From an optimization exercise on the open Yosys and OpenROAD flow, aimed at small area, a short achievable clock period and few clock cycles per item; shortcuts taken in it are not production practice.
RTL that was checked went through simulation tests only; none was proved equivalent to the original.
Not every run is shown, and edits may drop behaviour that the tests do not exercise.
Only the layout flow was run in runs 2, 6, 7 and 10 to 12; the RTL was not checked for function there.

==> flow/design.v <==
module AEC(clk, rst, ascii_in, ready, valid, result);
input clk;
input rst;
input ready;
input [7:0] ascii_in;
output valid;
output [6:0] result;
reg valid_flag;
reg [7:0] input_Stack [0:15];
reg [6:0] output_result;
reg [7:0] output_Stack [0:15];
reg [7:0] operator_Stack [0:15];
integer i;
integer flag;
integer input_top;
integer output_top;
integer operator_top;
parameter [5:0] ADD = 6'd43;        
parameter [5:0] SUB = 6'd45;        
parameter [5:0] MUL = 6'd42;        
parameter [5:0] LPAREN = 6'd40;     
parameter [5:0] RPAREN = 6'd41;     
parameter [5:0] EQL = 6'd61;        
always @(posedge clk) begin
    if (rst || valid) begin
        flag = 0;
        input_top = -1;
        output_top = -1;
        operator_top = -1;
        valid_flag = 0;
        output_result = 7'd0;
        for (i = 0; i < 16; i = i + 1) begin
            input_Stack[i] = 8'd0;
            output_Stack[i] = 8'd0;
            operator_Stack[i] = 8'd0;
        end
    end else if(flag == 0) begin
        if(ascii_in == EQL) begin
            input_top = input_top + 1;
            input_Stack[input_top] = ascii_in;
            flag = 1;
            i = 0;
        end else begin
            input_top = input_top + 1;
            input_Stack[input_top] = ascii_in;
        end
    end else if(flag == 1) begin
        if(input_Stack[i] != EQL) begin
            if(input_Stack[i]>=48 && input_Stack[i]<=57) begin   
                output_top = output_top + 1;
                output_Stack[output_top] = input_Stack[i]-48;
                i = i + 1;
            end else if(input_Stack[i]>=97 && input_Stack[i]<=102) begin  
                output_top = output_top + 1;
                output_Stack[output_top] = input_Stack[i]-87;
                i = i + 1;
            end else if(input_Stack[i] == LPAREN) begin
                operator_top = operator_top + 1;
                operator_Stack[operator_top] = input_Stack[i];
                i = i + 1;
            end else if(input_Stack[i] == RPAREN) begin
                if(operator_Stack[operator_top] == LPAREN) begin
                    i = i + 1;
                end else begin
                    output_top = output_top + 1;
                    output_Stack[output_top] = operator_Stack[operator_top];
                end
                operator_top = operator_top - 1;
            end else begin
                if( ( operator_top!=-1 && rank(operator_Stack[operator_top]) >= rank(input_Stack[i]) ) && operator_Stack[operator_top]!=LPAREN) begin
                    output_top = output_top + 1;
                    output_Stack[output_top] = operator_Stack[operator_top];
                    operator_top = operator_top - 1;
                end else begin
                    operator_top = operator_top + 1;
                    operator_Stack[operator_top] = input_Stack[i];
                    i = i + 1;
                end
            end
        end else begin
            if(operator_top > -1) begin
                output_top = output_top + 1;
                output_Stack[output_top] = operator_Stack[operator_top];
                operator_top = operator_top - 1;
            end else begin
                flag = 2;
                i = 0;
            end
        end
    end else if(flag == 2) begin
        if(i<=output_top) begin
            if(output_Stack[i] == ADD) begin
                operator_Stack[operator_top-1] = operator_Stack[operator_top-1] + operator_Stack[operator_top];
                operator_top = operator_top - 1;
            end else if(output_Stack[i] == SUB) begin
                operator_Stack[operator_top-1] = operator_Stack[operator_top-1] - operator_Stack[operator_top];
                operator_top = operator_top - 1;
            end else if(output_Stack[i] == MUL)  begin
                operator_Stack[operator_top-1] = operator_Stack[operator_top-1] * operator_Stack[operator_top];
                operator_top = operator_top - 1;
            end else begin
                operator_top = operator_top + 1;
                operator_Stack[operator_top] = output_Stack[i];
            end
            i = i + 1;
        end else begin
            output_top = -1;
            flag = 3;
        end
    end else if(flag == 3) begin
        output_result = operator_Stack[0];
        valid_flag = 1;
    end
end
assign valid = valid_flag;
assign result = output_result;
function rank;
input [7:0] x;
    case(x)
        ADD: rank = 0;
        SUB: rank = 0;
        MUL: rank = 1;
        default: rank = 0;
    endcase
endfunction
endmodule
==> flow/run.sh <==
#!/bin/bash
# synth_recipe.tcl (not shown) runs the flow's synth.tcl, then flattens the netlist and writes it again
# the make line also repeats each setting of config.mk as NAME=value (left out here)
make -C /OpenROAD-flow-scripts/flow DESIGN_CONFIG=/design/flow/config.mk WORK_HOME=/design/flow/orfs CLKGATE_MAP_FILE= SYNTH_SCRIPT=/design/flow/synth_recipe.tcl finish
==> flow/config.mk <==
export PLATFORM = sky130hd
export DESIGN_NAME = AEC
export DESIGN_NICKNAME = AEC
export VERILOG_FILES = /design/flow/design.v
export SDC_FILE = /design/flow/constraint.sdc
export NUM_CORES = 4
export LEC_CHECK = 0
export CAP_MARGIN = 20
export CORE_MARGIN = 2
export CORE_UTILIZATION = 40
export SLEW_MARGIN = 20
==> flow/constraint.sdc <==
create_clock -name core_clock -period 10.0 [get_ports {clk}]
set_input_delay 2.0000 -clock core_clock [delete_from_list [all_inputs] [get_ports {clk}]]
set_output_delay 2.0000 -clock core_clock [all_outputs]
set_load 0.01 [all_outputs]
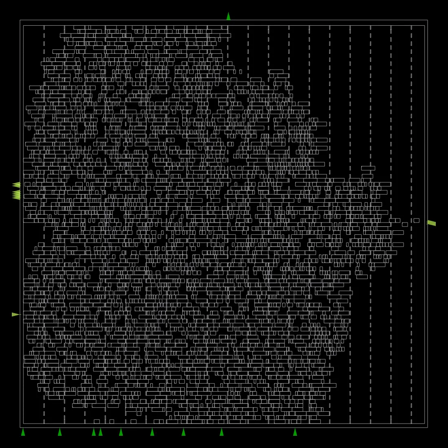
Fig. 1. Cell placement (run 1).
# Taps: 959
FP Rows: 99
Placeable Area: 73,100 µm²
non-filler cells, final: 4,407

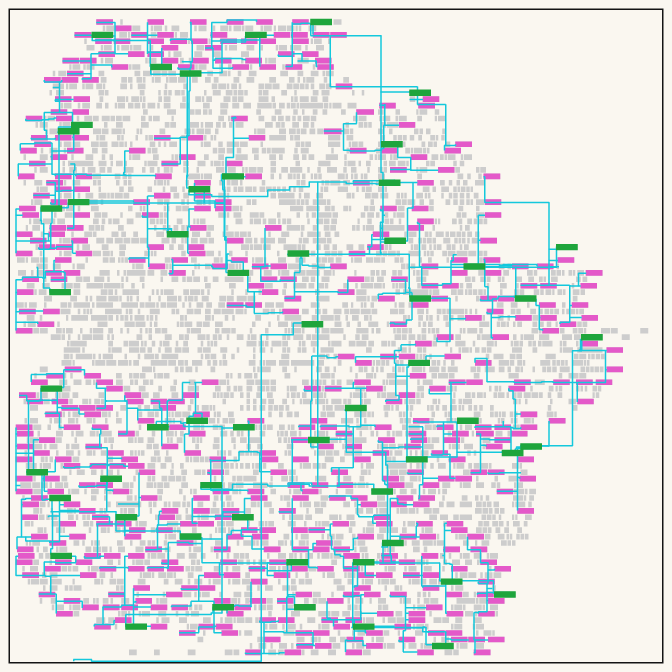
Fig. 2. Clock wires, drivers and flops (run 1).
- clock wires: cyan (length 6,960 µm)
- clock-net drivers: green (count 55)
- flip-flops: magenta (count 494)
- routed clock nets: 56
- flops lie: all over the die
Clock Skew: 0.0459 ns
clock latency (worst-skew pair): 0.64 ns

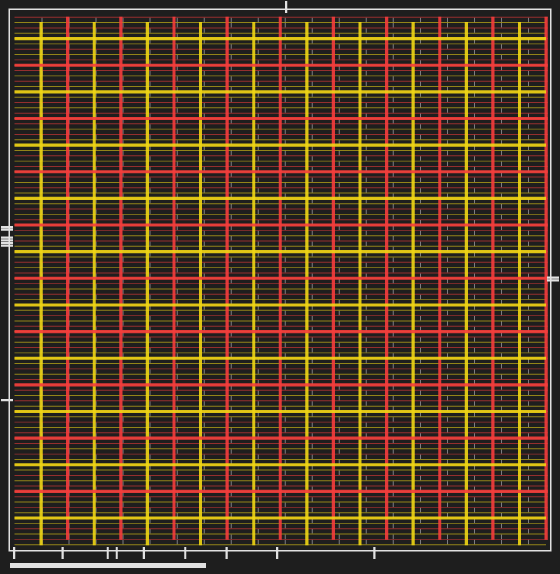
Fig. 3. PDN straps and rails (run 1).
The bar under the picture is 100 µm long. Pins as bars on the die edge. Tap cells in gray.
- VDD: red
- VSS: yellow
- met4 straps: 20
- signal pins: 19
- met5 straps: 19
- rows: 99

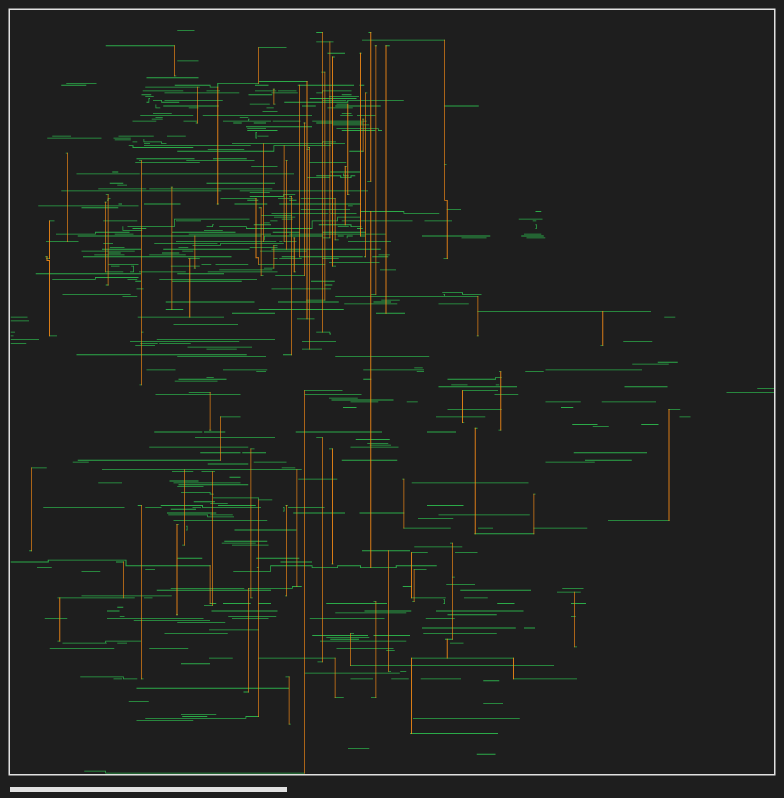
Fig. 4. Metal layers overlaid (run 1).
The bar under the picture is 100 µm long. Only two layers are drawn.
- M3: green (wire length 7,020 µm)
- M4: orange (wire length 3,060 µm)

run 1: registers in the layout (all words and copies together) (netlist names):
register and cells:
flag 2, i 32, input_Stack 128, input_top 4, operator_Stack 128, operator_top 32, output_Stack 128, output_result 7
output_top 32, valid_flag 1
run 1: final cells by class:
type / count / area [µm²]
fill: 7313 / 40900
multi-input combinational: 2647 / 18000
sequential: 494 / 9890
clock buffer: 75 / 1600
tap: 959 / 1200
timing repair buffer: 86 / 721
inverter: 119 / 447
clock inverter: 27 / 289
run 1: cell usage after synthesis (all sizes together) (11+ instances only):
cell     instances
and3            38
nand4           34
dfxtp          494
nor2           537
a22oi           85
a31oi           47
nor3            85
clkbuf         145
xor2            13
o21a            12
o22ai           22
xnor2           45
nand3b          16
a22o            22
a211o           11
a21oi          180
nand2          221
a211oi          74
ha              94
nand2b          22
nor2b           13
mux2i          351
and2            42
a221oi          22
o2bb2ai         11
or4             17
o31ai           18
or2             13
or3             45
buf            127
and4            15
fa              14
a222oi          34
o21ai          106
o211ai          22
nand3          139
inv            117
nor4            24
mux2            15
a21o            46
==> results.json, run 1 <==
{
  "cp_slowest_cell": "dfxtp_1",
  "crit_type": "reg2reg",
  "drtAntennaViolNets": 0,
  "busiest_layer": "met2",
  "finalSetupViolCount": 0,
  "dieArea_um2": 76000,
  "routed-wl-met3_um": 7020,
  "synth_compound_area_share_pct": 20.1,
  "place_congestion": 0.922,
  "cts_buffers": 55,
  "grt_pass1_wl_um": 146000,
  "cp.depth": 24,
  "critical_path.most_common_cell": "inv_1",
  "tightest_slew_ns": 1.12,
  "met1_usage_pct": 35.6,
  "critPathMaxFanout": 22,
  "start_util_pct": 40.4,
  "ios": 19,
  "wirelength_um": 94300,
  "cp-end-kind": "flip-flop",
  "fin_crit_ns": 8.58,
  "fin_ws_ns": 1.42,
  "critPathLaunch": "operator_top[0]",
  "synth_nets": 3651,
  "synthArstFlopShare_pct": 0,
  "ys_types": 119,
  "synth.largest_area_cell": "dfxtp_1",
  "outcome": "finished clean",
  "cts-root-buf": "clkbuf_16",
  "tns_ns": 0,
  "via_count": 26500,
  "highest_layer": "met4",
  "synthAdderAreaFrac_pct": 4.93,
  "crit_path_start_kind": "flip-flop",
  "hold_viol": 0,
  "synth_area_um2": 29500,
  "cts_setup_buffers": 0,
  "clock-sinks": 494,
  "cts_max_level": 2,
  "layout_commonest_cell": "nor2_1",
  "antenna_found_initial": 0,
  "drc_errors": 0,
  "grt_usage_pct": 24.2,
  "clk_pin_slew_ns": 0.06
}
Testbench counts for the RTL of run 1, summed over its fixed seeds: cycles 127,247, items 4,000.
Fig. 5: run 1, placed cells, one color a class
Fill, decap, tap and diode cells in gray.
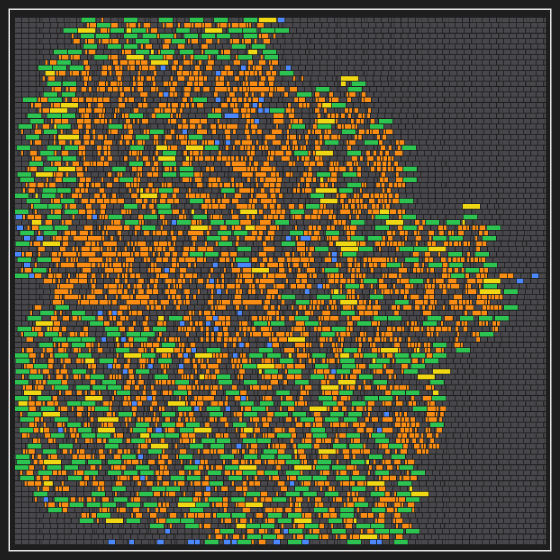

## Run 2: what changed since run 1
==> flow/design.v (replaced) <==
module AEC(clk, rst, ascii_in, ready, valid, result);
input clk;
input rst;
input ready;
input [7:0] ascii_in;
output valid;
output [6:0] result;
reg c_dig, c_lp, c_rp, c_add, c_sub, c_eq;
reg [3:0] c_val;
wire a_grp = ~ascii_in[6] & ~ascii_in[4];           
wire a_num = ~ascii_in[6] &  ascii_in[4] & ~(ascii_in[3] & ascii_in[2]);
wire a_eq  = ~ascii_in[6] &  ascii_in[4] &   ascii_in[3] & ascii_in[2];
wire a_dig = ascii_in[6] | a_num;
wire [3:0] a_val = ascii_in[6] ? ascii_in[3:0] + 4'd9 : ascii_in[3:0];
always @(posedge clk) begin
    if (rst || c_eq) begin
        c_dig <= 1'b0; c_lp <= 1'b0; c_rp <= 1'b0;
        c_add <= 1'b0; c_sub <= 1'b0; c_eq <= 1'b0;
    end else begin
        c_dig <= a_dig;
        c_lp  <= a_grp & (ascii_in[2:0] == 3'b000);
        c_rp  <= a_grp & (ascii_in[2:0] == 3'b001);
        c_add <= a_grp & (ascii_in[2:0] == 3'b011);
        c_sub <= a_grp & (ascii_in[2:0] == 3'b101);
        c_eq  <= a_eq;
    end
    c_val <= a_val;
end
reg [6:0] S, M;
reg       triv;                  
reg [6:0] mark;                  
reg [6:0] DS0, DS1, DS2;         
reg [6:0] DM0, DM1, DM2;
wire [6:0] sum  = S + M;
wire [6:0] ctxS = mark[0] ? 7'd0 : DS0;
wire [6:0] ctxM = mark[0] ? 7'd1 : DM0;
wire [6:0] mul_a = c_rp ? ctxM : M;
wire [6:0] mul_b = c_rp ? sum  : {3'd0, c_val};
wire [6:0] prod = mul_a * mul_b;
wire push = c_lp & ~triv;
wire pop  = c_rp & ~mark[0];
always @(posedge clk) begin
    if (rst || c_eq) begin
        S <= 7'd0;
        M <= 7'd1;
        triv <= 1'b1;
    end else if (c_dig) begin
        M <= prod;
        triv <= 1'b0;
    end else if (c_add | c_sub) begin
        S <= sum;
        M <= c_sub ? 7'h7f : 7'd1;
    end else if (c_lp) begin
        S <= 7'd0;
        M <= 7'd1;
        triv <= 1'b1;
    end else if (c_rp) begin
        S <= ctxS;
        M <= prod;
        triv <= 1'b0;
    end
end
always @(posedge clk) begin
    if (c_lp)
        mark <= {mark[5:0], triv};
    else if (c_rp)
        mark <= {1'b0, mark[6:1]};
end
always @(posedge clk) begin
    if (push) begin
        DS0 <= S;   DM0 <= M;
        DS1 <= DS0; DM1 <= DM0;
        DS2 <= DS1; DM2 <= DM1;
    end else if (pop) begin
        DS0 <= DS1; DM0 <= DM1;
        DS1 <= DS2; DM1 <= DM2;
    end
end
assign valid = c_eq;
assign result = sum;
endmodule
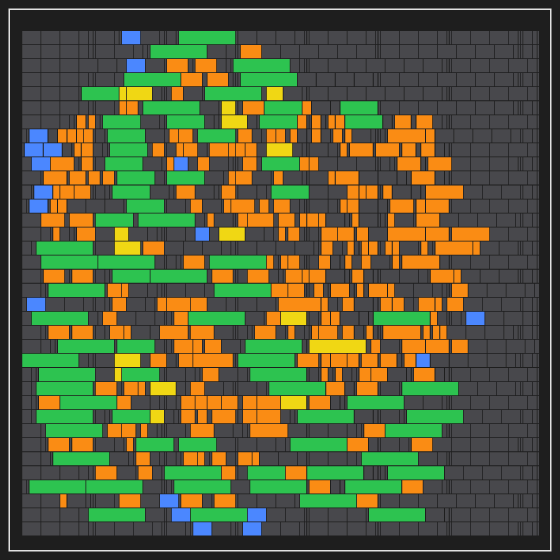
Fig. 6. Placed cells, one color a class (run 2).
Fill, decap, tap and diode cells in gray.
- remaining buffers and delay cells: blue (cells 18; share of their area 4.0%)
- registers: green (cells 74; share of their area 45%)
- clock drivers and dummy loads: yellow (cells 16; share of their area 4.4%)
- remaining logic cells: orange (cells 254; share of their area 46%)
Final Util: 46.0%
fin area: 4520 µm²

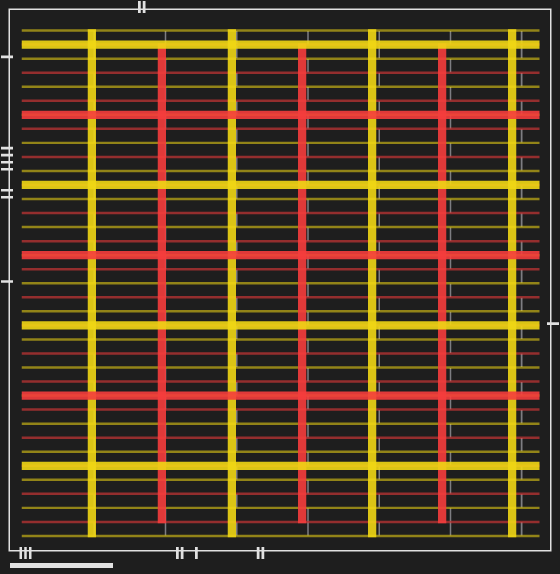
Fig. 7. PDN straps and rails (run 2).
The bar under the picture is 20 µm long. Pins as bars on the die edge. Tap cells in gray.
Die Wd: 105 µm
die height: 105 µm

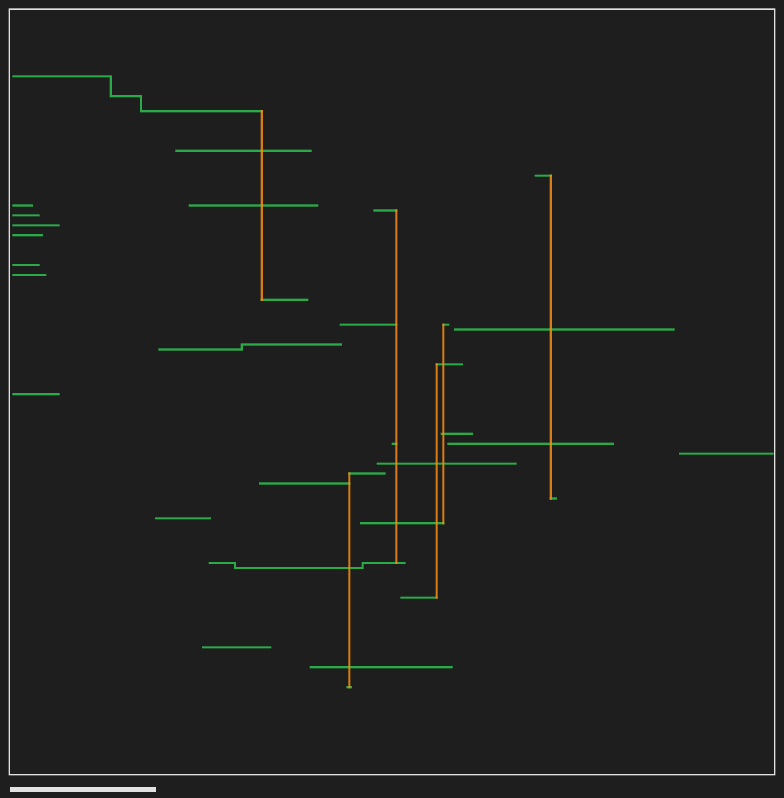
Fig. 8. Metal layers overlaid (run 2).
The bar under the picture is 20 µm long. Only two layers are drawn.
- M3: green (wire length 340 µm)
- M4: orange (wire length 207 µm)
via count: 2,564
total track usage: 15.4%
wire per inst: 16.0 µm

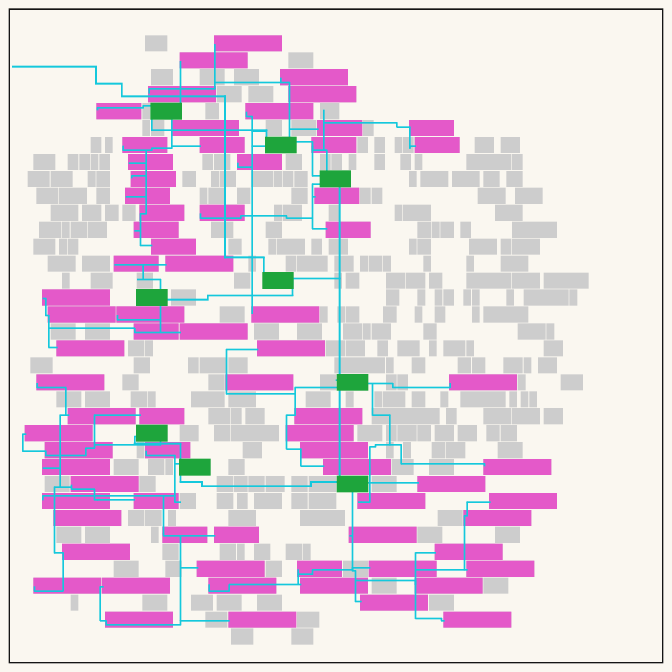
Fig. 9. Clock wires, drivers and flops (run 2).
- clock wires: cyan (length 973 µm)
- clock-net drivers: green (count 9)
- flip-flops: magenta (count 74)
- routed clock nets: 10
Clock Skew: 0.0117 ns
clock latency (worst-skew pair): 0.35 ns

==> run 2 against run 1 <==
Compared with the run above: maximum frequency is 46% higher; count of clock-buffer cells in the layout is 66 lower; global-route usage is 8.8 points lower; final cell count is 89% lower; cell area is 86% lower; largest cell class is now registers; still clean on timing, DRC and antenna; die area is 86% lower; register-to-register slack better by 2.7 ns; core utilization is 2.0 points higher.
==> results.json, run 2 <==
{
  "outcome": "finished clean",
  "crit_path_start_kind": "flip-flop",
  "grt_pass1_vias": 2580,
  "synth_nets": 382,
  "dieArea_um2": 10900,
  "synth.largest_area_cell": "edfxtp_1",
  "finalSetupViolCount": 0,
  "layout_commonest_cell": "edfxtp_1",
  "multi_input_area_um2": 1970,
  "critPathLaunch": "M[0]",
  "cts_setup_buffers": 0,
  "critical_path.most_common_cell": "fa_1",
  "r2r_cells": 20,
  "synth_top_cells_by_count": "edfxtp_1 (49), mux2_2 (27), dfxtp_1 (25), nand2_1 (24), ha_1 (23)",
  "finalNonFillerCells": 495,
  "period_share_pct": 58.8,
  "ff_latch_area_um2": 1970,
  "clock-sinks": 74,
  "nFillCells": 978,
  "drtAntennaViolNets": 0,
  "synthArstFlopShare_pct": 0,
  "highest_layer": "met4",
  "tns_ns": 0,
  "met1_usage_pct": 21.7,
  "hold_viol": 0,
  "dp_hpwl_um": 5780,
  "cts_max_level": 3,
  "place_congestion": 0.828,
  "drc_errors": 0,
  "crit_type": "reg2reg",
  "fin_ws_ns": 4.12,
  "busiest_layer": "met2",
  "cts_buffers": 9,
  "ios": 19,
  "cp-end-kind": "flip-flop",
  "tightest_slew_ns": 0.962,
  "cp_slowest_cell": "fa_1",
  "clk_pin_slew_ns": 0.08,
  "routed-wl-met3_um": 339,
  "rows": 36,
  "synth_most_common_cell": "edfxtp_1",
  "critPathMaxFanout": 5
}
[run 2: changes by cell type after synthesis, sizes merged, moves of 80 or more]
cell,delta
mux2i,-347
a21oi,-163
nand2,-197
o21ai,-94
dfxtp,-469
inv,-104
nor3,-80
buf,-123
nand3,-137
clkbuf,-137
nor2,-515
[run 2: cell type report]
class	count	area share (%)
clock buffers	9	2.74
repair buffers	18	3.82
flip-flops and latches	74	43.6
clock inverters	7	1.52
multi-input cells	241	43.5
inverters	13	1.08
well taps	133	3.68
[run 2: kinds of logic after synthesis]
family	share of synthesized area (%)
AO/OA/AOI/OAI	12.6
XOR/XNOR	4.02
adder cells (fa/ha/maj)	11.1
buffers and inverters	2.78
flip-flops	48.7
multiplexers	10.4
AND/OR/NAND/NOR	10.4
[run 2: critical path: cells and delay by family, from the launching register on]
kind | cells | cell delay [ns]
simple gates | 1 | 0.28
buf+inv | 3 | 0.15
mux | 1 | 0.25
compound gates | 2 | 0.34
xor+xnor | 6 | 1.55
fa+ha+maj | 7 | 2.79
flops | 1 | 0.39
Fig. 10: run 2, cell placement
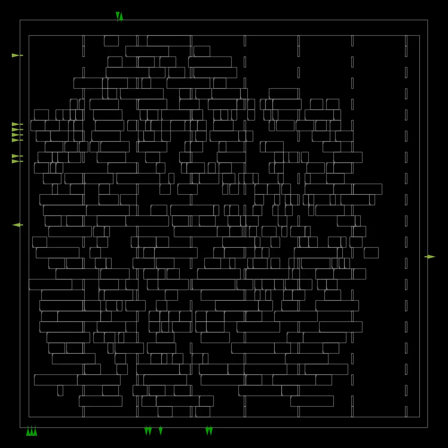

## Run 3: what changed since run 2
--- a/flow/design.v
+++ b/flow/design.v
@@ -26,38 +26,50 @@
     end
     c_val <= a_val;
 end
-reg [6:0] S, M;
+reg [6:0] S, M, K;
 reg       triv;                  
 reg [6:0] mark;                  
+reg [1:0] sp;                    
 reg [6:0] DS0, DS1, DS2;         
-reg [6:0] DM0, DM1, DM2;
+reg [6:0] DK1, DK2;              
 wire [6:0] sum  = S + M;
-wire [6:0] ctxS = mark[0] ? 7'd0 : DS0;
-wire [6:0] ctxM = mark[0] ? 7'd1 : DM0;
-wire [6:0] mul_a = c_rp ? ctxM : M;
-wire [6:0] mul_b = c_rp ? sum  : {3'd0, c_val};
-wire [6:0] prod = mul_a * mul_b;
+wire [6:0] prod = M * c_val;
+wire [6:0] ctxS = (sp == 2'd1) ? DS0 : (sp == 2'd2) ? DS1 : DS2;
+wire [6:0] ctxK = (sp == 2'd1) ? 7'd1 : (sp == 2'd2) ? DK1 : DK2;
 wire push = c_lp & ~triv;
 wire pop  = c_rp & ~mark[0];
 always @(posedge clk) begin
     if (rst || c_eq) begin
         S <= 7'd0;
         M <= 7'd1;
+        K <= 7'd1;
         triv <= 1'b1;
-    end else if (c_dig) begin
-        M <= prod;
-        triv <= 1'b0;
-    end else if (c_add | c_sub) begin
-        S <= sum;
-        M <= c_sub ? 7'h7f : 7'd1;
-    end else if (c_lp) begin
-        S <= 7'd0;
-        M <= 7'd1;
-        triv <= 1'b1;
-    end else if (c_rp) begin
-        S <= ctxS;
-        M <= prod;
-        triv <= 1'b0;
+        sp <= 2'd0;
+    end else begin
+        if (c_dig) begin
+            M <= prod;
+            triv <= 1'b0;
+        end
+        if (c_add | c_sub) begin
+            S <= sum;
+            M <= c_sub ? -K : K;
+        end
+        if (push) begin
+            S <= 7'd0;
+            K <= M;
+            triv <= 1'b1;
+            sp <= sp + 2'd1;
+        end
+        if (c_rp) begin
+            S <= 7'd0;
+            M <= sum;
+            triv <= 1'b0;
+        end
+        if (pop) begin
+            S <= ctxS;
+            K <= ctxK;
+            sp <= sp - 2'd1;
+        end
     end
 end
 always @(posedge clk) begin
@@ -68,12 +80,9 @@
 end
 always @(posedge clk) begin
     if (push) begin
-        DS0 <= S;   DM0 <= M;
-        DS1 <= DS0; DM1 <= DM0;
-        DS2 <= DS1; DM2 <= DM1;
-    end else if (pop) begin
-        DS0 <= DS1; DM0 <= DM1;
-        DS1 <= DS2; DM1 <= DM2;
+        if (sp == 2'd0) DS0 <= S;
+        if (sp == 2'd1) begin DS1 <= S; DK1 <= K; end
+        if (sp == 2'd2) begin DS2 <= S; DK2 <= K; end
     end
 end
 assign valid = c_eq;
--- a/flow/config.mk
+++ b/flow/config.mk
@@ -5,6 +5,7 @@
 export SDC_FILE = /design/flow/constraint.sdc
 export NUM_CORES = 4
 export LEC_CHECK = 0
+export ABC_CLOCK_PERIOD_IN_PS = 1000
 export CAP_MARGIN = 20
 export CORE_MARGIN = 2
 export CORE_UTILIZATION = 40
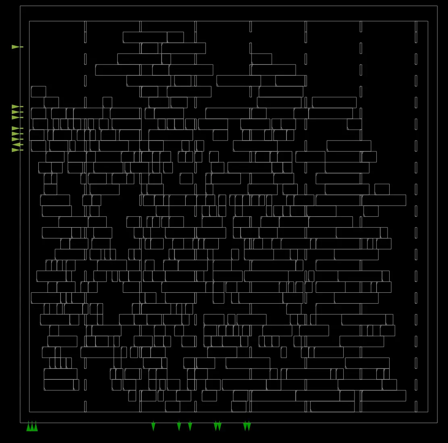
Fig. 11. Cell placement (run 3).
fillers: 927
Placeable Area: 9770 µm²
# Taps: 133
Seq/total area: 42.6%
FP Rows: 36

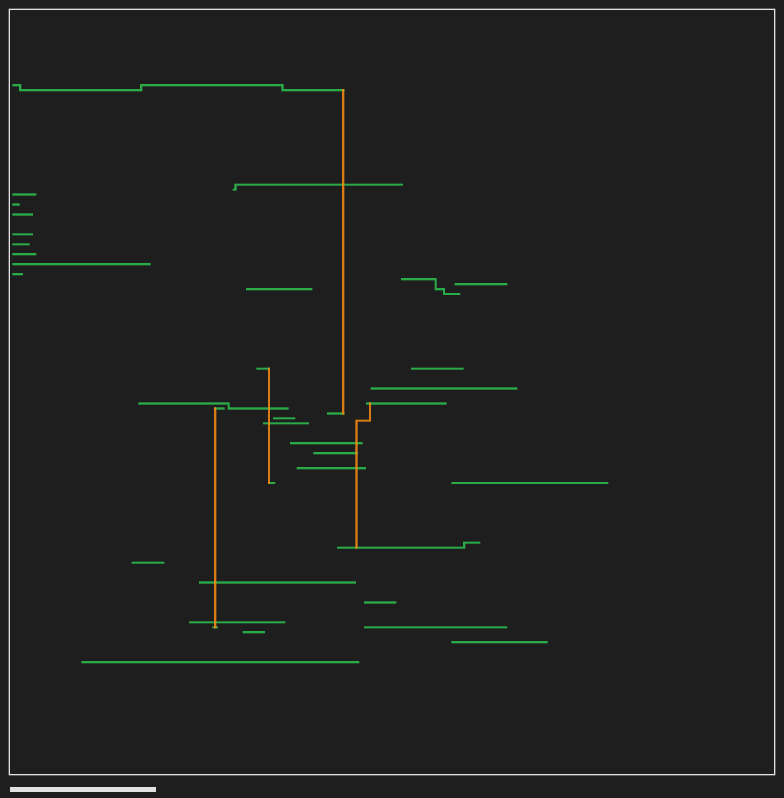
Fig. 12. Metal layers overlaid (run 3).
The bar under the picture is 20 µm long. Only two layers are drawn.
- M3: green (wire length 383 µm)
- M4: orange (wire length 111 µm)
total track usage: 16.7%
Routed WL: 8610 µm
wire per inst: 16.3 µm

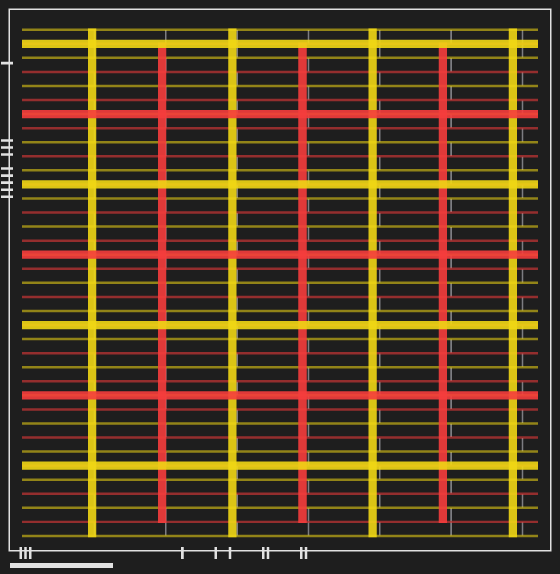
Fig. 13. PDN straps and rails (run 3).
The bar under the picture is 20 µm long. Pins as bars on the die edge. Tap cells in gray.
- VDD: red
- VSS: yellow
- tap cells: 133
- met1 rails: 37
- met4 straps: 7

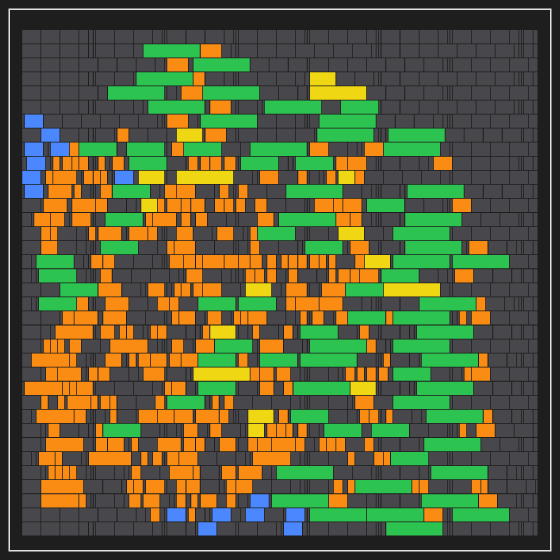
Fig. 14. Placed cells, one color a class (run 3).
Fill, decap, tap and diode cells in gray.
- clock drivers and dummy loads: yellow (cells 16; share of their area 6.1%)
- remaining buffers and delay cells: blue (cells 15; share of their area 3.4%)
- registers: green (cells 76; share of their area 44%)
- remaining logic cells: orange (cells 288; share of their area 46%)
Final Util: 46.7%
fin area: 4560 µm²

==> run 3 against run 2 <==
Compared with the run above: first-iteration DRC count up 44%; still clean; flip-flop and latch count up 2; die area down 0.33%; setup slack better by 1.1 ns; routed wire length up 8.8%.
==> results.json, run 3 <==
{
  "cts_buffers": 9,
  "muxShareOfSynthArea_pct": 7.19,
  "critPathMaxFanout": 6,
  "outcome": "finished clean",
  "hold_viol": 0,
  "synth_top_family_by_area": "compound AO/OA/AOI/OAI gates",
  "drtAntennaViolNets": 0,
  "cp-end-kind": "output port",
  "grt_pass1_vias": 2738,
  "critPathLaunch": "M[0]",
  "dieArea_um2": 10900,
  "synthArstFlopShare_pct": 0,
  "skew_ns": 0.00943,
  "clk_latency_ns": 0.35,
  "ff_latch_area_um2": 1940,
  "finalSetupViolCount": 0,
  "finalNonFillerCells": 528,
  "via_count": 2816,
  "synthAdderAreaFrac_pct": 10.5,
  "clock-sinks": 76,
  "period_share_pct": 48.0,
  "synth-simple-area-share_pct": 13.3,
  "synth_top_cells_by_count": "edfxtp_1 (42), o21ai_0 (40), dfxtp_1 (34), nand2_1 (31), a21oi_1 (24)",
  "drc_errors": 0,
  "tightest_slew_ns": 0.931,
  "highest_layer": "met4",
  "tns_ns": 0,
  "clk_pin_slew_ns": 0.08,
  "synth.largest_area_cell": "edfxtp_1",
  "synth_compound_area_share_pct": 14.3,
  "dp_hpwl_um": 6170
}
Testbench counts for the RTL of run 3, summed over its fixed seeds: cycles 41,688, items 4,000.
-- run 3: cell types whose count changed after synthesis, sizes merged, moves of 8 or more --
cell,delta
o22ai,-8
and2,+12
mux2i,+16
dfxtp,+9
o21ai,+28
mux2,-26
-- run 3: cell families after synthesis --
logic type,after synthesis
fa+ha+maj,29
compound gates,94
xor+xnor,12
simple gates,105
flops,76
buf+inv,35
mux,28
-- run 3: area by class of cell --
cell class	count	share of cell area, %
Tap cell	133	3.65
Multi-Input combinational cell	268	42.9
Clock inverter	7	3.21
Inverter	20	1.65
Timing Repair Buffer	15	3.29
Clock buffer	9	2.71
Sequential cell	76	42.6
## Run 4: what changed since run 3
--- a/flow/config.mk
+++ b/flow/config.mk
@@ -5,7 +5,6 @@
 export SDC_FILE = /design/flow/constraint.sdc
 export NUM_CORES = 4
 export LEC_CHECK = 0
-export ABC_CLOCK_PERIOD_IN_PS = 1000
 export CAP_MARGIN = 20
 export CORE_MARGIN = 2
 export CORE_UTILIZATION = 40
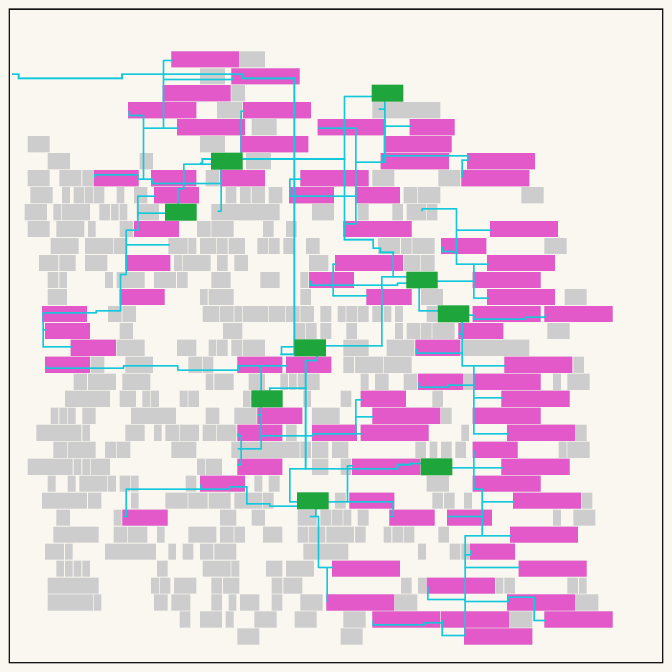
Fig. 15. Clock wires, drivers and flops (run 4).
- clock-net drivers: green (count 9)
- clock wires: cyan (length 930 µm)
- flip-flops: magenta (count 76)
- routed clock nets: 10
Clock Skew: 0.00943 ns

==> run 4 against run 3 <==
Compared with the run above: routed wire length unchanged; count of clock-buffer cells in the layout unchanged; cell area unchanged; clock skew unchanged.
==> results.json, run 4 <==
{
  "grt_usage_pct": 16.7,
  "highest_layer": "met4",
  "post_drt_wl_per_cell_um": 16.3,
  "clock-sinks": 76,
  "wirelength_um": 8610,
  "clk_latency_ns": 0.35,
  "tightest_slew_ns": 0.931,
  "rows": 36,
  "drtAntennaViolNets": 0,
  "drc_errors": 0,
  "nFillCells": 927,
  "dieArea_um2": 10900,
  "fmax_ghz": 0.208,
  "dp_hpwl_um": 6170,
  "finish.utilization_pct": 46.7,
  "period_share_pct": 48.0,
  "synthArstFlopShare_pct": 0,
  "clk_pin_slew_ns": 0.08,
  "tns_ns": 0,
  "hold_viol": 0,
  "finalSetupViolCount": 0,
  "synth.largest_area_cell": "edfxtp_1",
  "finalInstanceArea_um2": 4560,
  "ff_latch_area_um2": 1940,
  "outcome": "finished clean",
  "cts_buffers": 9,
  "cp-end-kind": "output port",
  "via_count": 2816
}
==> run 4: cell counts after synthesis <==
No cell type changed its count.
==> run 4: cells by family after synthesis <==
group | synth area share [%]
AND/OR/NAND/NOR | 13.3
XOR/XNOR | 3.29
flip-flops | 48.1
adder cells (fa/ha/maj) | 10.5
buffers and inverters | 3.41
multiplexers | 7.19
AO/OA/AOI/OAI | 14.3
==> run 4: layer usage <==
| metal | vias to the layer above | GRT usage [%] |
|---|---|---|
| met5 | - | 0 |
| met4 | 0 | 5.69 |
| met3 | 9 | 3.57 |
| met2 | 64 | 25.7 |
| met1 | 1353 | 23.3 |
| li1 | 1390 | - |
==> run 4: area by class of cell <==
cell class	instances	area share (%)
inverters	20	1.65
clock buffers	9	2.71
clock inverters	7	3.21
flip-flops and latches	76	42.6
repair buffers	15	3.29
well taps	133	3.65
multi-input cells	268	42.9
==> run 4: how the worst max path moves through the flow <==
stage	start	end	slack, ns	cells past startpoint
3_5_place_dp	M[1]	result[5]	5.57	6
2_1_floorplan	M[0]	result[6]	6.32	5
3_3_place_gp	M[1]	result[5]	5.58	6
5_1_grt	M[0]	result[6]	5.05	6
6_report	M[0]	result[6]	5.20	6
4_1_cts	M[1]	result[5]	5.17	6
## Run 5: what changed since run 4
==> flow/flow/run.sh (new file) <==
#!/bin/bash
# Standard ORFS layout with a tighter setup target for repair_timing and
# ports buffered with buf_4 cells. Clock period and SDC are unchanged.
set -euo pipefail
MARGIN=${MARGIN:-6.5}
bash standard.sh SETUP_SLACK_MARGIN=$MARGIN \
  "BUFFER_PORTS_ARGS=-buffer_cell sky130_fd_sc_hd__buf_4" finish > std_flow.log 2>&1
==> flow/standard.sh (new file) <==
#!/bin/bash
# synth_recipe.tcl (not shown) runs the flow's synth.tcl, then flattens the netlist and writes it again
# the make line also repeats each setting of config.mk as NAME=value (left out here)
make -C /OpenROAD-flow-scripts/flow DESIGN_CONFIG=/design/flow/config.mk WORK_HOME=/design/flow/orfs CLKGATE_MAP_FILE= SYNTH_SCRIPT=/design/flow/synth_recipe.tcl "${@:-finish}"
removed: flow/run.sh
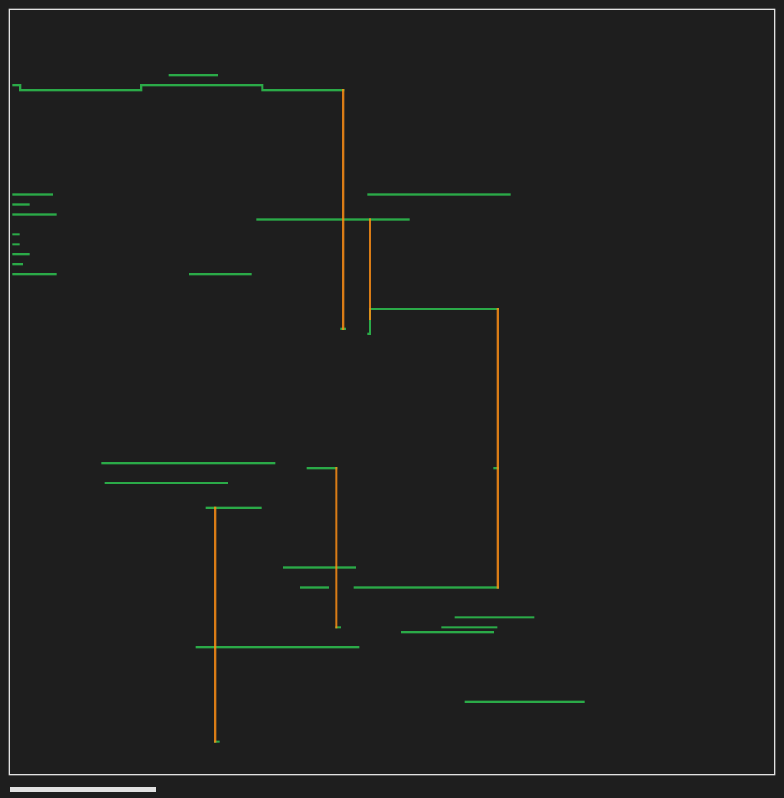
Fig. 16. Metal layers overlaid (run 5).
The bar under the picture is 20 µm long. Only two layers are drawn.
- M4: orange (wire length 138 µm)
- M3: green (wire length 300 µm)
wire per inst: 16.4 µm
via count: 2,891
total track usage: 16.8%
Routed WL: 8910 µm

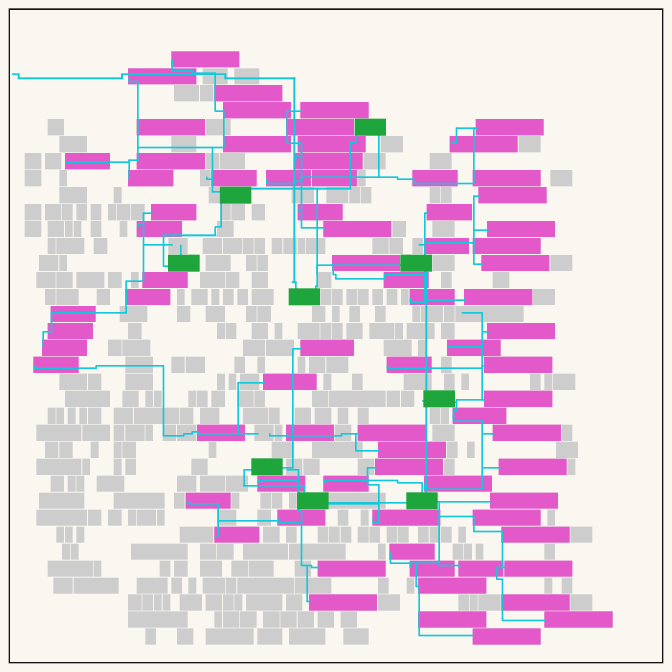
Fig. 17. Clock wires, drivers and flops (run 5).
Clock Skew: 0.0120 ns

==> run 5 against run 4 <==
Compared with the run above: cell area rose by 3.9%; register-to-register slack improved by 0.11 ns; routed wire length rose by 3.5%; via count rose by 2.7%; setup slack improved by 0.80 ns; non-clock buffer count rose by 15; critical endpoint unchanged; largest cell class unchanged.
==> results.json, run 5 <==
{
  "cp-end-kind": "output port",
  "clk_pin_slew_ns": 0.08,
  "clk_latency_ns": 0.35,
  "synth.largest_area_cell": "edfxtp_1",
  "tns_ns": 0,
  "drc_errors": 0,
  "busiest_layer": "met2",
  "cts_buffers": 9,
  "dieArea_um2": 10900,
  "ff_latch_area_um2": 1960,
  "outcome": "finished clean",
  "period_share_pct": 40.0,
  "rows": 36,
  "met3_usage_pct": 3.26,
  "finalSetupViolCount": 0,
  "met1_usage_pct": 22.2,
  "synthArstFlopShare_pct": 0,
  "highest_layer": "met4",
  "hold_viol": 0,
  "core_um2": 9770,
  "tightest_slew_ns": 0.916,
  "met2_usage_pct": 27.4,
  "dp_hpwl_um": 6160,
  "clock-sinks": 76
}
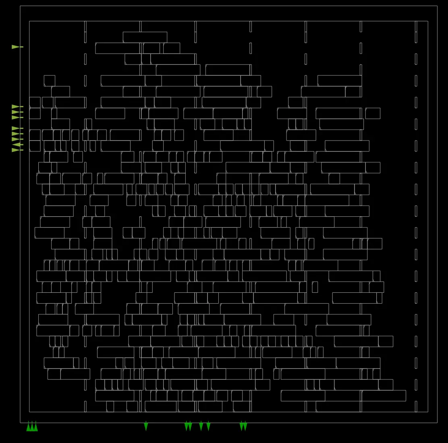
Fig. 18. Cell placement (run 5).
Final Util: 48.5%
fillers: 902
non-filler cells, final: 543

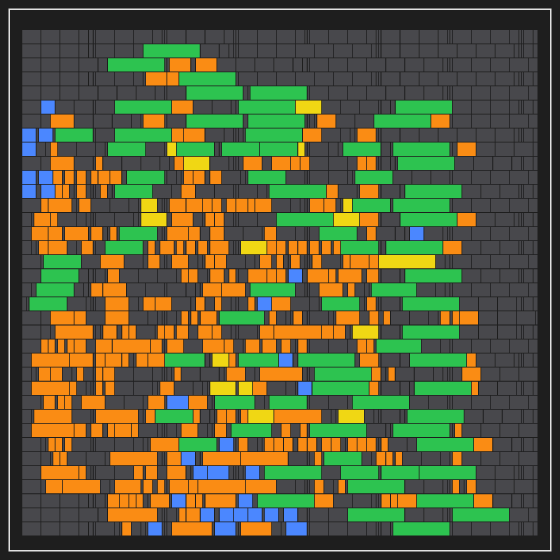
Fig. 19. Placed cells, one color a class (run 5).
Fill, decap, tap and diode cells in gray.
fin area: 4740 µm²
Seq/total area: 41.4%

==> run 5: cell counts after synthesis <==
No cell type changed its count.
==> run 5: how the worst max path moves through the flow <==
stage	startpoint	endpoint	cells after the start
after floorplan	M[0]	result[6]	5
after global placement	M[1]	result[5]	6
after detailed placement	M[1]	result[5]	6
after CTS	S[0]	result[6]	6
after global routing	S[1]	result[5]	6
final	M[0]	result[6]	6
==> run 5: repair_timing <==
action / 4_1_cts / 5_1_grt
pin swaps: 7 / 7
hold buffers: 0 / 0
endpoints found under the hold margin: 0 / 0
setup buffers: 13 / 2
resized for setup: 25 / 7
setup endpoints to repair: 6 / 6
==> run 5: kinds of logic after synthesis <==
family / synth area share [%]
simple gates: 13.3
compound gates: 14.3
flops: 48.1
buf+inv: 3.41
fa+ha+maj: 10.5
mux: 7.19
xor+xnor: 3.29
==> run 5: cell type report <==
type	instances	area share (%)
multi-input cells	268	44.4
flip-flops and latches	76	41.4
repair buffers	30	5.06
well taps	133	3.51
clock buffers	10	2.69
inverters	20	1.58
clock inverters	6	1.37
Fig. 20: run 5, PDN straps and rails
The bar under the picture is 20 µm long. Pins as bars on the die edge. Tap cells in gray.
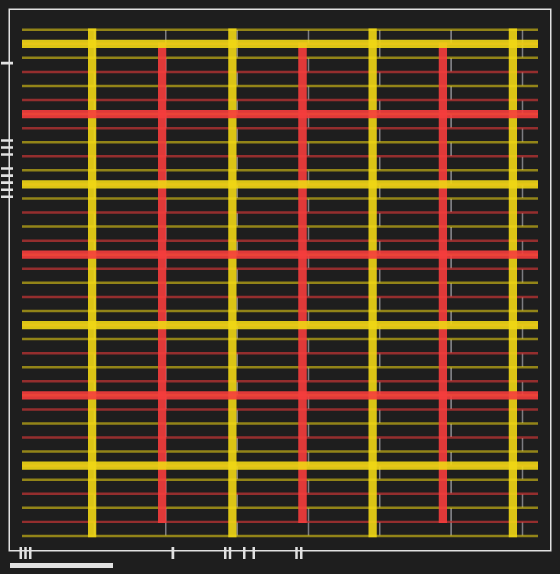

## Run 6: what changed since run 5
--- a/flow/design.v
+++ b/flow/design.v
@@ -5,27 +5,15 @@
 input [7:0] ascii_in;
 output valid;
 output [6:0] result;
-reg c_dig, c_lp, c_rp, c_add, c_sub, c_eq;
-reg [3:0] c_val;
 wire a_grp = ~ascii_in[6] & ~ascii_in[4];           
 wire a_num = ~ascii_in[6] &  ascii_in[4] & ~(ascii_in[3] & ascii_in[2]);
-wire a_eq  = ~ascii_in[6] &  ascii_in[4] &   ascii_in[3] & ascii_in[2];
-wire a_dig = ascii_in[6] | a_num;
-wire [3:0] a_val = ascii_in[6] ? ascii_in[3:0] + 4'd9 : ascii_in[3:0];
-always @(posedge clk) begin
-    if (rst || c_eq) begin
-        c_dig <= 1'b0; c_lp <= 1'b0; c_rp <= 1'b0;
-        c_add <= 1'b0; c_sub <= 1'b0; c_eq <= 1'b0;
-    end else begin
-        c_dig <= a_dig;
-        c_lp  <= a_grp & (ascii_in[2:0] == 3'b000);
-        c_rp  <= a_grp & (ascii_in[2:0] == 3'b001);
-        c_add <= a_grp & (ascii_in[2:0] == 3'b011);
-        c_sub <= a_grp & (ascii_in[2:0] == 3'b101);
-        c_eq  <= a_eq;
-    end
-    c_val <= a_val;
-end
+wire c_eq  = ~ascii_in[6] &  ascii_in[4] &   ascii_in[3] & ascii_in[2];
+wire c_dig = ascii_in[6] | a_num;
+wire [3:0] c_val = ascii_in[6] ? ascii_in[3:0] + 4'd9 : ascii_in[3:0];
+wire c_lp  = a_grp & (ascii_in[2:0] == 3'b000);
+wire c_rp  = a_grp & (ascii_in[2:0] == 3'b001);
+wire c_add = a_grp & (ascii_in[2:0] == 3'b011);
+wire c_sub = a_grp & (ascii_in[2:0] == 3'b101);
 reg [6:0] S, M, K;
 reg       triv;                  
 reg [6:0] mark;                  
==> flow/run.sh (new file) <==
#!/bin/bash
# synth_recipe.tcl (not shown) runs the flow's synth.tcl, then flattens the netlist and writes it again
# the make line also repeats each setting of config.mk as NAME=value (left out here)
make -C /OpenROAD-flow-scripts/flow DESIGN_CONFIG=/design/flow/config.mk WORK_HOME=/design/flow/orfs CLKGATE_MAP_FILE= SYNTH_SCRIPT=/design/flow/synth_recipe.tcl finish
removed: flow/flow/run.sh
removed: flow/standard.sh
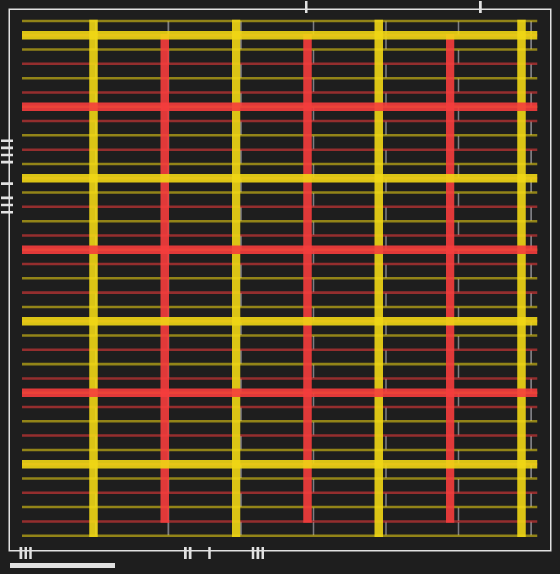
Fig. 21. PDN straps and rails (run 6).
The bar under the picture is 20 µm long. Pins as bars on the die edge. Tap cells in gray.
- VSS: yellow
- VDD: red
- met4 straps: 7
- met5 straps: 7
- rows: 36
- tap cells: 133
Die Wd: 103 µm
die height: 103 µm

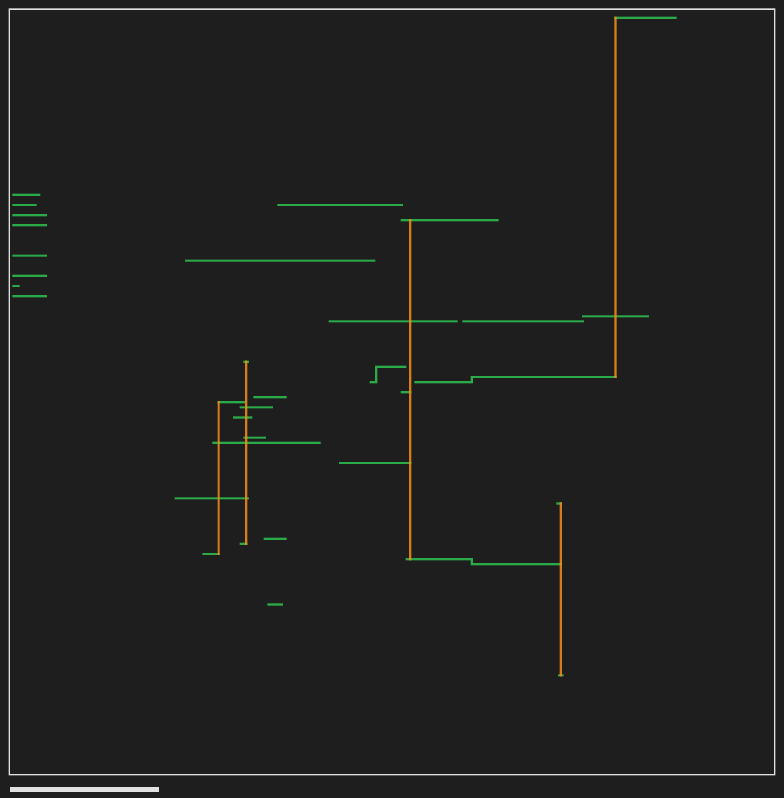
Fig. 22. Metal layers overlaid (run 6).
The bar under the picture is 20 µm long. Only two layers are drawn.
- M3: green (wire length 248 µm)
- M4: orange (wire length 162 µm)
total track usage: 17.4%
Routed WL: 8230 µm
via count: 2,786
wire per inst: 15.4 µm

==> run 6 against run 5 <==
Compared with the run above: global-route usage grew 0.56 points; final cell count shrank 1.7%; highest routed layer unchanged; critical path type is now in2reg.
==> results.json, run 6 <==
{
  "cp-end-kind": "flip-flop",
  "clk_pin_slew_ns": 0.08,
  "cts_resized": 0,
  "critPathLaunch": "ascii_in[6]",
  "hold_viol": 0,
  "cts_buffer_depth": 2,
  "tightest_slew_ns": 0.933,
  "clock-sinks": 66,
  "cts_buffers": 9,
  "synth-xor-area-share_pct": 3.95,
  "drc_errors": 0,
  "synthAdderAreaFrac_pct": 10.8,
  "yosys-top-cells-area": "edfxtp_1 (32%), dfxtp_1 (12%), ha_1 (6.7%)",
  "synth_top_cells_by_count": "edfxtp_1 (42), nand2_1 (42), nor2_1 (34), o21ai_0 (25), dfxtp_1 (24)",
  "finalSetupViolCount": 0,
  "muxShareOfSynthArea_pct": 5.30,
  "first_pass_iters": 4,
  "tns_ns": 0,
  "finalInstanceArea_um2": 4350,
  "synth-simple-area-share_pct": 16.5,
  "viasPerCell": 5.22,
  "synth_compound_area_share_pct": 14.5,
  "finalNonFillerCells": 534,
  "nFillCells": 926,
  "hp-class": "reg2reg",
  "max_cap_violations": 0,
  "dp_hpwl_um": 6070,
  "outcome": "finished clean",
  "cts_tree": "yes",
  "rows": 36,
  "period_share_pct": 59.8,
  "finish.utilization_pct": 45.3,
  "clk_latency_ns": 0.35,
  "cts_setup_buffers": 0,
  "ctsHoldBuffers": 0,
  "crit_end": "M[6]",
  "synthArstFlopShare_pct": 0,
  "synth_top_family_by_area": "simple AND/OR/NAND/NOR gates",
  "core_um2": 9590
}
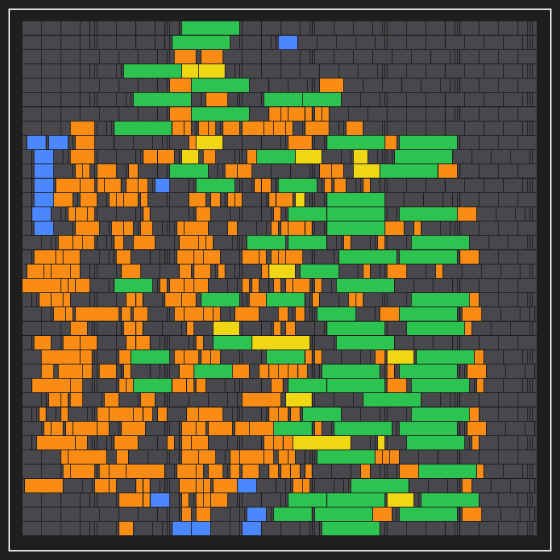
Fig. 23. Placed cells, one color a class (run 6).
Fill, decap, tap and diode cells in gray.
- remaining buffers and delay cells: blue (cells 16; share of their area 3.8%)
- clock drivers and dummy loads: yellow (cells 16; share of their area 5.2%)
- registers: green (cells 66; share of their area 42%)
- remaining logic cells: orange (cells 303; share of their area 49%)

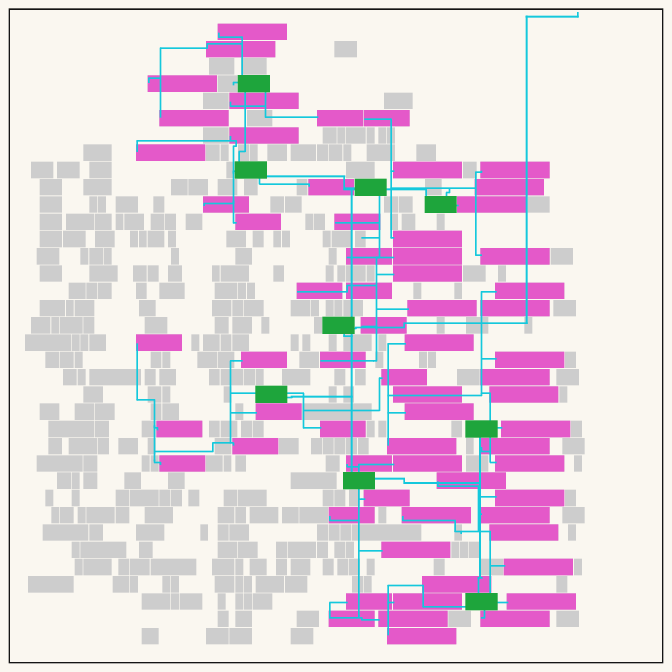
Fig. 24. Clock wires, drivers and flops (run 6).
- flip-flops: magenta (count 66)
- clock wires: cyan (length 815 µm)
- clock-net drivers: green (count 9)
- routed clock nets: 10
Clock Skew: 0.00880 ns

[run 6: per-layer routing]
| layer | vias to the layer above | GRT usage, % | wire length (µm) |
|---|---|---|---|
| met5 | - | 0 | 0 |
| met4 | 0 | 6.56 | 161 |
| met3 | 13 | 2.92 | 248 |
| met2 | 51 | 28.2 | 3990 |
| met1 | 1304 | 23.4 | 3830 |
| li1 | 1418 | - | - |
[run 6: layout make-up]
type | count | area [µm²] | share of cell area, %
repair buffers | 16 | 158 | 3.62
flip-flops and latches | 66 | 1740 | 40.0
multi-input cells | 283 | 1990 | 45.8
clock buffers | 10 | 128 | 2.93
well taps | 133 | 166 | 3.83
clock inverters | 6 | 90.1 | 2.07
inverters | 20 | 75.1 | 1.73
[run 6: worst max-delay path, cell delays in order]
cell             delay [ns]
clkdlybuf4s50_1        0.93
o31ai_1                0.20
xnor2_1                0.37
nand2_1                0.15
fa_1                   0.55
inv_1                  0.05
fa_1                   0.56
inv_1                  0.06
fa_1                   0.45
inv_1                  0.07
a21o_1                 0.12
a21oi_1                0.08
xnor2_1                0.21
xnor3_1                0.33
o21ai_1                0.13
Fig. 25: run 6, cell placement
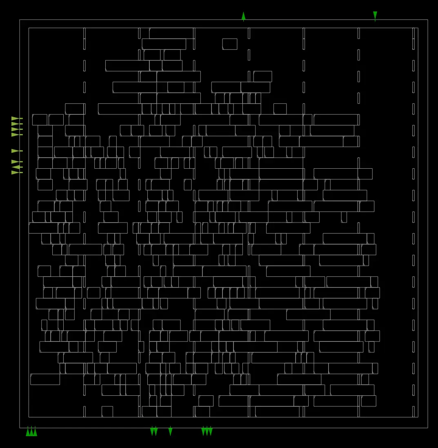

## Run 7: what changed since run 6
==> flow/design.v (replaced) <==
module AEC(clk, rst, ascii_in, ready, valid, result);
input clk;
input rst;
input ready;
input [7:0] ascii_in;
output valid;
output [6:0] result;
localparam [3:0] OP_NOP  = 4'b0000;     
localparam [3:0] OP_EQ   = 4'b0010;
localparam [3:0] OP_LP   = 4'b0001;     
localparam [3:0] OP_LPT  = 4'b0011;     
localparam [3:0] OP_RP   = 4'b0100;
localparam [3:0] OP_MUL  = 4'b0110;
localparam [3:0] OP_ADD  = 4'b1000;
localparam [3:0] OP_SUB  = 4'b1001;
reg       c_dig;
reg [3:0] c_v;
wire is_eq  = ~c_dig & (c_v == OP_EQ);
wire is_lp  = ~c_dig & ~c_v[3] & c_v[0];
wire is_lpt = ~c_dig & ~c_v[3] & c_v[1] & c_v[0];
wire is_rp  = ~c_dig & (c_v == OP_RP);
wire is_as  = ~c_dig & c_v[3];
wire is_sub = ~c_dig & c_v[3] & c_v[0];
wire is_open = ~c_dig & ~c_v[3] & ~c_v[2] & (c_v[0] | ~c_v[1]);   
wire a_grp = ~ascii_in[6] & ~ascii_in[4];           
wire a_num = ~ascii_in[6] &  ascii_in[4] & ~(ascii_in[3] & ascii_in[2]);
wire a_eq  = ~ascii_in[6] &  ascii_in[4] &   ascii_in[3] & ascii_in[2];
wire a_dig = ascii_in[6] | a_num;
wire [3:0] a_val = ascii_in[6] ? ascii_in[3:0] + 4'd9 : ascii_in[3:0];
reg  [3:0] a_op;
always @* begin
    case (ascii_in[2:0])
        3'b000:  a_op = is_open ? OP_LPT : OP_LP;
        3'b001:  a_op = OP_RP;
        3'b010:  a_op = OP_MUL;
        3'b011:  a_op = OP_ADD;
        default: a_op = OP_SUB;
    endcase
    if (!a_grp)
        a_op = a_eq ? OP_EQ : OP_NOP;
end
always @(posedge clk) begin
    if (rst || is_eq) begin
        c_dig <= 1'b0;
        c_v   <= OP_NOP;
    end else begin
        c_dig <= a_dig;
        c_v   <= a_dig ? a_val : a_op;
    end
end
reg [6:0] S, M;
reg [6:0] mark;                  
reg [1:0] sp;                    
reg [6:0] DS0, DS1, DS2;         
reg [6:0] DK1, DK2;
reg [6:0] K;
wire [6:0] ctxK = (sp == 2'd1) ? 7'd1 : (sp == 2'd2) ? DK1 : DK2;
wire [6:0] ctxS = (sp == 2'd1) ? DS0 : (sp == 2'd2) ? DS1 : DS2;
wire [6:0] sum  = S + M;
wire [6:0] pp0 = c_v[0] ? M : 7'd0;
wire [6:0] pp1 = c_v[1] ? {M[5:0], 1'b0} : 7'd0;
wire [6:0] pp2 = c_v[2] ? {M[4:0], 2'b0} : 7'd0;
wire [6:0] pp3 = c_v[3] ? {M[3:0], 3'b0} : 7'd0;
wire [6:0] prod = (pp0 + pp1) + (pp2 + pp3);
wire push = is_lp & ~is_lpt;
wire pop  = is_rp & ~mark[0];
always @(posedge clk) begin
    if (rst || is_eq) begin
        S <= 7'd0;
        M <= 7'd1;
        K <= 7'd1;
        sp <= 2'd0;
    end else begin
        if (c_dig)
            M <= prod;
        if (is_as) begin
            S <= sum;
            M <= is_sub ? -K : K;
        end
        if (push) begin
            S <= 7'd0;
            K <= M;
            sp <= sp + 2'd1;
        end
        if (is_rp) begin
            S <= pop ? ctxS : 7'd0;
            M <= sum;
        end
        if (pop) begin
            sp <= sp - 2'd1;
            K <= ctxK;
        end
    end
end
always @(posedge clk) begin
    if (is_lp)
        mark <= {mark[5:0], is_lpt};
    else if (is_rp)
        mark <= {1'b0, mark[6:1]};
end
always @(posedge clk) begin
    if (push) begin
        if (sp == 2'd0) DS0 <= S;
        if (sp == 2'd1) begin DS1 <= S; DK1 <= K; end
        if (sp == 2'd2) begin DS2 <= S; DK2 <= K; end
    end
end
assign valid = is_eq;
assign result = sum;
endmodule
==> flow/flow/run.sh (new file) <==
#!/bin/bash
# Standard ORFS layout with a tighter setup target for repair_timing and
# ports buffered with buf_4 cells. Clock period and SDC are unchanged.
set -euo pipefail
MARGIN=${MARGIN:-6.5}
bash standard.sh SETUP_SLACK_MARGIN=$MARGIN \
  "BUFFER_PORTS_ARGS=-buffer_cell sky130_fd_sc_hd__buf_4" finish > std_flow.log 2>&1
==> flow/standard.sh (new file) <==
#!/bin/bash
# synth_recipe.tcl (not shown) runs the flow's synth.tcl, then flattens the netlist and writes it again
# the make line also repeats each setting of config.mk as NAME=value (left out here)
make -C /OpenROAD-flow-scripts/flow DESIGN_CONFIG=/design/flow/config.mk WORK_HOME=/design/flow/orfs CLKGATE_MAP_FILE= SYNTH_SCRIPT=/design/flow/synth_recipe.tcl "${@:-finish}"
removed: flow/run.sh
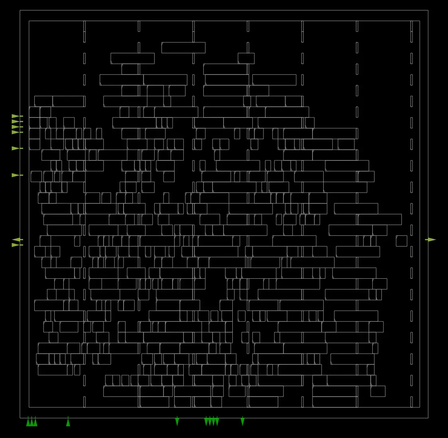
Fig. 26. Cell placement (run 7).
fillers: 893
non-filler cells, final: 552
Final Util: 48.1%

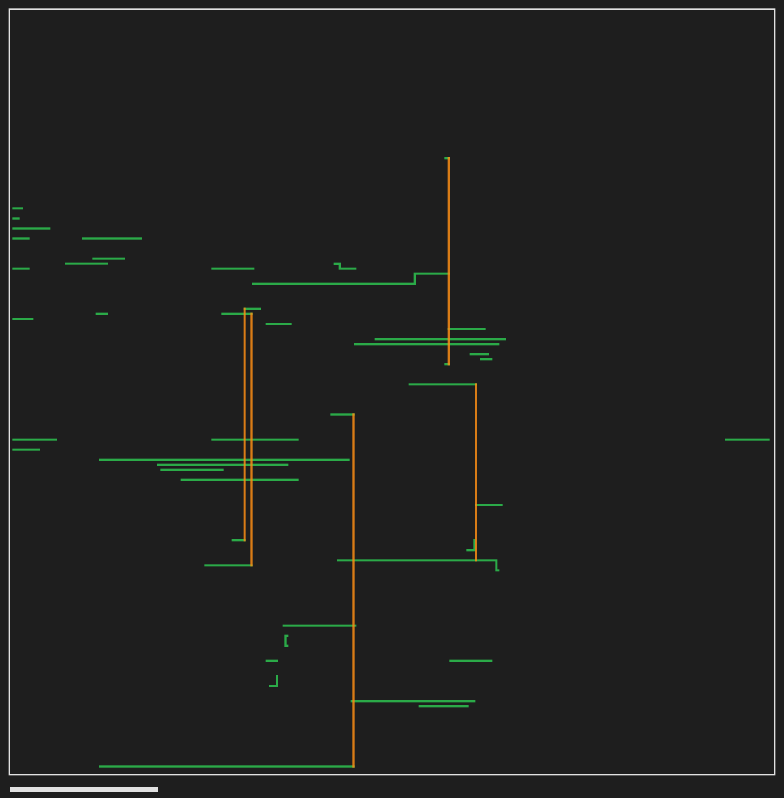
Fig. 27. Metal layers overlaid (run 7).
The bar under the picture is 20 µm long. Only two layers are drawn.
- M4: orange (wire length 165 µm)
- M3: green (wire length 352 µm)
wire per inst: 15.7 µm
Routed WL: 8640 µm

==> run 7 against run 6 <==
Compared with the run above: synthesized cell count grew 1.0%; die area rose by 1.2%; flip-flop and latch count up 4; core utilization increased by 2.8 points; area after synthesis increased by 1.2%; count of clock-buffer cells in the layout shrank 1; sequential share of layout area fell by 0.39 points; critical path type is now reg2out.
==> results.json, run 7 <==
{
  "outcome": "finished clean",
  "path_delay_family": "simple AND/OR/NAND/NOR gates",
  "seq_cell_count": 70,
  "cts_buffer_depth": 2,
  "tightest_slew_ns": 0.830,
  "clk_latency_ns": 0.35,
  "clock-sinks": 70,
  "multi_input_cells": 276,
  "period_share_pct": 41.9,
  "cp-end-kind": "output port",
  "cp_slowest_cell": "or4_1",
  "finalSetupViolCount": 0,
  "tns_ns": 0,
  "dp_hpwl_um": 6080,
  "clk_share_pct": 5.23,
  "buf_share_pct": 5.56,
  "largest_cell_class": "multi-input gates",
  "max_cap_violations": 0,
  "cts_buffers": 9,
  "viasPerCell": 5.32,
  "clock_buffers": 9,
  "multi_input_area_um2": 2050,
  "hold_viol": 0
}
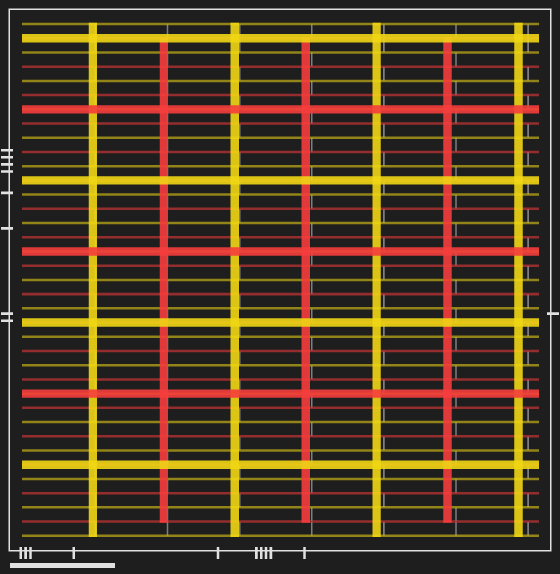
Fig. 28. PDN straps and rails (run 7).
The bar under the picture is 20 µm long. Pins as bars on the die edge. Tap cells in gray.
- VSS: yellow
- VDD: red
- met4 straps: 7
- met1 rails: 37
- signal pins: 19
Die Wd: 103 µm
die height: 103 µm
Placeable Area: 9680 µm²

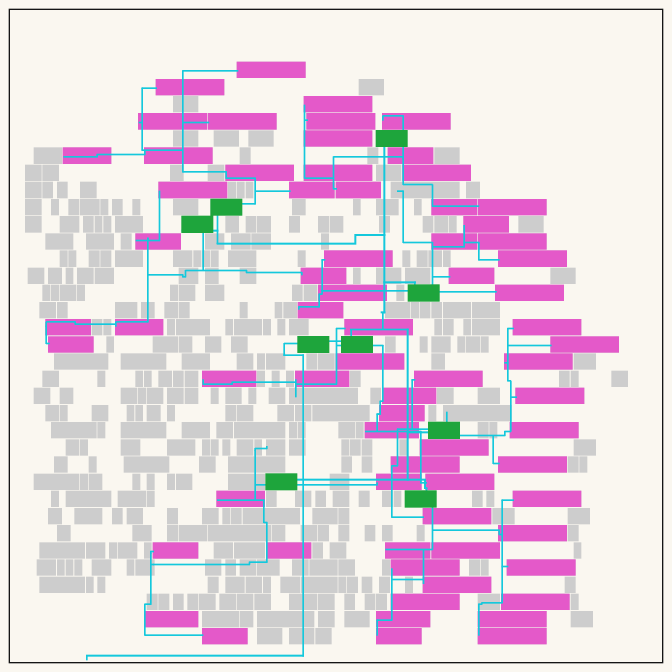
Fig. 29. Clock wires, drivers and flops (run 7).
Clock Skew: 0.00853 ns

run 7: cell count changes after synthesis, sizes merged, moves of 4 or more:
cell | previous run | this run
a311oi | 7 | 2
dfxtp | 24 | 28
inv | 20 | 24
mux2 | 5 | 12
mux2i | 15 | 7
nand2 | 42 | 51
nand3 | 2 | 10
nor2 | 35 | 24
nor2b | 8 | 3
nor3 | 9 | 4
run 7: path summary, 6_finish.rpt:
kind,end,slack [ns],startpoint
hold / removal,DS2[3],0.49,S[3]
setup / recovery,result[6],5.81,S[0]
hold reg to reg,DS2[3],0.49,S[3]
setup reg to reg,M[5],6.85,c_v[2]
run 7: per-layer routing:
metal,up-vias,GRT usage [%],part of all wire [%]
li1,1437,-,-
met1,1407,24.8,46
met2,77,28.9,48
met3,13,3.49,4.1
met4,0,6.17,1.9
met5,-,0,0
run 7: repair_timing:
item | CTS | global route
hold buffers | 0 | 0
setup endpoints to repair | 7 | 7
pin swaps | 8 | 9
setup buffers | 13 | 3
resized for setup | 22 | 8
run 7: logic make-up after synthesis:
kind of cell	share of synthesized area (%)
adders and majority gates	10.9
and+or+nand+nor	14.7
buffers and inverters	4.66
AOI/OAI and AO/OA	14.6
DFF	46.2
muxes	5.20
xor gates and xnor gates	3.77
Fig. 30: run 7, placed cells, one color a class
Fill, decap, tap and diode cells in gray.
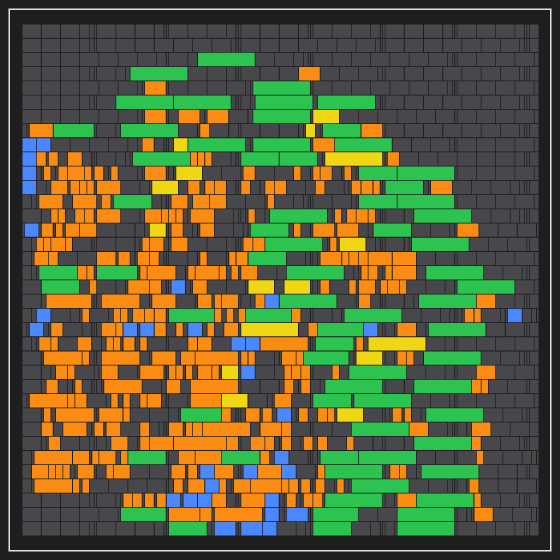

## Run 8: what changed since run 7
--- a/flow/design.v
+++ b/flow/design.v
@@ -39,8 +39,10 @@
     if (!a_grp)
         a_op = a_eq ? OP_EQ : OP_NOP;
 end
+reg       out_v;
+reg [6:0] out_r;
 always @(posedge clk) begin
-    if (rst || is_eq) begin
+    if (rst || is_eq || out_v) begin
         c_dig <= 1'b0;
         c_v   <= OP_NOP;
     end else begin
@@ -105,6 +107,10 @@
         if (sp == 2'd2) begin DS2 <= S; DK2 <= K; end
     end
 end
-assign valid = is_eq;
-assign result = sum;
+always @(posedge clk) begin
+    out_v <= is_eq & ~rst;
+    out_r <= sum;
+end
+assign valid = out_v;
+assign result = out_r;
 endmodule
==> flow/flow/run.sh (replaced) <==
#!/bin/bash
# Standard ORFS layout with a tighter setup target for repair_timing and
# ports buffered with buf_4 cells. Clock period and SDC are unchanged.
set -euo pipefail
MARGIN=${MARGIN:-7.5}
bash standard.sh SETUP_SLACK_MARGIN=$MARGIN \
  "BUFFER_PORTS_ARGS=-buffer_cell sky130_fd_sc_hd__buf_4" finish > std_flow.log 2>&1
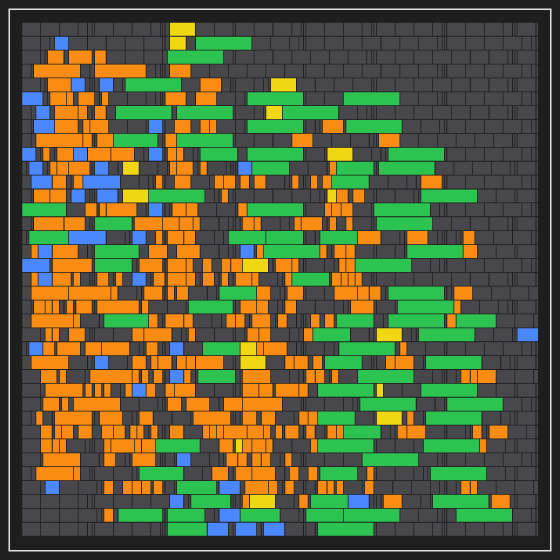
Fig. 31. Placed cells, one color a class (run 8).
Fill, decap, tap and diode cells in gray.
Final Util: 49.4%
fin area: 5030 µm²
Placeable Area: 10,200 µm²
Seq/total area: 40.1%

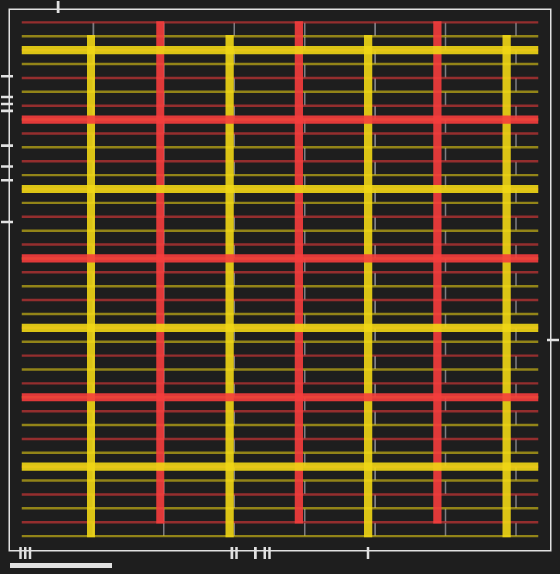
Fig. 32. PDN straps and rails (run 8).
The bar under the picture is 20 µm long. Pins as bars on the die edge. Tap cells in gray.
- VDD: red
- VSS: yellow
- met4 straps: 7
- signal pins: 19
- tap cells: 136
- met1 rails: 38
- rows: 37
die height: 106 µm

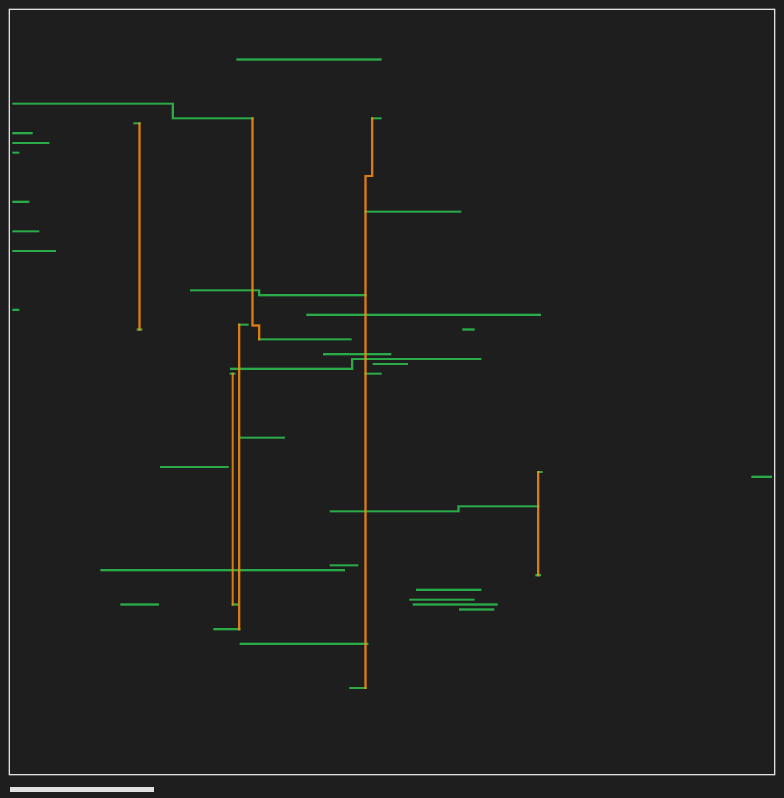
Fig. 33. Metal layers overlaid (run 8).
The bar under the picture is 20 µm long. Only two layers are drawn.
- M4: orange (wire length 228 µm)
- M3: green (wire length 362 µm)

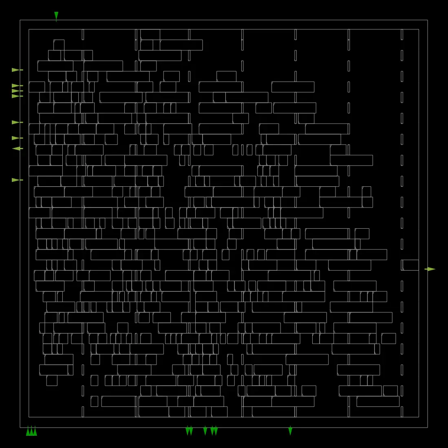
Fig. 34. Cell placement (run 8).
fillers: 957
# Taps: 136
FP Rows: 37
non-filler cells, final: 575
FFs & Latches: 78

==> run 8 against run 7 <==
Compared with the run above: register-to-register slack better by 0.18 ns; core utilization is 1.2 points higher; cell area is 7.9% higher; count of clock-buffer cells in the layout is 1 higher; critical path depth is 3 higher; die area is 4.8% higher; still clean on timing, DRC and antenna; synthesized cell count is 2.6% higher; via count is 5.9% higher; non-clock buffer count is 7 higher; routed wire length is 15% higher.
==> results.json, run 8 <==
{
  "outcome": "finished clean",
  "wirelength_um": 9900,
  "cp-end-kind": "flip-flop",
  "synthAdderAreaFrac_pct": 10.4,
  "antenna_found_initial": 0,
  "dp_hpwl_um": 6660,
  "synth_edf_count": 42,
  "dieWidth_um": 106,
  "r2r_cells": 11,
  "hold_viol": 0,
  "synth.largest_area_cell": "edfxtp_1",
  "r2r_start": "c_v[2]",
  "synth_compound_area_share_pct": 14.3,
  "first_pass_iters": 4,
  "path_delay_family": "adder cells",
  "grt_max_degree": 18,
  "multi_input_area_um2": 2180,
  "tns_ns": 0,
  "clock-sinks": 78,
  "synth-simple-area-share_pct": 14.3,
  "yosys_warnings": 1,
  "muxShareOfSynthArea_pct": 4.89,
  "n_antenna_cell": 0,
  "cp_slowest_cell": "fa_1",
  "skew_ns": 0.0133,
  "clk_latency_ns": 0.37,
  "synth_top_family_by_area": "compound AO/OA/AOI/OAI gates",
  "ff2ff_setup_slack_ns": 7.03,
  "period_share_pct": 29.7,
  "ios": 19,
  "cts_buffer_depth": 2,
  "synth-xor-area-share_pct": 3.83,
  "netlist.area_leader.share_pct": 30.4,
  "finalSetupViolCount": 0,
  "tightest_slew_ns": 0.812,
  "viasPerCell": 5.40,
  "worstReg2RegEnd": "M[6]",
  "cts_buffers": 9,
  "final_cell_mix": "nand2_1 (47), edfxtp_1 (42), buf_4 (26)",
  "rsz0062_at_grt": "yes",
  "max_cap_violations": 0,
  "ctsHoldBuffers": 0,
  "grt-ovfl-total": 0,
  "min-delay-start": "sp[1]",
  "holdPathEnd": "sp[1]",
  "post_drt_wl_per_cell_um": 17.2
}
Testbench counts for the RTL of run 8, summed over its fixed seeds: cycles 45,688, items 4,000.
## run 8: worst max path at each step
stage / start / end / slack [ns] / depth (start not counted)
finish: c_v[2] / M[6] / 7.03 / 11
global route: c_v[2] / M[6] / 6.92 / 11
CTS: c_v[2] / M[6] / 7.01 / 11
detailed placement: c_v[1] / M[6] / 6.62 / 9
global placement: c_v[1] / M[6] / 6.70 / 9
floorplan: c_v[0] / M[6] / 6.98 / 13
## run 8: layout make-up
type | instances | area share [%]
multi-input cells | 277 | 43.3
inverters | 28 | 2.34
flip-flops and latches | 78 | 40.1
clock buffers | 10 | 2.54
well taps | 136 | 3.38
repair buffers | 40 | 7.44
clock inverters | 6 | 0.871
## run 8: repair_timing
| action | in CTS | in global routing |
|---|---|---|
| resized for setup | 38 | 30 |
| pin swaps | 14 | 14 |
| buffers inserted | 17 | 7 |
| endpoints found under the setup margin | 16 | 27 |
| cloned | 0 | 1 |
## run 8: routing by layer
layer  vias to the layer above  GRT usage, %  part of all wire [%]  wire length (µm)
li1                       1513             -                     -                 -
met1                      1515          22.8                    45              4410
met2                        61          30.3                    50              4910
met3                        17          4.08                   3.6               361
met4                         0          8.08                   2.3               228
met5                         -             0                     0                 0
Fig. 35: run 8, clock wires, drivers and flops
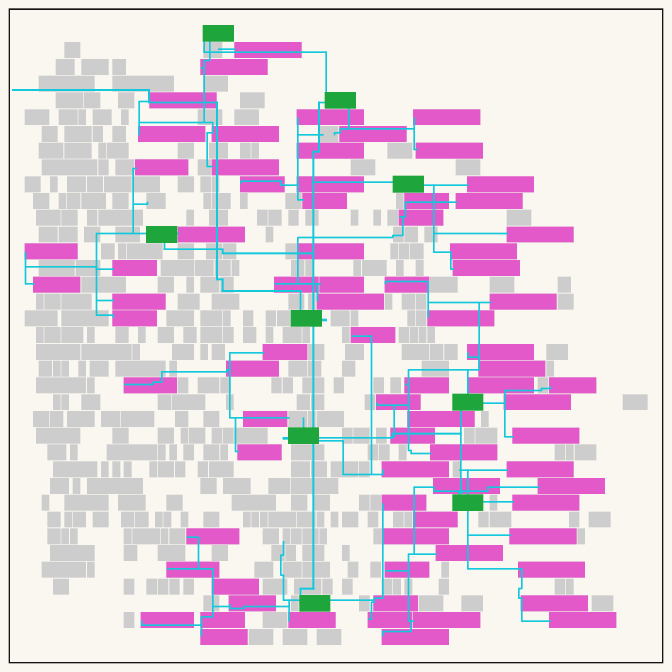

## Run 9: what changed since run 8
==> flow/flow/run.sh (replaced) <==
#!/bin/bash
# Standard ORFS layout with a tighter setup target for repair_timing and
# ports buffered with buf_4 cells. Clock period and SDC are unchanged.
set -euo pipefail
MARGIN=${MARGIN:-7}
bash standard.sh SETUP_SLACK_MARGIN=$MARGIN \
  "BUFFER_PORTS_ARGS=-buffer_cell sky130_fd_sc_hd__buf_4" finish > std_flow.log 2>&1
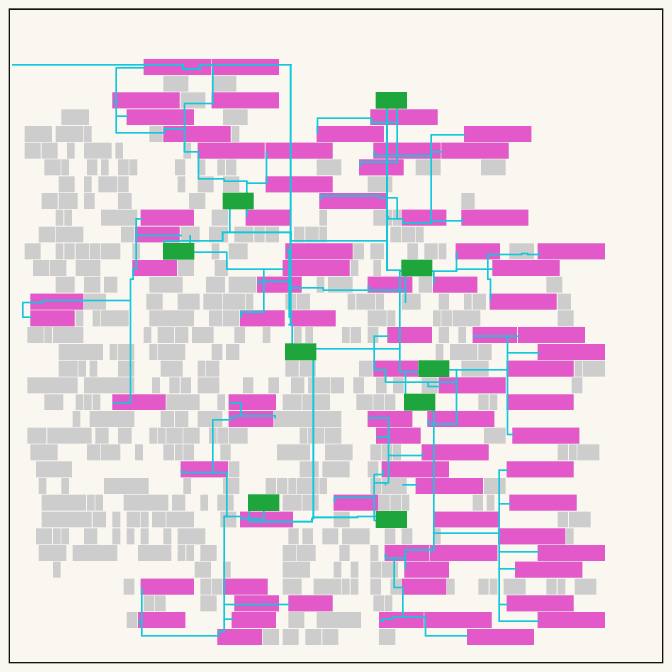
Fig. 36. Clock wires, drivers and flops (run 9).
- clock wires: cyan (length 957 µm)
- clock-net drivers: green (count 9)
- flip-flops: magenta (count 78)
- routed clock nets: 10

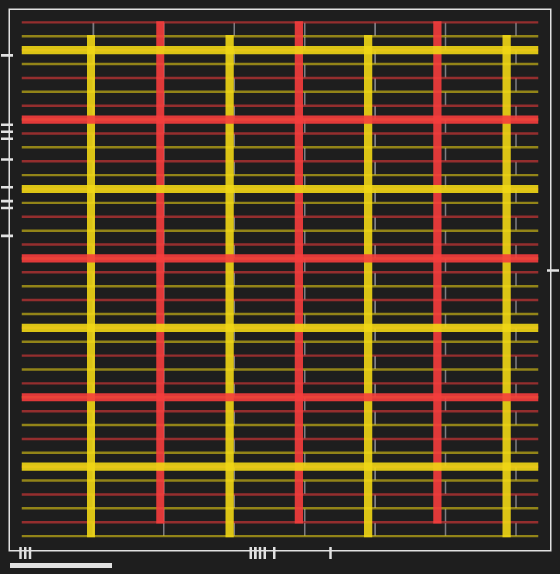
Fig. 37. PDN straps and rails (run 9).
The bar under the picture is 20 µm long. Pins as bars on the die edge. Tap cells in gray.
- VDD: red
- VSS: yellow
- rows: 37
- met5 straps: 7
- tap cells: 136

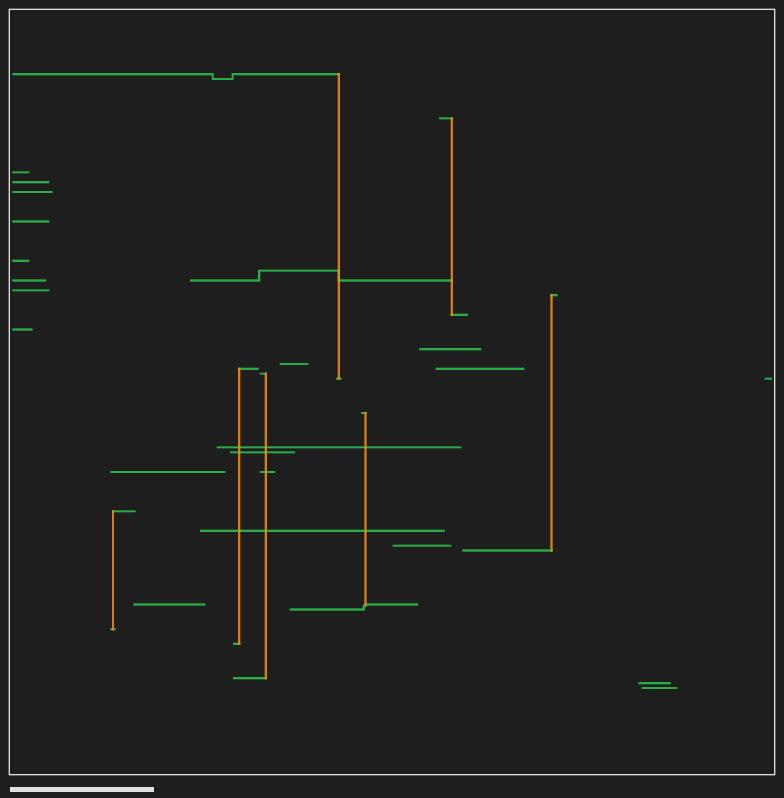
Fig. 38. Metal layers overlaid (run 9).
The bar under the picture is 20 µm long. Only two layers are drawn.
via count: 2,974
total track usage: 17.5%
wire per inst: 16.3 µm
Routed WL: 9090 µm

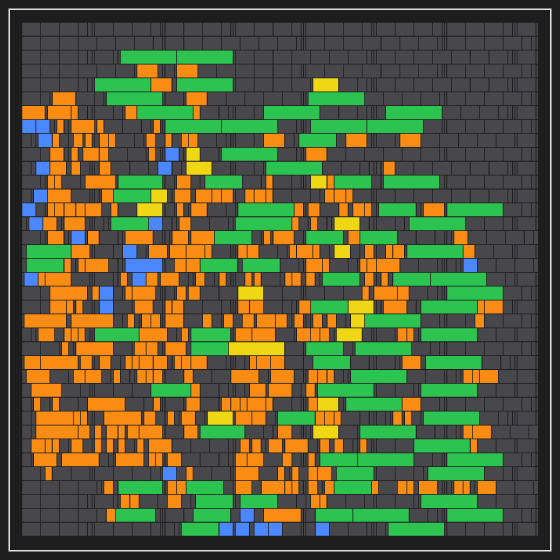
Fig. 39. Placed cells, one color a class (run 9).
Fill, decap, tap and diode cells in gray.
- registers: green (cells 78; share of their area 44%)
- remaining logic cells: orange (cells 304; share of their area 47%)
- remaining buffers and delay cells: blue (cells 25; share of their area 4.4%)
- clock drivers and dummy loads: yellow (cells 16; share of their area 4.5%)

==> run 9 against run 8 <==
Compared with the run above: count of clock-buffer cells in the layout fell by 1; die area did not move; sequential share of layout area rose by 2.4 points; global-route usage fell by 0.73 points; core utilization fell by 3.1 points; non-clock buffer count fell by 15.
==> results.json, run 9 <==
{
  "outcome": "finished clean",
  "cp-end-kind": "flip-flop",
  "netlist.area_leader.share_pct": 30.4,
  "n_antenna_cell": 0,
  "r2r_cells": 11,
  "clock-sinks": 78,
  "period_share_pct": 30.7,
  "viasPerCell": 5.32,
  "first_pass_iters": 4,
  "tns_ns": 0,
  "cp_slowest_cell": "fa_1",
  "yosys_warnings": 1,
  "skew_ns": 0.00940,
  "synth_top_family_by_area": "compound AO/OA/AOI/OAI gates",
  "clk_latency_ns": 0.35,
  "finish.utilization_pct": 46.3,
  "rows": 37,
  "ios": 19,
  "tightest_slew_ns": 0.836,
  "path_delay_family": "adder cells",
  "worstReg2RegEnd": "M[6]",
  "final_cell_mix": "nand2_1 (48), edfxtp_1 (42), dfxtp_1 (28), inv_1 (28), o21ai_0 (26)",
  "synth_edf_count": 42,
  "cts_buffer_depth": 2,
  "synth-xor-area-share_pct": 3.83
}
[run 9: final cells by class]
cell class,count,area [µm²],share of cell area [%]
clock inverters,7,82.6,1.75
inverters,28,105,2.23
well taps,136,170,3.61
repair buffers,25,200,4.25
clock buffers,9,124,2.63
flip-flops and latches,78,2000,42.5
multi-input cells,276,2030,43.0
[run 9: worst max-delay path by stage]
stage,startpoint,to,slack (ns),depth (start not counted)
3_3_place_gp,rst,c_v[2],6.68,4
6_report,M[3],M[6],6.93,11
2_1_floorplan,c_v[0],M[6],6.98,13
5_1_grt,M[3],M[6],6.85,11
4_1_cts,c_v[0],M[6],6.92,11
3_5_place_dp,rst,c_v[2],6.68,4
[run 9: routing by layer]
layer,wire [µm],vias up,global-route usage [%]
li1,-,1466,-
met5,0,-,0
met4,227,0,7.14
met2,4310,52,28.3
met1,4250,1441,23.2
met3,306,15,3.28
[run 9: repair_timing]
action	in CTS	in global routing
setup endpoints to repair	2	8
gates resized for setup	10	6
buffers inserted	7	2
pin swaps	7	7
Fig. 40: run 9, cell placement
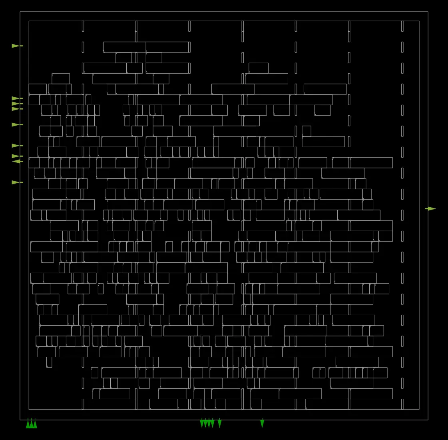

## Run 10: what changed since run 9
--- a/flow/design.v
+++ b/flow/design.v
@@ -39,10 +39,8 @@
     if (!a_grp)
         a_op = a_eq ? OP_EQ : OP_NOP;
 end
-reg       out_v;
-reg [6:0] out_r;
 always @(posedge clk) begin
-    if (rst || is_eq || out_v) begin
+    if (rst || is_eq) begin
         c_dig <= 1'b0;
         c_v   <= OP_NOP;
     end else begin
@@ -51,6 +49,7 @@
     end
 end
 reg [6:0] S, M;
+reg [6:0] R;                     
 reg [6:0] mark;                  
 reg [1:0] sp;                    
 reg [6:0] DS0, DS1, DS2;         
@@ -58,7 +57,6 @@
 reg [6:0] K;
 wire [6:0] ctxK = (sp == 2'd1) ? 7'd1 : (sp == 2'd2) ? DK1 : DK2;
 wire [6:0] ctxS = (sp == 2'd1) ? DS0 : (sp == 2'd2) ? DS1 : DS2;
-wire [6:0] sum  = S + M;
 wire [6:0] pp0 = c_v[0] ? M : 7'd0;
 wire [6:0] pp1 = c_v[1] ? {M[5:0], 1'b0} : 7'd0;
 wire [6:0] pp2 = c_v[2] ? {M[4:0], 2'b0} : 7'd0;
@@ -66,18 +64,39 @@
 wire [6:0] prod = (pp0 + pp1) + (pp2 + pp3);
 wire push = is_lp & ~is_lpt;
 wire pop  = is_rp & ~mark[0];
+wire [6:0] Kpm = is_sub ? -K : K;
+reg  [6:0] X, Y;
+always @* begin
+    X = 7'd0;
+    Y = R;
+    if (c_dig) begin
+        X = S;
+        Y = prod;
+    end else if (is_as) begin
+        X = R;
+        Y = Kpm;
+    end else if (is_lp) begin
+        Y = M;
+    end else if (pop) begin
+        X = ctxS;
+    end
+end
+wire [6:0] Rn = X + Y;
 always @(posedge clk) begin
     if (rst || is_eq) begin
         S <= 7'd0;
         M <= 7'd1;
         K <= 7'd1;
+        R <= 7'd1;
         sp <= 2'd0;
     end else begin
+        if (c_dig | is_as | push | is_rp)
+            R <= Rn;
         if (c_dig)
             M <= prod;
         if (is_as) begin
-            S <= sum;
-            M <= is_sub ? -K : K;
+            S <= R;
+            M <= Kpm;
         end
         if (push) begin
             S <= 7'd0;
@@ -86,7 +105,7 @@
         end
         if (is_rp) begin
             S <= pop ? ctxS : 7'd0;
-            M <= sum;
+            M <= R;
         end
         if (pop) begin
             sp <= sp - 2'd1;
@@ -107,10 +126,6 @@
         if (sp == 2'd2) begin DS2 <= S; DK2 <= K; end
     end
 end
-always @(posedge clk) begin
-    out_v <= is_eq & ~rst;
-    out_r <= sum;
-end
-assign valid = out_v;
-assign result = out_r;
+assign valid = is_eq;
+assign result = R;
 endmodule
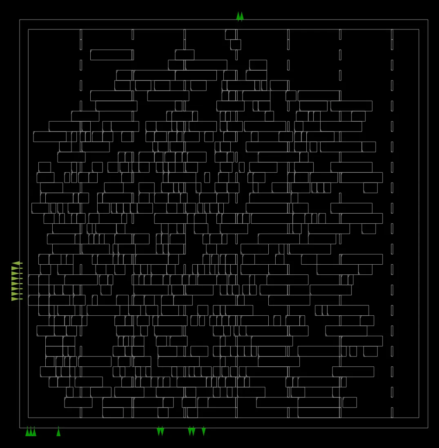
Fig. 41. Cell placement (run 10).
# Taps: 140
non-filler cells, final: 613
Final Util: 47.0%
fillers: 1,033

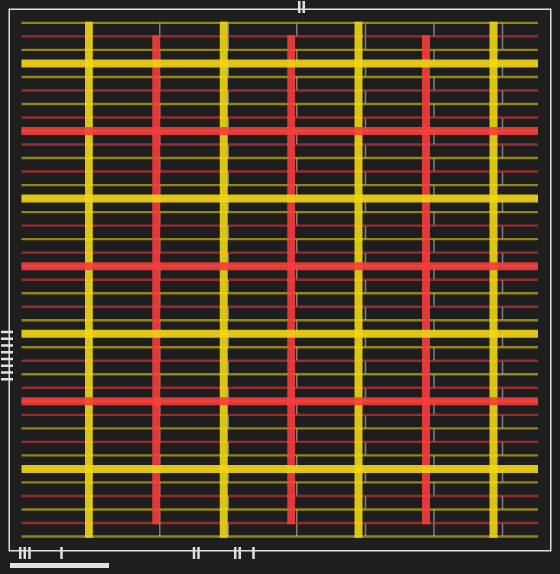
Fig. 42. PDN straps and rails (run 10).
The bar under the picture is 20 µm long. Pins as bars on the die edge. Tap cells in gray.
- VSS: yellow
- VDD: red
- met4 straps: 7
- signal pins: 19
- rows: 38

==> run 10 against run 9 <==
Compared with the run above: still clean on timing, DRC and antenna; clock skew decreased by 0.0025 ns; maximum frequency decreased by 14%; setup slack got worse by 0.50 ns; highest routed layer unchanged.
==> results.json, run 10 <==
{
  "final_cell_mix": "nand2_1 (52), edfxtp_1 (42), o21ai_0 (38)",
  "cts_resized": 26,
  "tightest_slew_ns": 0.827,
  "busiest_layer": "met2",
  "met1_length_um": 4660,
  "crit_end": "R[6]",
  "cts_setup_buffers": 15,
  "n_antenna_cell": 0,
  "yosys_warnings": 1,
  "cp-end-kind": "flip-flop",
  "clock-sinks": 77,
  "routed-wl-met3_um": 450,
  "via_count": 3314,
  "highest_layer": "met4",
  "wl_met2_um": 4860,
  "tns_ns": 0,
  "period_share_pct": 35.8,
  "ios": 19,
  "outcome": "finished clean",
  "met2_usage_pct": 30.2
}
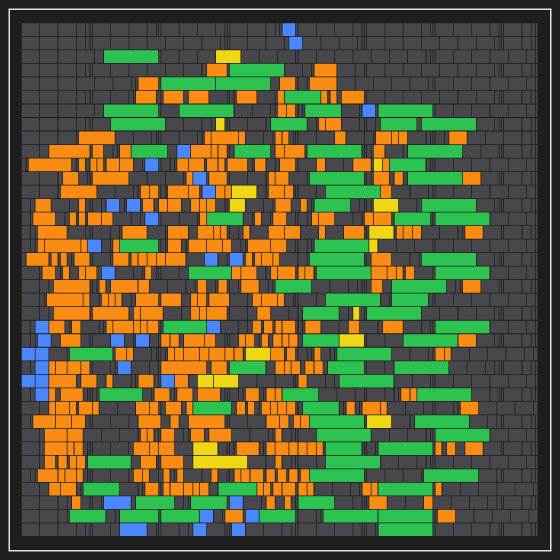
Fig. 43. Placed cells, one color a class (run 10).
Fill, decap, tap and diode cells in gray.
Placeable Area: 10,700 µm²
FP Rows: 38
Seq/total area: 39.3%
fin area: 5050 µm²

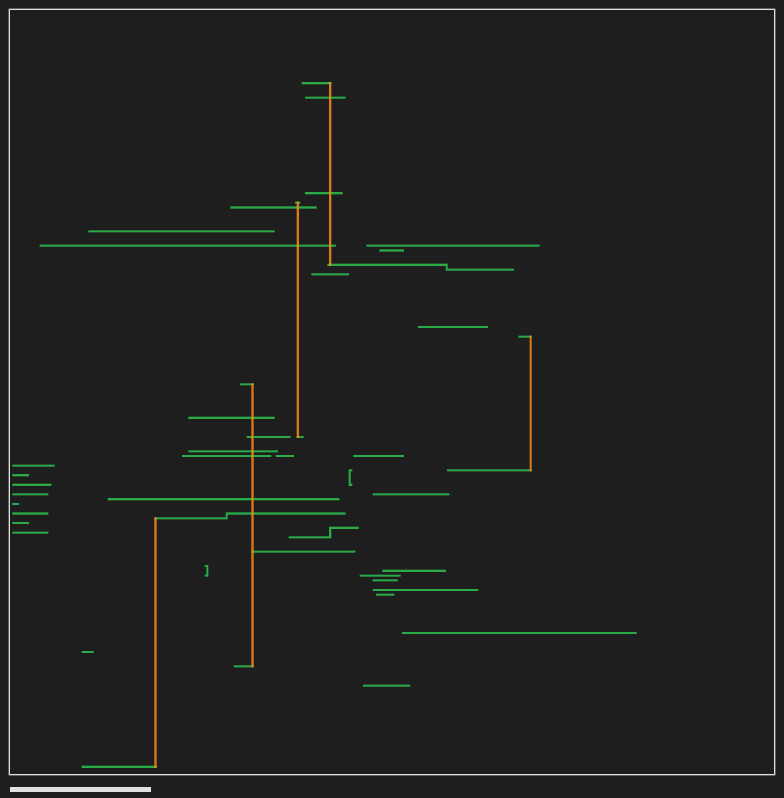
Fig. 44. Metal layers overlaid (run 10).
The bar under the picture is 20 µm long. Only two layers are drawn.
- M4: orange (wire length 154 µm)
- M3: green (wire length 451 µm)
wire per inst: 16.5 µm
total track usage: 18.5%

==> run 10: area by class of cell <==
class                           count  area (µm²)  area share, %
Clock buffer                        9         124           2.45
Tap cell                          140         175           3.47
Sequential cell                    77        1990           39.3
Timing Repair Buffer               34         270           5.35
Clock inverter                      7        66.3           1.31
Multi-Input combinational cell    320        2330           46.2
Inverter                           26        97.6           1.93
==> run 10: worst max-delay path, cell delays in order (launching register included) <==
cell	delay, ns
dfxtp_4	0.36
buf_4	0.16
and2_2	0.20
fa_1	0.49
inv_1	0.06
fa_1	0.49
fa_1	0.48
xor2_2	0.21
a21oi_2	0.18
ha_1	0.28
a21oi_2	0.16
xor2_1	0.18
xnor2_1	0.13
a21oi_1	0.08
==> run 10: cells by family (layout without fill, tap and decap cells) <==
logic type / Yosys count / in the layout / share of synthesized area, %
xor gates and xnor gates: 17 / 17 / 4.03
AOI/OAI and AO/OA: 113 / 113 / 15.7
buffers and inverters: 49 / 76 / 4.31
and+or+nand+nor: 128 / 128 / 13.3
muxes: 33 / 33 / 8.05
DFF: 77 / 77 / 44.8
adders and majority gates: 29 / 29 / 9.82
Fig. 45: run 10, clock wires, drivers and flops
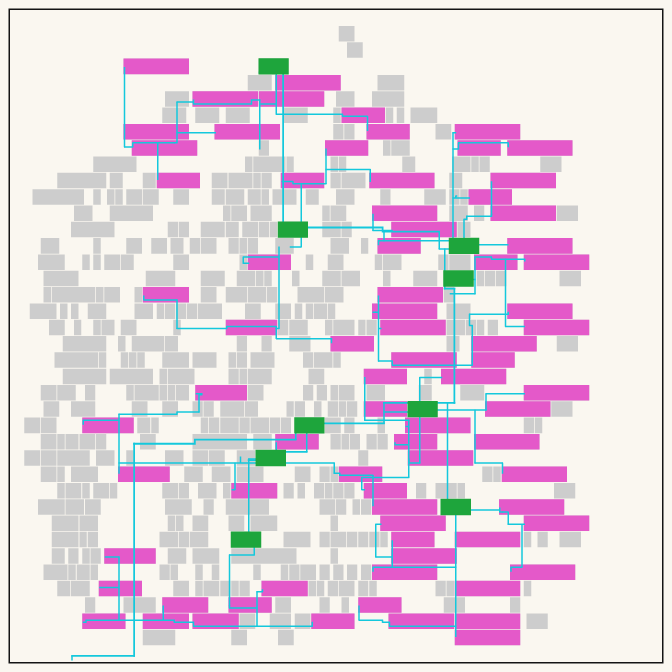

## Run 11: what changed since run 10
==> flow/flow/run.sh (replaced) <==
#!/bin/bash
# Standard ORFS layout with a tighter setup target for repair_timing and
# ports buffered with buf_4 cells. Clock period and SDC are unchanged.
set -euo pipefail
MARGIN=${MARGIN:-8}
bash standard.sh SETUP_SLACK_MARGIN=$MARGIN \
  "BUFFER_PORTS_ARGS=-buffer_cell sky130_fd_sc_hd__buf_4" finish > std_flow.log 2>&1
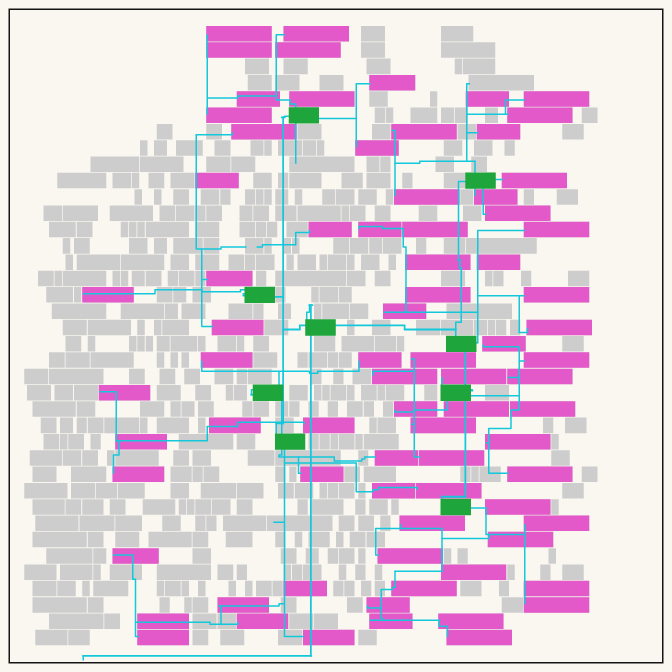
Fig. 46. Clock wires, drivers and flops (run 11).
Clock Skew: 0.0126 ns
clock latency (worst-skew pair): 0.36 ns

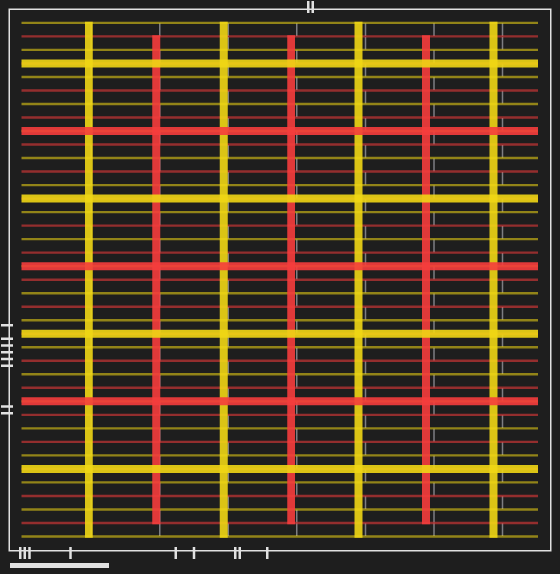
Fig. 47. PDN straps and rails (run 11).
The bar under the picture is 20 µm long. Pins as bars on the die edge. Tap cells in gray.
- VDD: red
- VSS: yellow
- met1 rails: 39
- tap cells: 140
Die Wd: 109 µm
die height: 109 µm

==> run 11 against run 10 <==
Compared with the run above: still clean; die area is the same; synthesized cell count is the same; flip-flop and latch count is the same; routed wire length grew 17%; clock skew grew 0.0057 ns; maximum frequency shrank 1.0%.
==> results.json, run 11 <==
{
  "via_count": 3577,
  "n_antenna_cell": 0,
  "largest_cell_class": "multi-input gates",
  "cp.depth": 13,
  "cts_resized": 93,
  "final_cell_mix": "nand2_1 (45), buf_4 (44), edfxtp_1 (42)",
  "ff_latch_area_um2": 2010,
  "cp-end-kind": "flip-flop",
  "grt_usage_pct": 21.4,
  "post_drt_wl_per_cell_um": 18.2,
  "met1_length_um": 5150,
  "clock-sinks": 77,
  "core_um2": 10700,
  "met2_usage_pct": 36.3,
  "busiest_layer": "met2",
  "slowest_delay_ns": 0.55,
  "period_share_pct": 36.1,
  "nWellTaps": 140,
  "path_delay_family": "adder cells",
  "crit_buf_inv": 2,
  "buf_share_pct": 13.1,
  "inverters": 26,
  "multi_input_cells": 322,
  "highest_layer": "met4",
  "multi_input_area_share_pct": 44.3,
  "crit_chain": "buf_6, and2_4, fa_1, inv_2, fa_1, fa_1, xor2_2, a21oi_2, ha_1, a21oi_2, xor2_1, xnor2_1, a21oi_1",
  "wl_met2_um": 6010,
  "tns_ns": 0,
  "hold_viol": 0,
  "ios": 19,
  "tightest_slew_ns": 0.749,
  "routed-wl-met3_um": 360,
  "yosys_warnings": 1,
  "outcome": "finished clean",
  "fin_nets": 550,
  "dieArea_um2": 11800,
  "synth_nets": 486,
  "rows": 38,
  "clock_buffers": 9,
  "critical_path.most_common_cell": "fa_1",
  "cts_setup_buffers": 42,
  "multi_input_area_um2": 2690
}
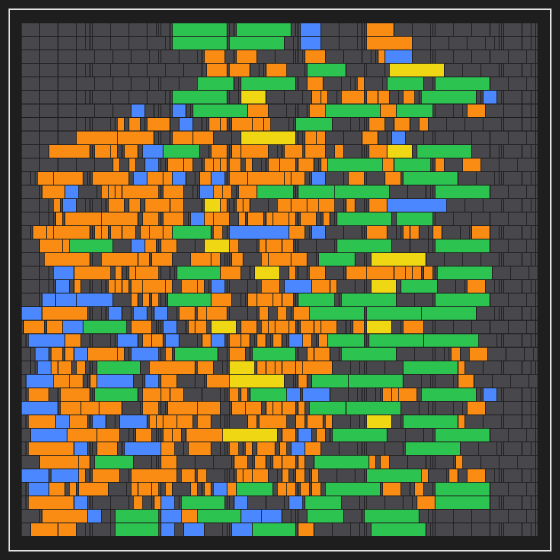
Fig. 48. Placed cells, one color a class (run 11).
Fill, decap, tap and diode cells in gray.
Seq/total area: 33.2%
fin area: 6070 µm²
Final Util: 56.5%

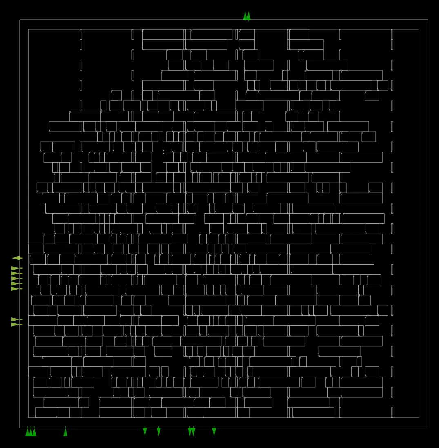
Fig. 49. Cell placement (run 11).
non-filler cells, final: 654
fillers: 952
FFs & Latches: 77

==> run 11: kinds of logic (layout without fill, tap and decap cells) <==
group           Yosys count  after routing  share of synthesized area (%)
flops                    77             77                           44.8
mux                      33             33                           8.05
compound gates          113            113                           15.7
fa+ha+maj                29             29                           9.82
xor+xnor                 17             17                           4.03
buf+inv                  49            115                           4.31
simple gates            128            130                           13.3
==> run 11: how the worst max path moves through the flow <==
stage            from    to  slack [ns]
2_1_floorplan  c_v[0]  R[6]        6.45
3_3_place_gp   c_v[0]  R[6]        6.04
3_5_place_dp   c_v[0]  R[6]        5.96
4_1_cts        c_v[0]  R[6]        6.37
5_1_grt        c_v[0]  R[6]        6.25
6_report       c_v[2]  R[6]        6.39
==> run 11: stage by stage <==
stage	setup slack (ns)	util, %	area, µm²	hold WS [ns]
after floorplan	6.45	-	4640	0.463
after global routing	6.25	56.5	6070	0.548
after global placement	6.04	44.8	4820	0.490
final	6.39	56.5	6070	0.528
after detailed placement	5.96	44.8	4820	0.504
after CTS	6.37	54.2	5830	0.524
Fig. 50: run 11, metal layers overlaid
The bar under the picture is 20 µm long. Only two layers are drawn.
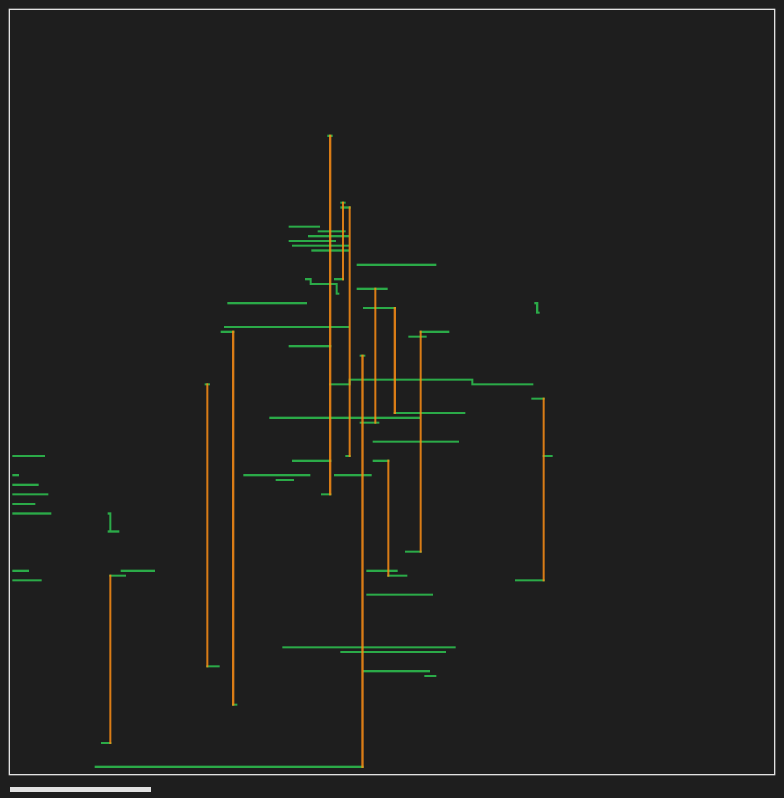

## Run 12: what changed since run 11
==> flow/flow/run.sh (replaced) <==
#!/bin/bash
# Standard ORFS layout with a tighter setup target for repair_timing and
# ports buffered with buf_4 cells. Clock period and SDC are unchanged.
set -euo pipefail
MARGIN=${MARGIN:-6}
bash standard.sh SETUP_SLACK_MARGIN=$MARGIN \
  "BUFFER_PORTS_ARGS=-buffer_cell sky130_fd_sc_hd__buf_4" finish > std_flow.log 2>&1
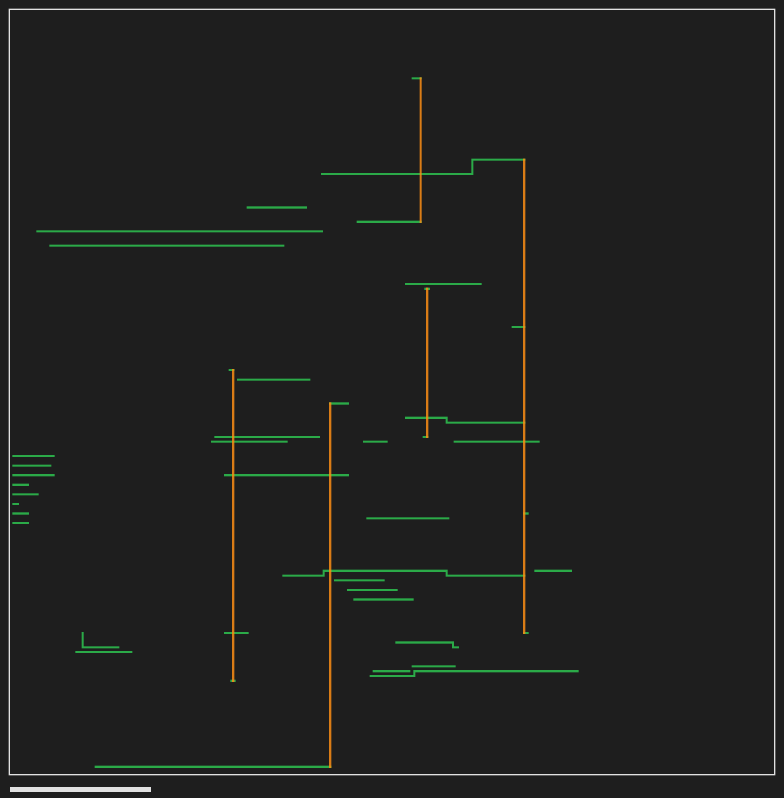
Fig. 51. Metal layers overlaid (run 12).
The bar under the picture is 20 µm long. Only two layers are drawn.
- M4: orange (wire length 205 µm)
- M3: green (wire length 428 µm)
Routed WL: 10,100 µm
via count: 3,295
total track usage: 18.5%
wire per inst: 16.7 µm

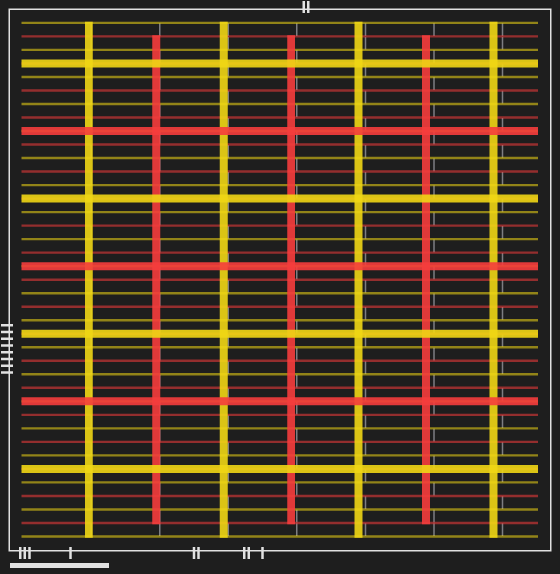
Fig. 52. PDN straps and rails (run 12).
The bar under the picture is 20 µm long. Pins as bars on the die edge. Tap cells in gray.
- VDD: red
- VSS: yellow
- met5 straps: 7
- rows: 38
- met1 rails: 39
- tap cells: 140

==> run 12 against run 11 <==
Compared with the run above: non-clock buffer count is 48 lower; area after synthesis unchanged; still clean; critical path type unchanged; global-route usage down 2.8 points; cell area decreased by 19%; sequential share of layout area up 6.8 points.
==> results.json, run 12 <==
{
  "finalNonFillerCells": 605,
  "clock-sinks": 77,
  "crit_buf_inv": 3,
  "outcome": "finished clean",
  "tightest_slew_ns": 1.03,
  "muxShareOfSynthArea_pct": 8.05,
  "synth_top_family_by_area": "compound AO/OA/AOI/OAI gates",
  "wl_met2_um": 4830,
  "final_cell_mix": "nand2_1 (54), edfxtp_1 (42), o21ai_0 (40)",
  "dieHeight_um": 109,
  "slowest_delay_ns": 0.54,
  "hold_viol": 0,
  "tns_ns": 0,
  "synth_nets": 486,
  "synthAdderAreaFrac_pct": 9.82,
  "met2_usage_pct": 29.9,
  "ios": 19,
  "hold_slack_ns": 0.525,
  "fin_ws_ns": 6.17,
  "n_antenna_cell": 0,
  "cts_setup_buffers": 0,
  "cp-end-kind": "flip-flop",
  "clk_latency_ns": 0.36,
  "fin_nets": 500,
  "path_delay_family": "adder cells"
}
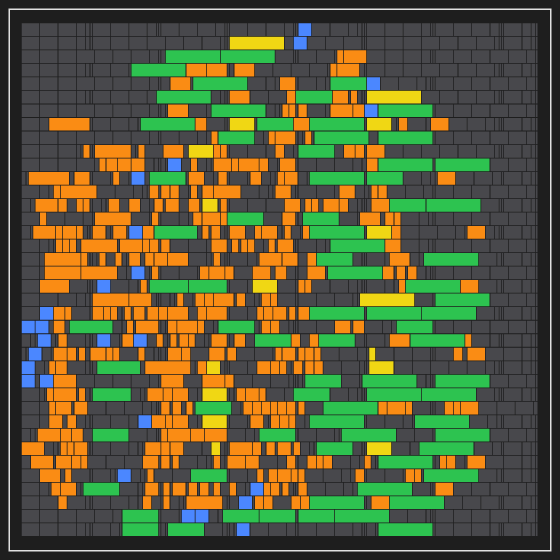
Fig. 53. Placed cells, one color a class (run 12).
Fill, decap, tap and diode cells in gray.
- remaining buffers and delay cells: blue (cells 26; share of their area 4.1%)
- remaining logic cells: orange (cells 346; share of their area 49%)
- clock drivers and dummy loads: yellow (cells 16; share of their area 5.0%)
- registers: green (cells 77; share of their area 41%)

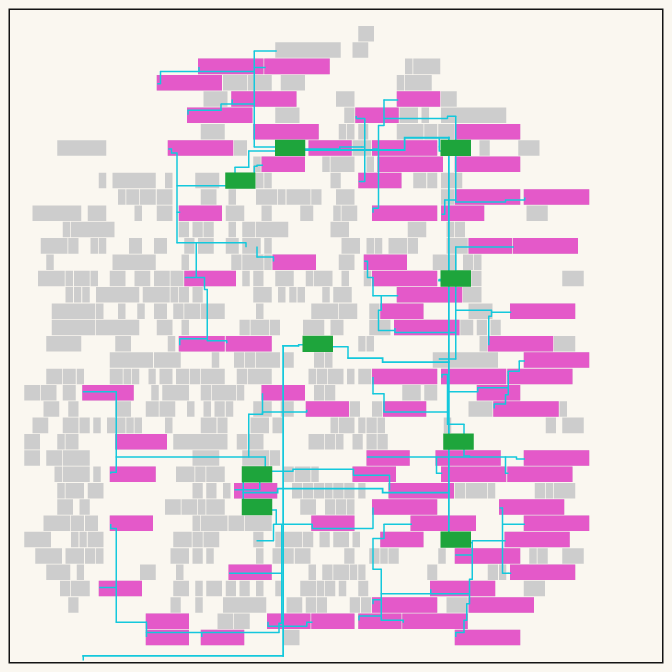
Fig. 54. Clock wires, drivers and flops (run 12).
Clock Skew: 0.0104 ns

==> run 12: cell counts after synthesis <==
No cell type changed its count.
==> run 12: final cells by class <==
type / instances / area (µm²)
fill: 1033 / 5800
multi-input combinational: 320 / 2260
sequential: 77 / 1980
timing repair buffer: 26 / 195
tap: 140 / 175
clock buffer: 10 / 128
clock inverter: 6 / 111
inverter: 26 / 97.6
==> run 12: final timing paths <==
check	start	endpoint	slack (ns)	depth (start not counted)
setup / recovery	c_v[0]	R[6]	6.17	17
hold / removal	S[2]	DS0[2]	0.52	0
setup reg to reg	c_v[0]	R[6]	6.17	17
hold reg to reg	S[2]	DS0[2]	0.52	0
==> run 12: per-stage QoR <==
| step | instance area, µm² | util (%) |
|---|---|---|
| finish | 4940 | 46.0 |
| global route | 4940 | 46.0 |
| CTS | 4860 | 45.2 |
| detailed placement | 4620 | 43.0 |
| global placement | 4620 | 43.0 |
| floorplan | 4380 | - |

[re-timing with driven ports]
Ports are ideal in the flow. The routed layouts listed here were re-timed in OpenROAD.
Step 1, drivers: a clkbuf_16 drives clk and a buf_2 each remaining input, both assumed.
Step 2 moves the port delays by t, midway between the first and last clock arrival at a register: inputs arrive t later, outputs are due t later. That takes back most of the time a late clock gives input paths.
Slacks: ideal / step 1 / step 2; pairs: ideal / step 1.
run	t (ns)	setup WS [ns]	worst setup path at the end
run 1	0.673	1.416 / 1.416 / 1.416	register to register
run 2	0.371	4.119 / 4.119 / 4.119	register to register
run 3	0.379	5.200 / 5.167 / 5.546	register to output
run 4	0.379	5.200 / 5.167 / 5.546	register to output
run 5	0.372	6.002 / 5.971 / 6.343	register to output
run 6	0.372	4.022 / 4.031 / 3.659	input to register
run 7	0.373	5.813 / 5.782 / 6.155	register to output
run 8	0.393	7.027 / 7.027 / 6.877	input to register
run 9	0.381	6.927 / 6.927 / 6.779	input to register
run 10	0.375	6.425 / 6.425 / 6.425	register to register
run 11	0.384	6.388 / 6.388 / 6.388	register to register
run 12	0.387	6.169 / 6.169 / 6.169	register to register
After both steps every run listed still meets setup and hold. For run 6, which loses most, drivers alone change the setup slack by +0.009 ns; drivers and shift together by -0.363 ns.
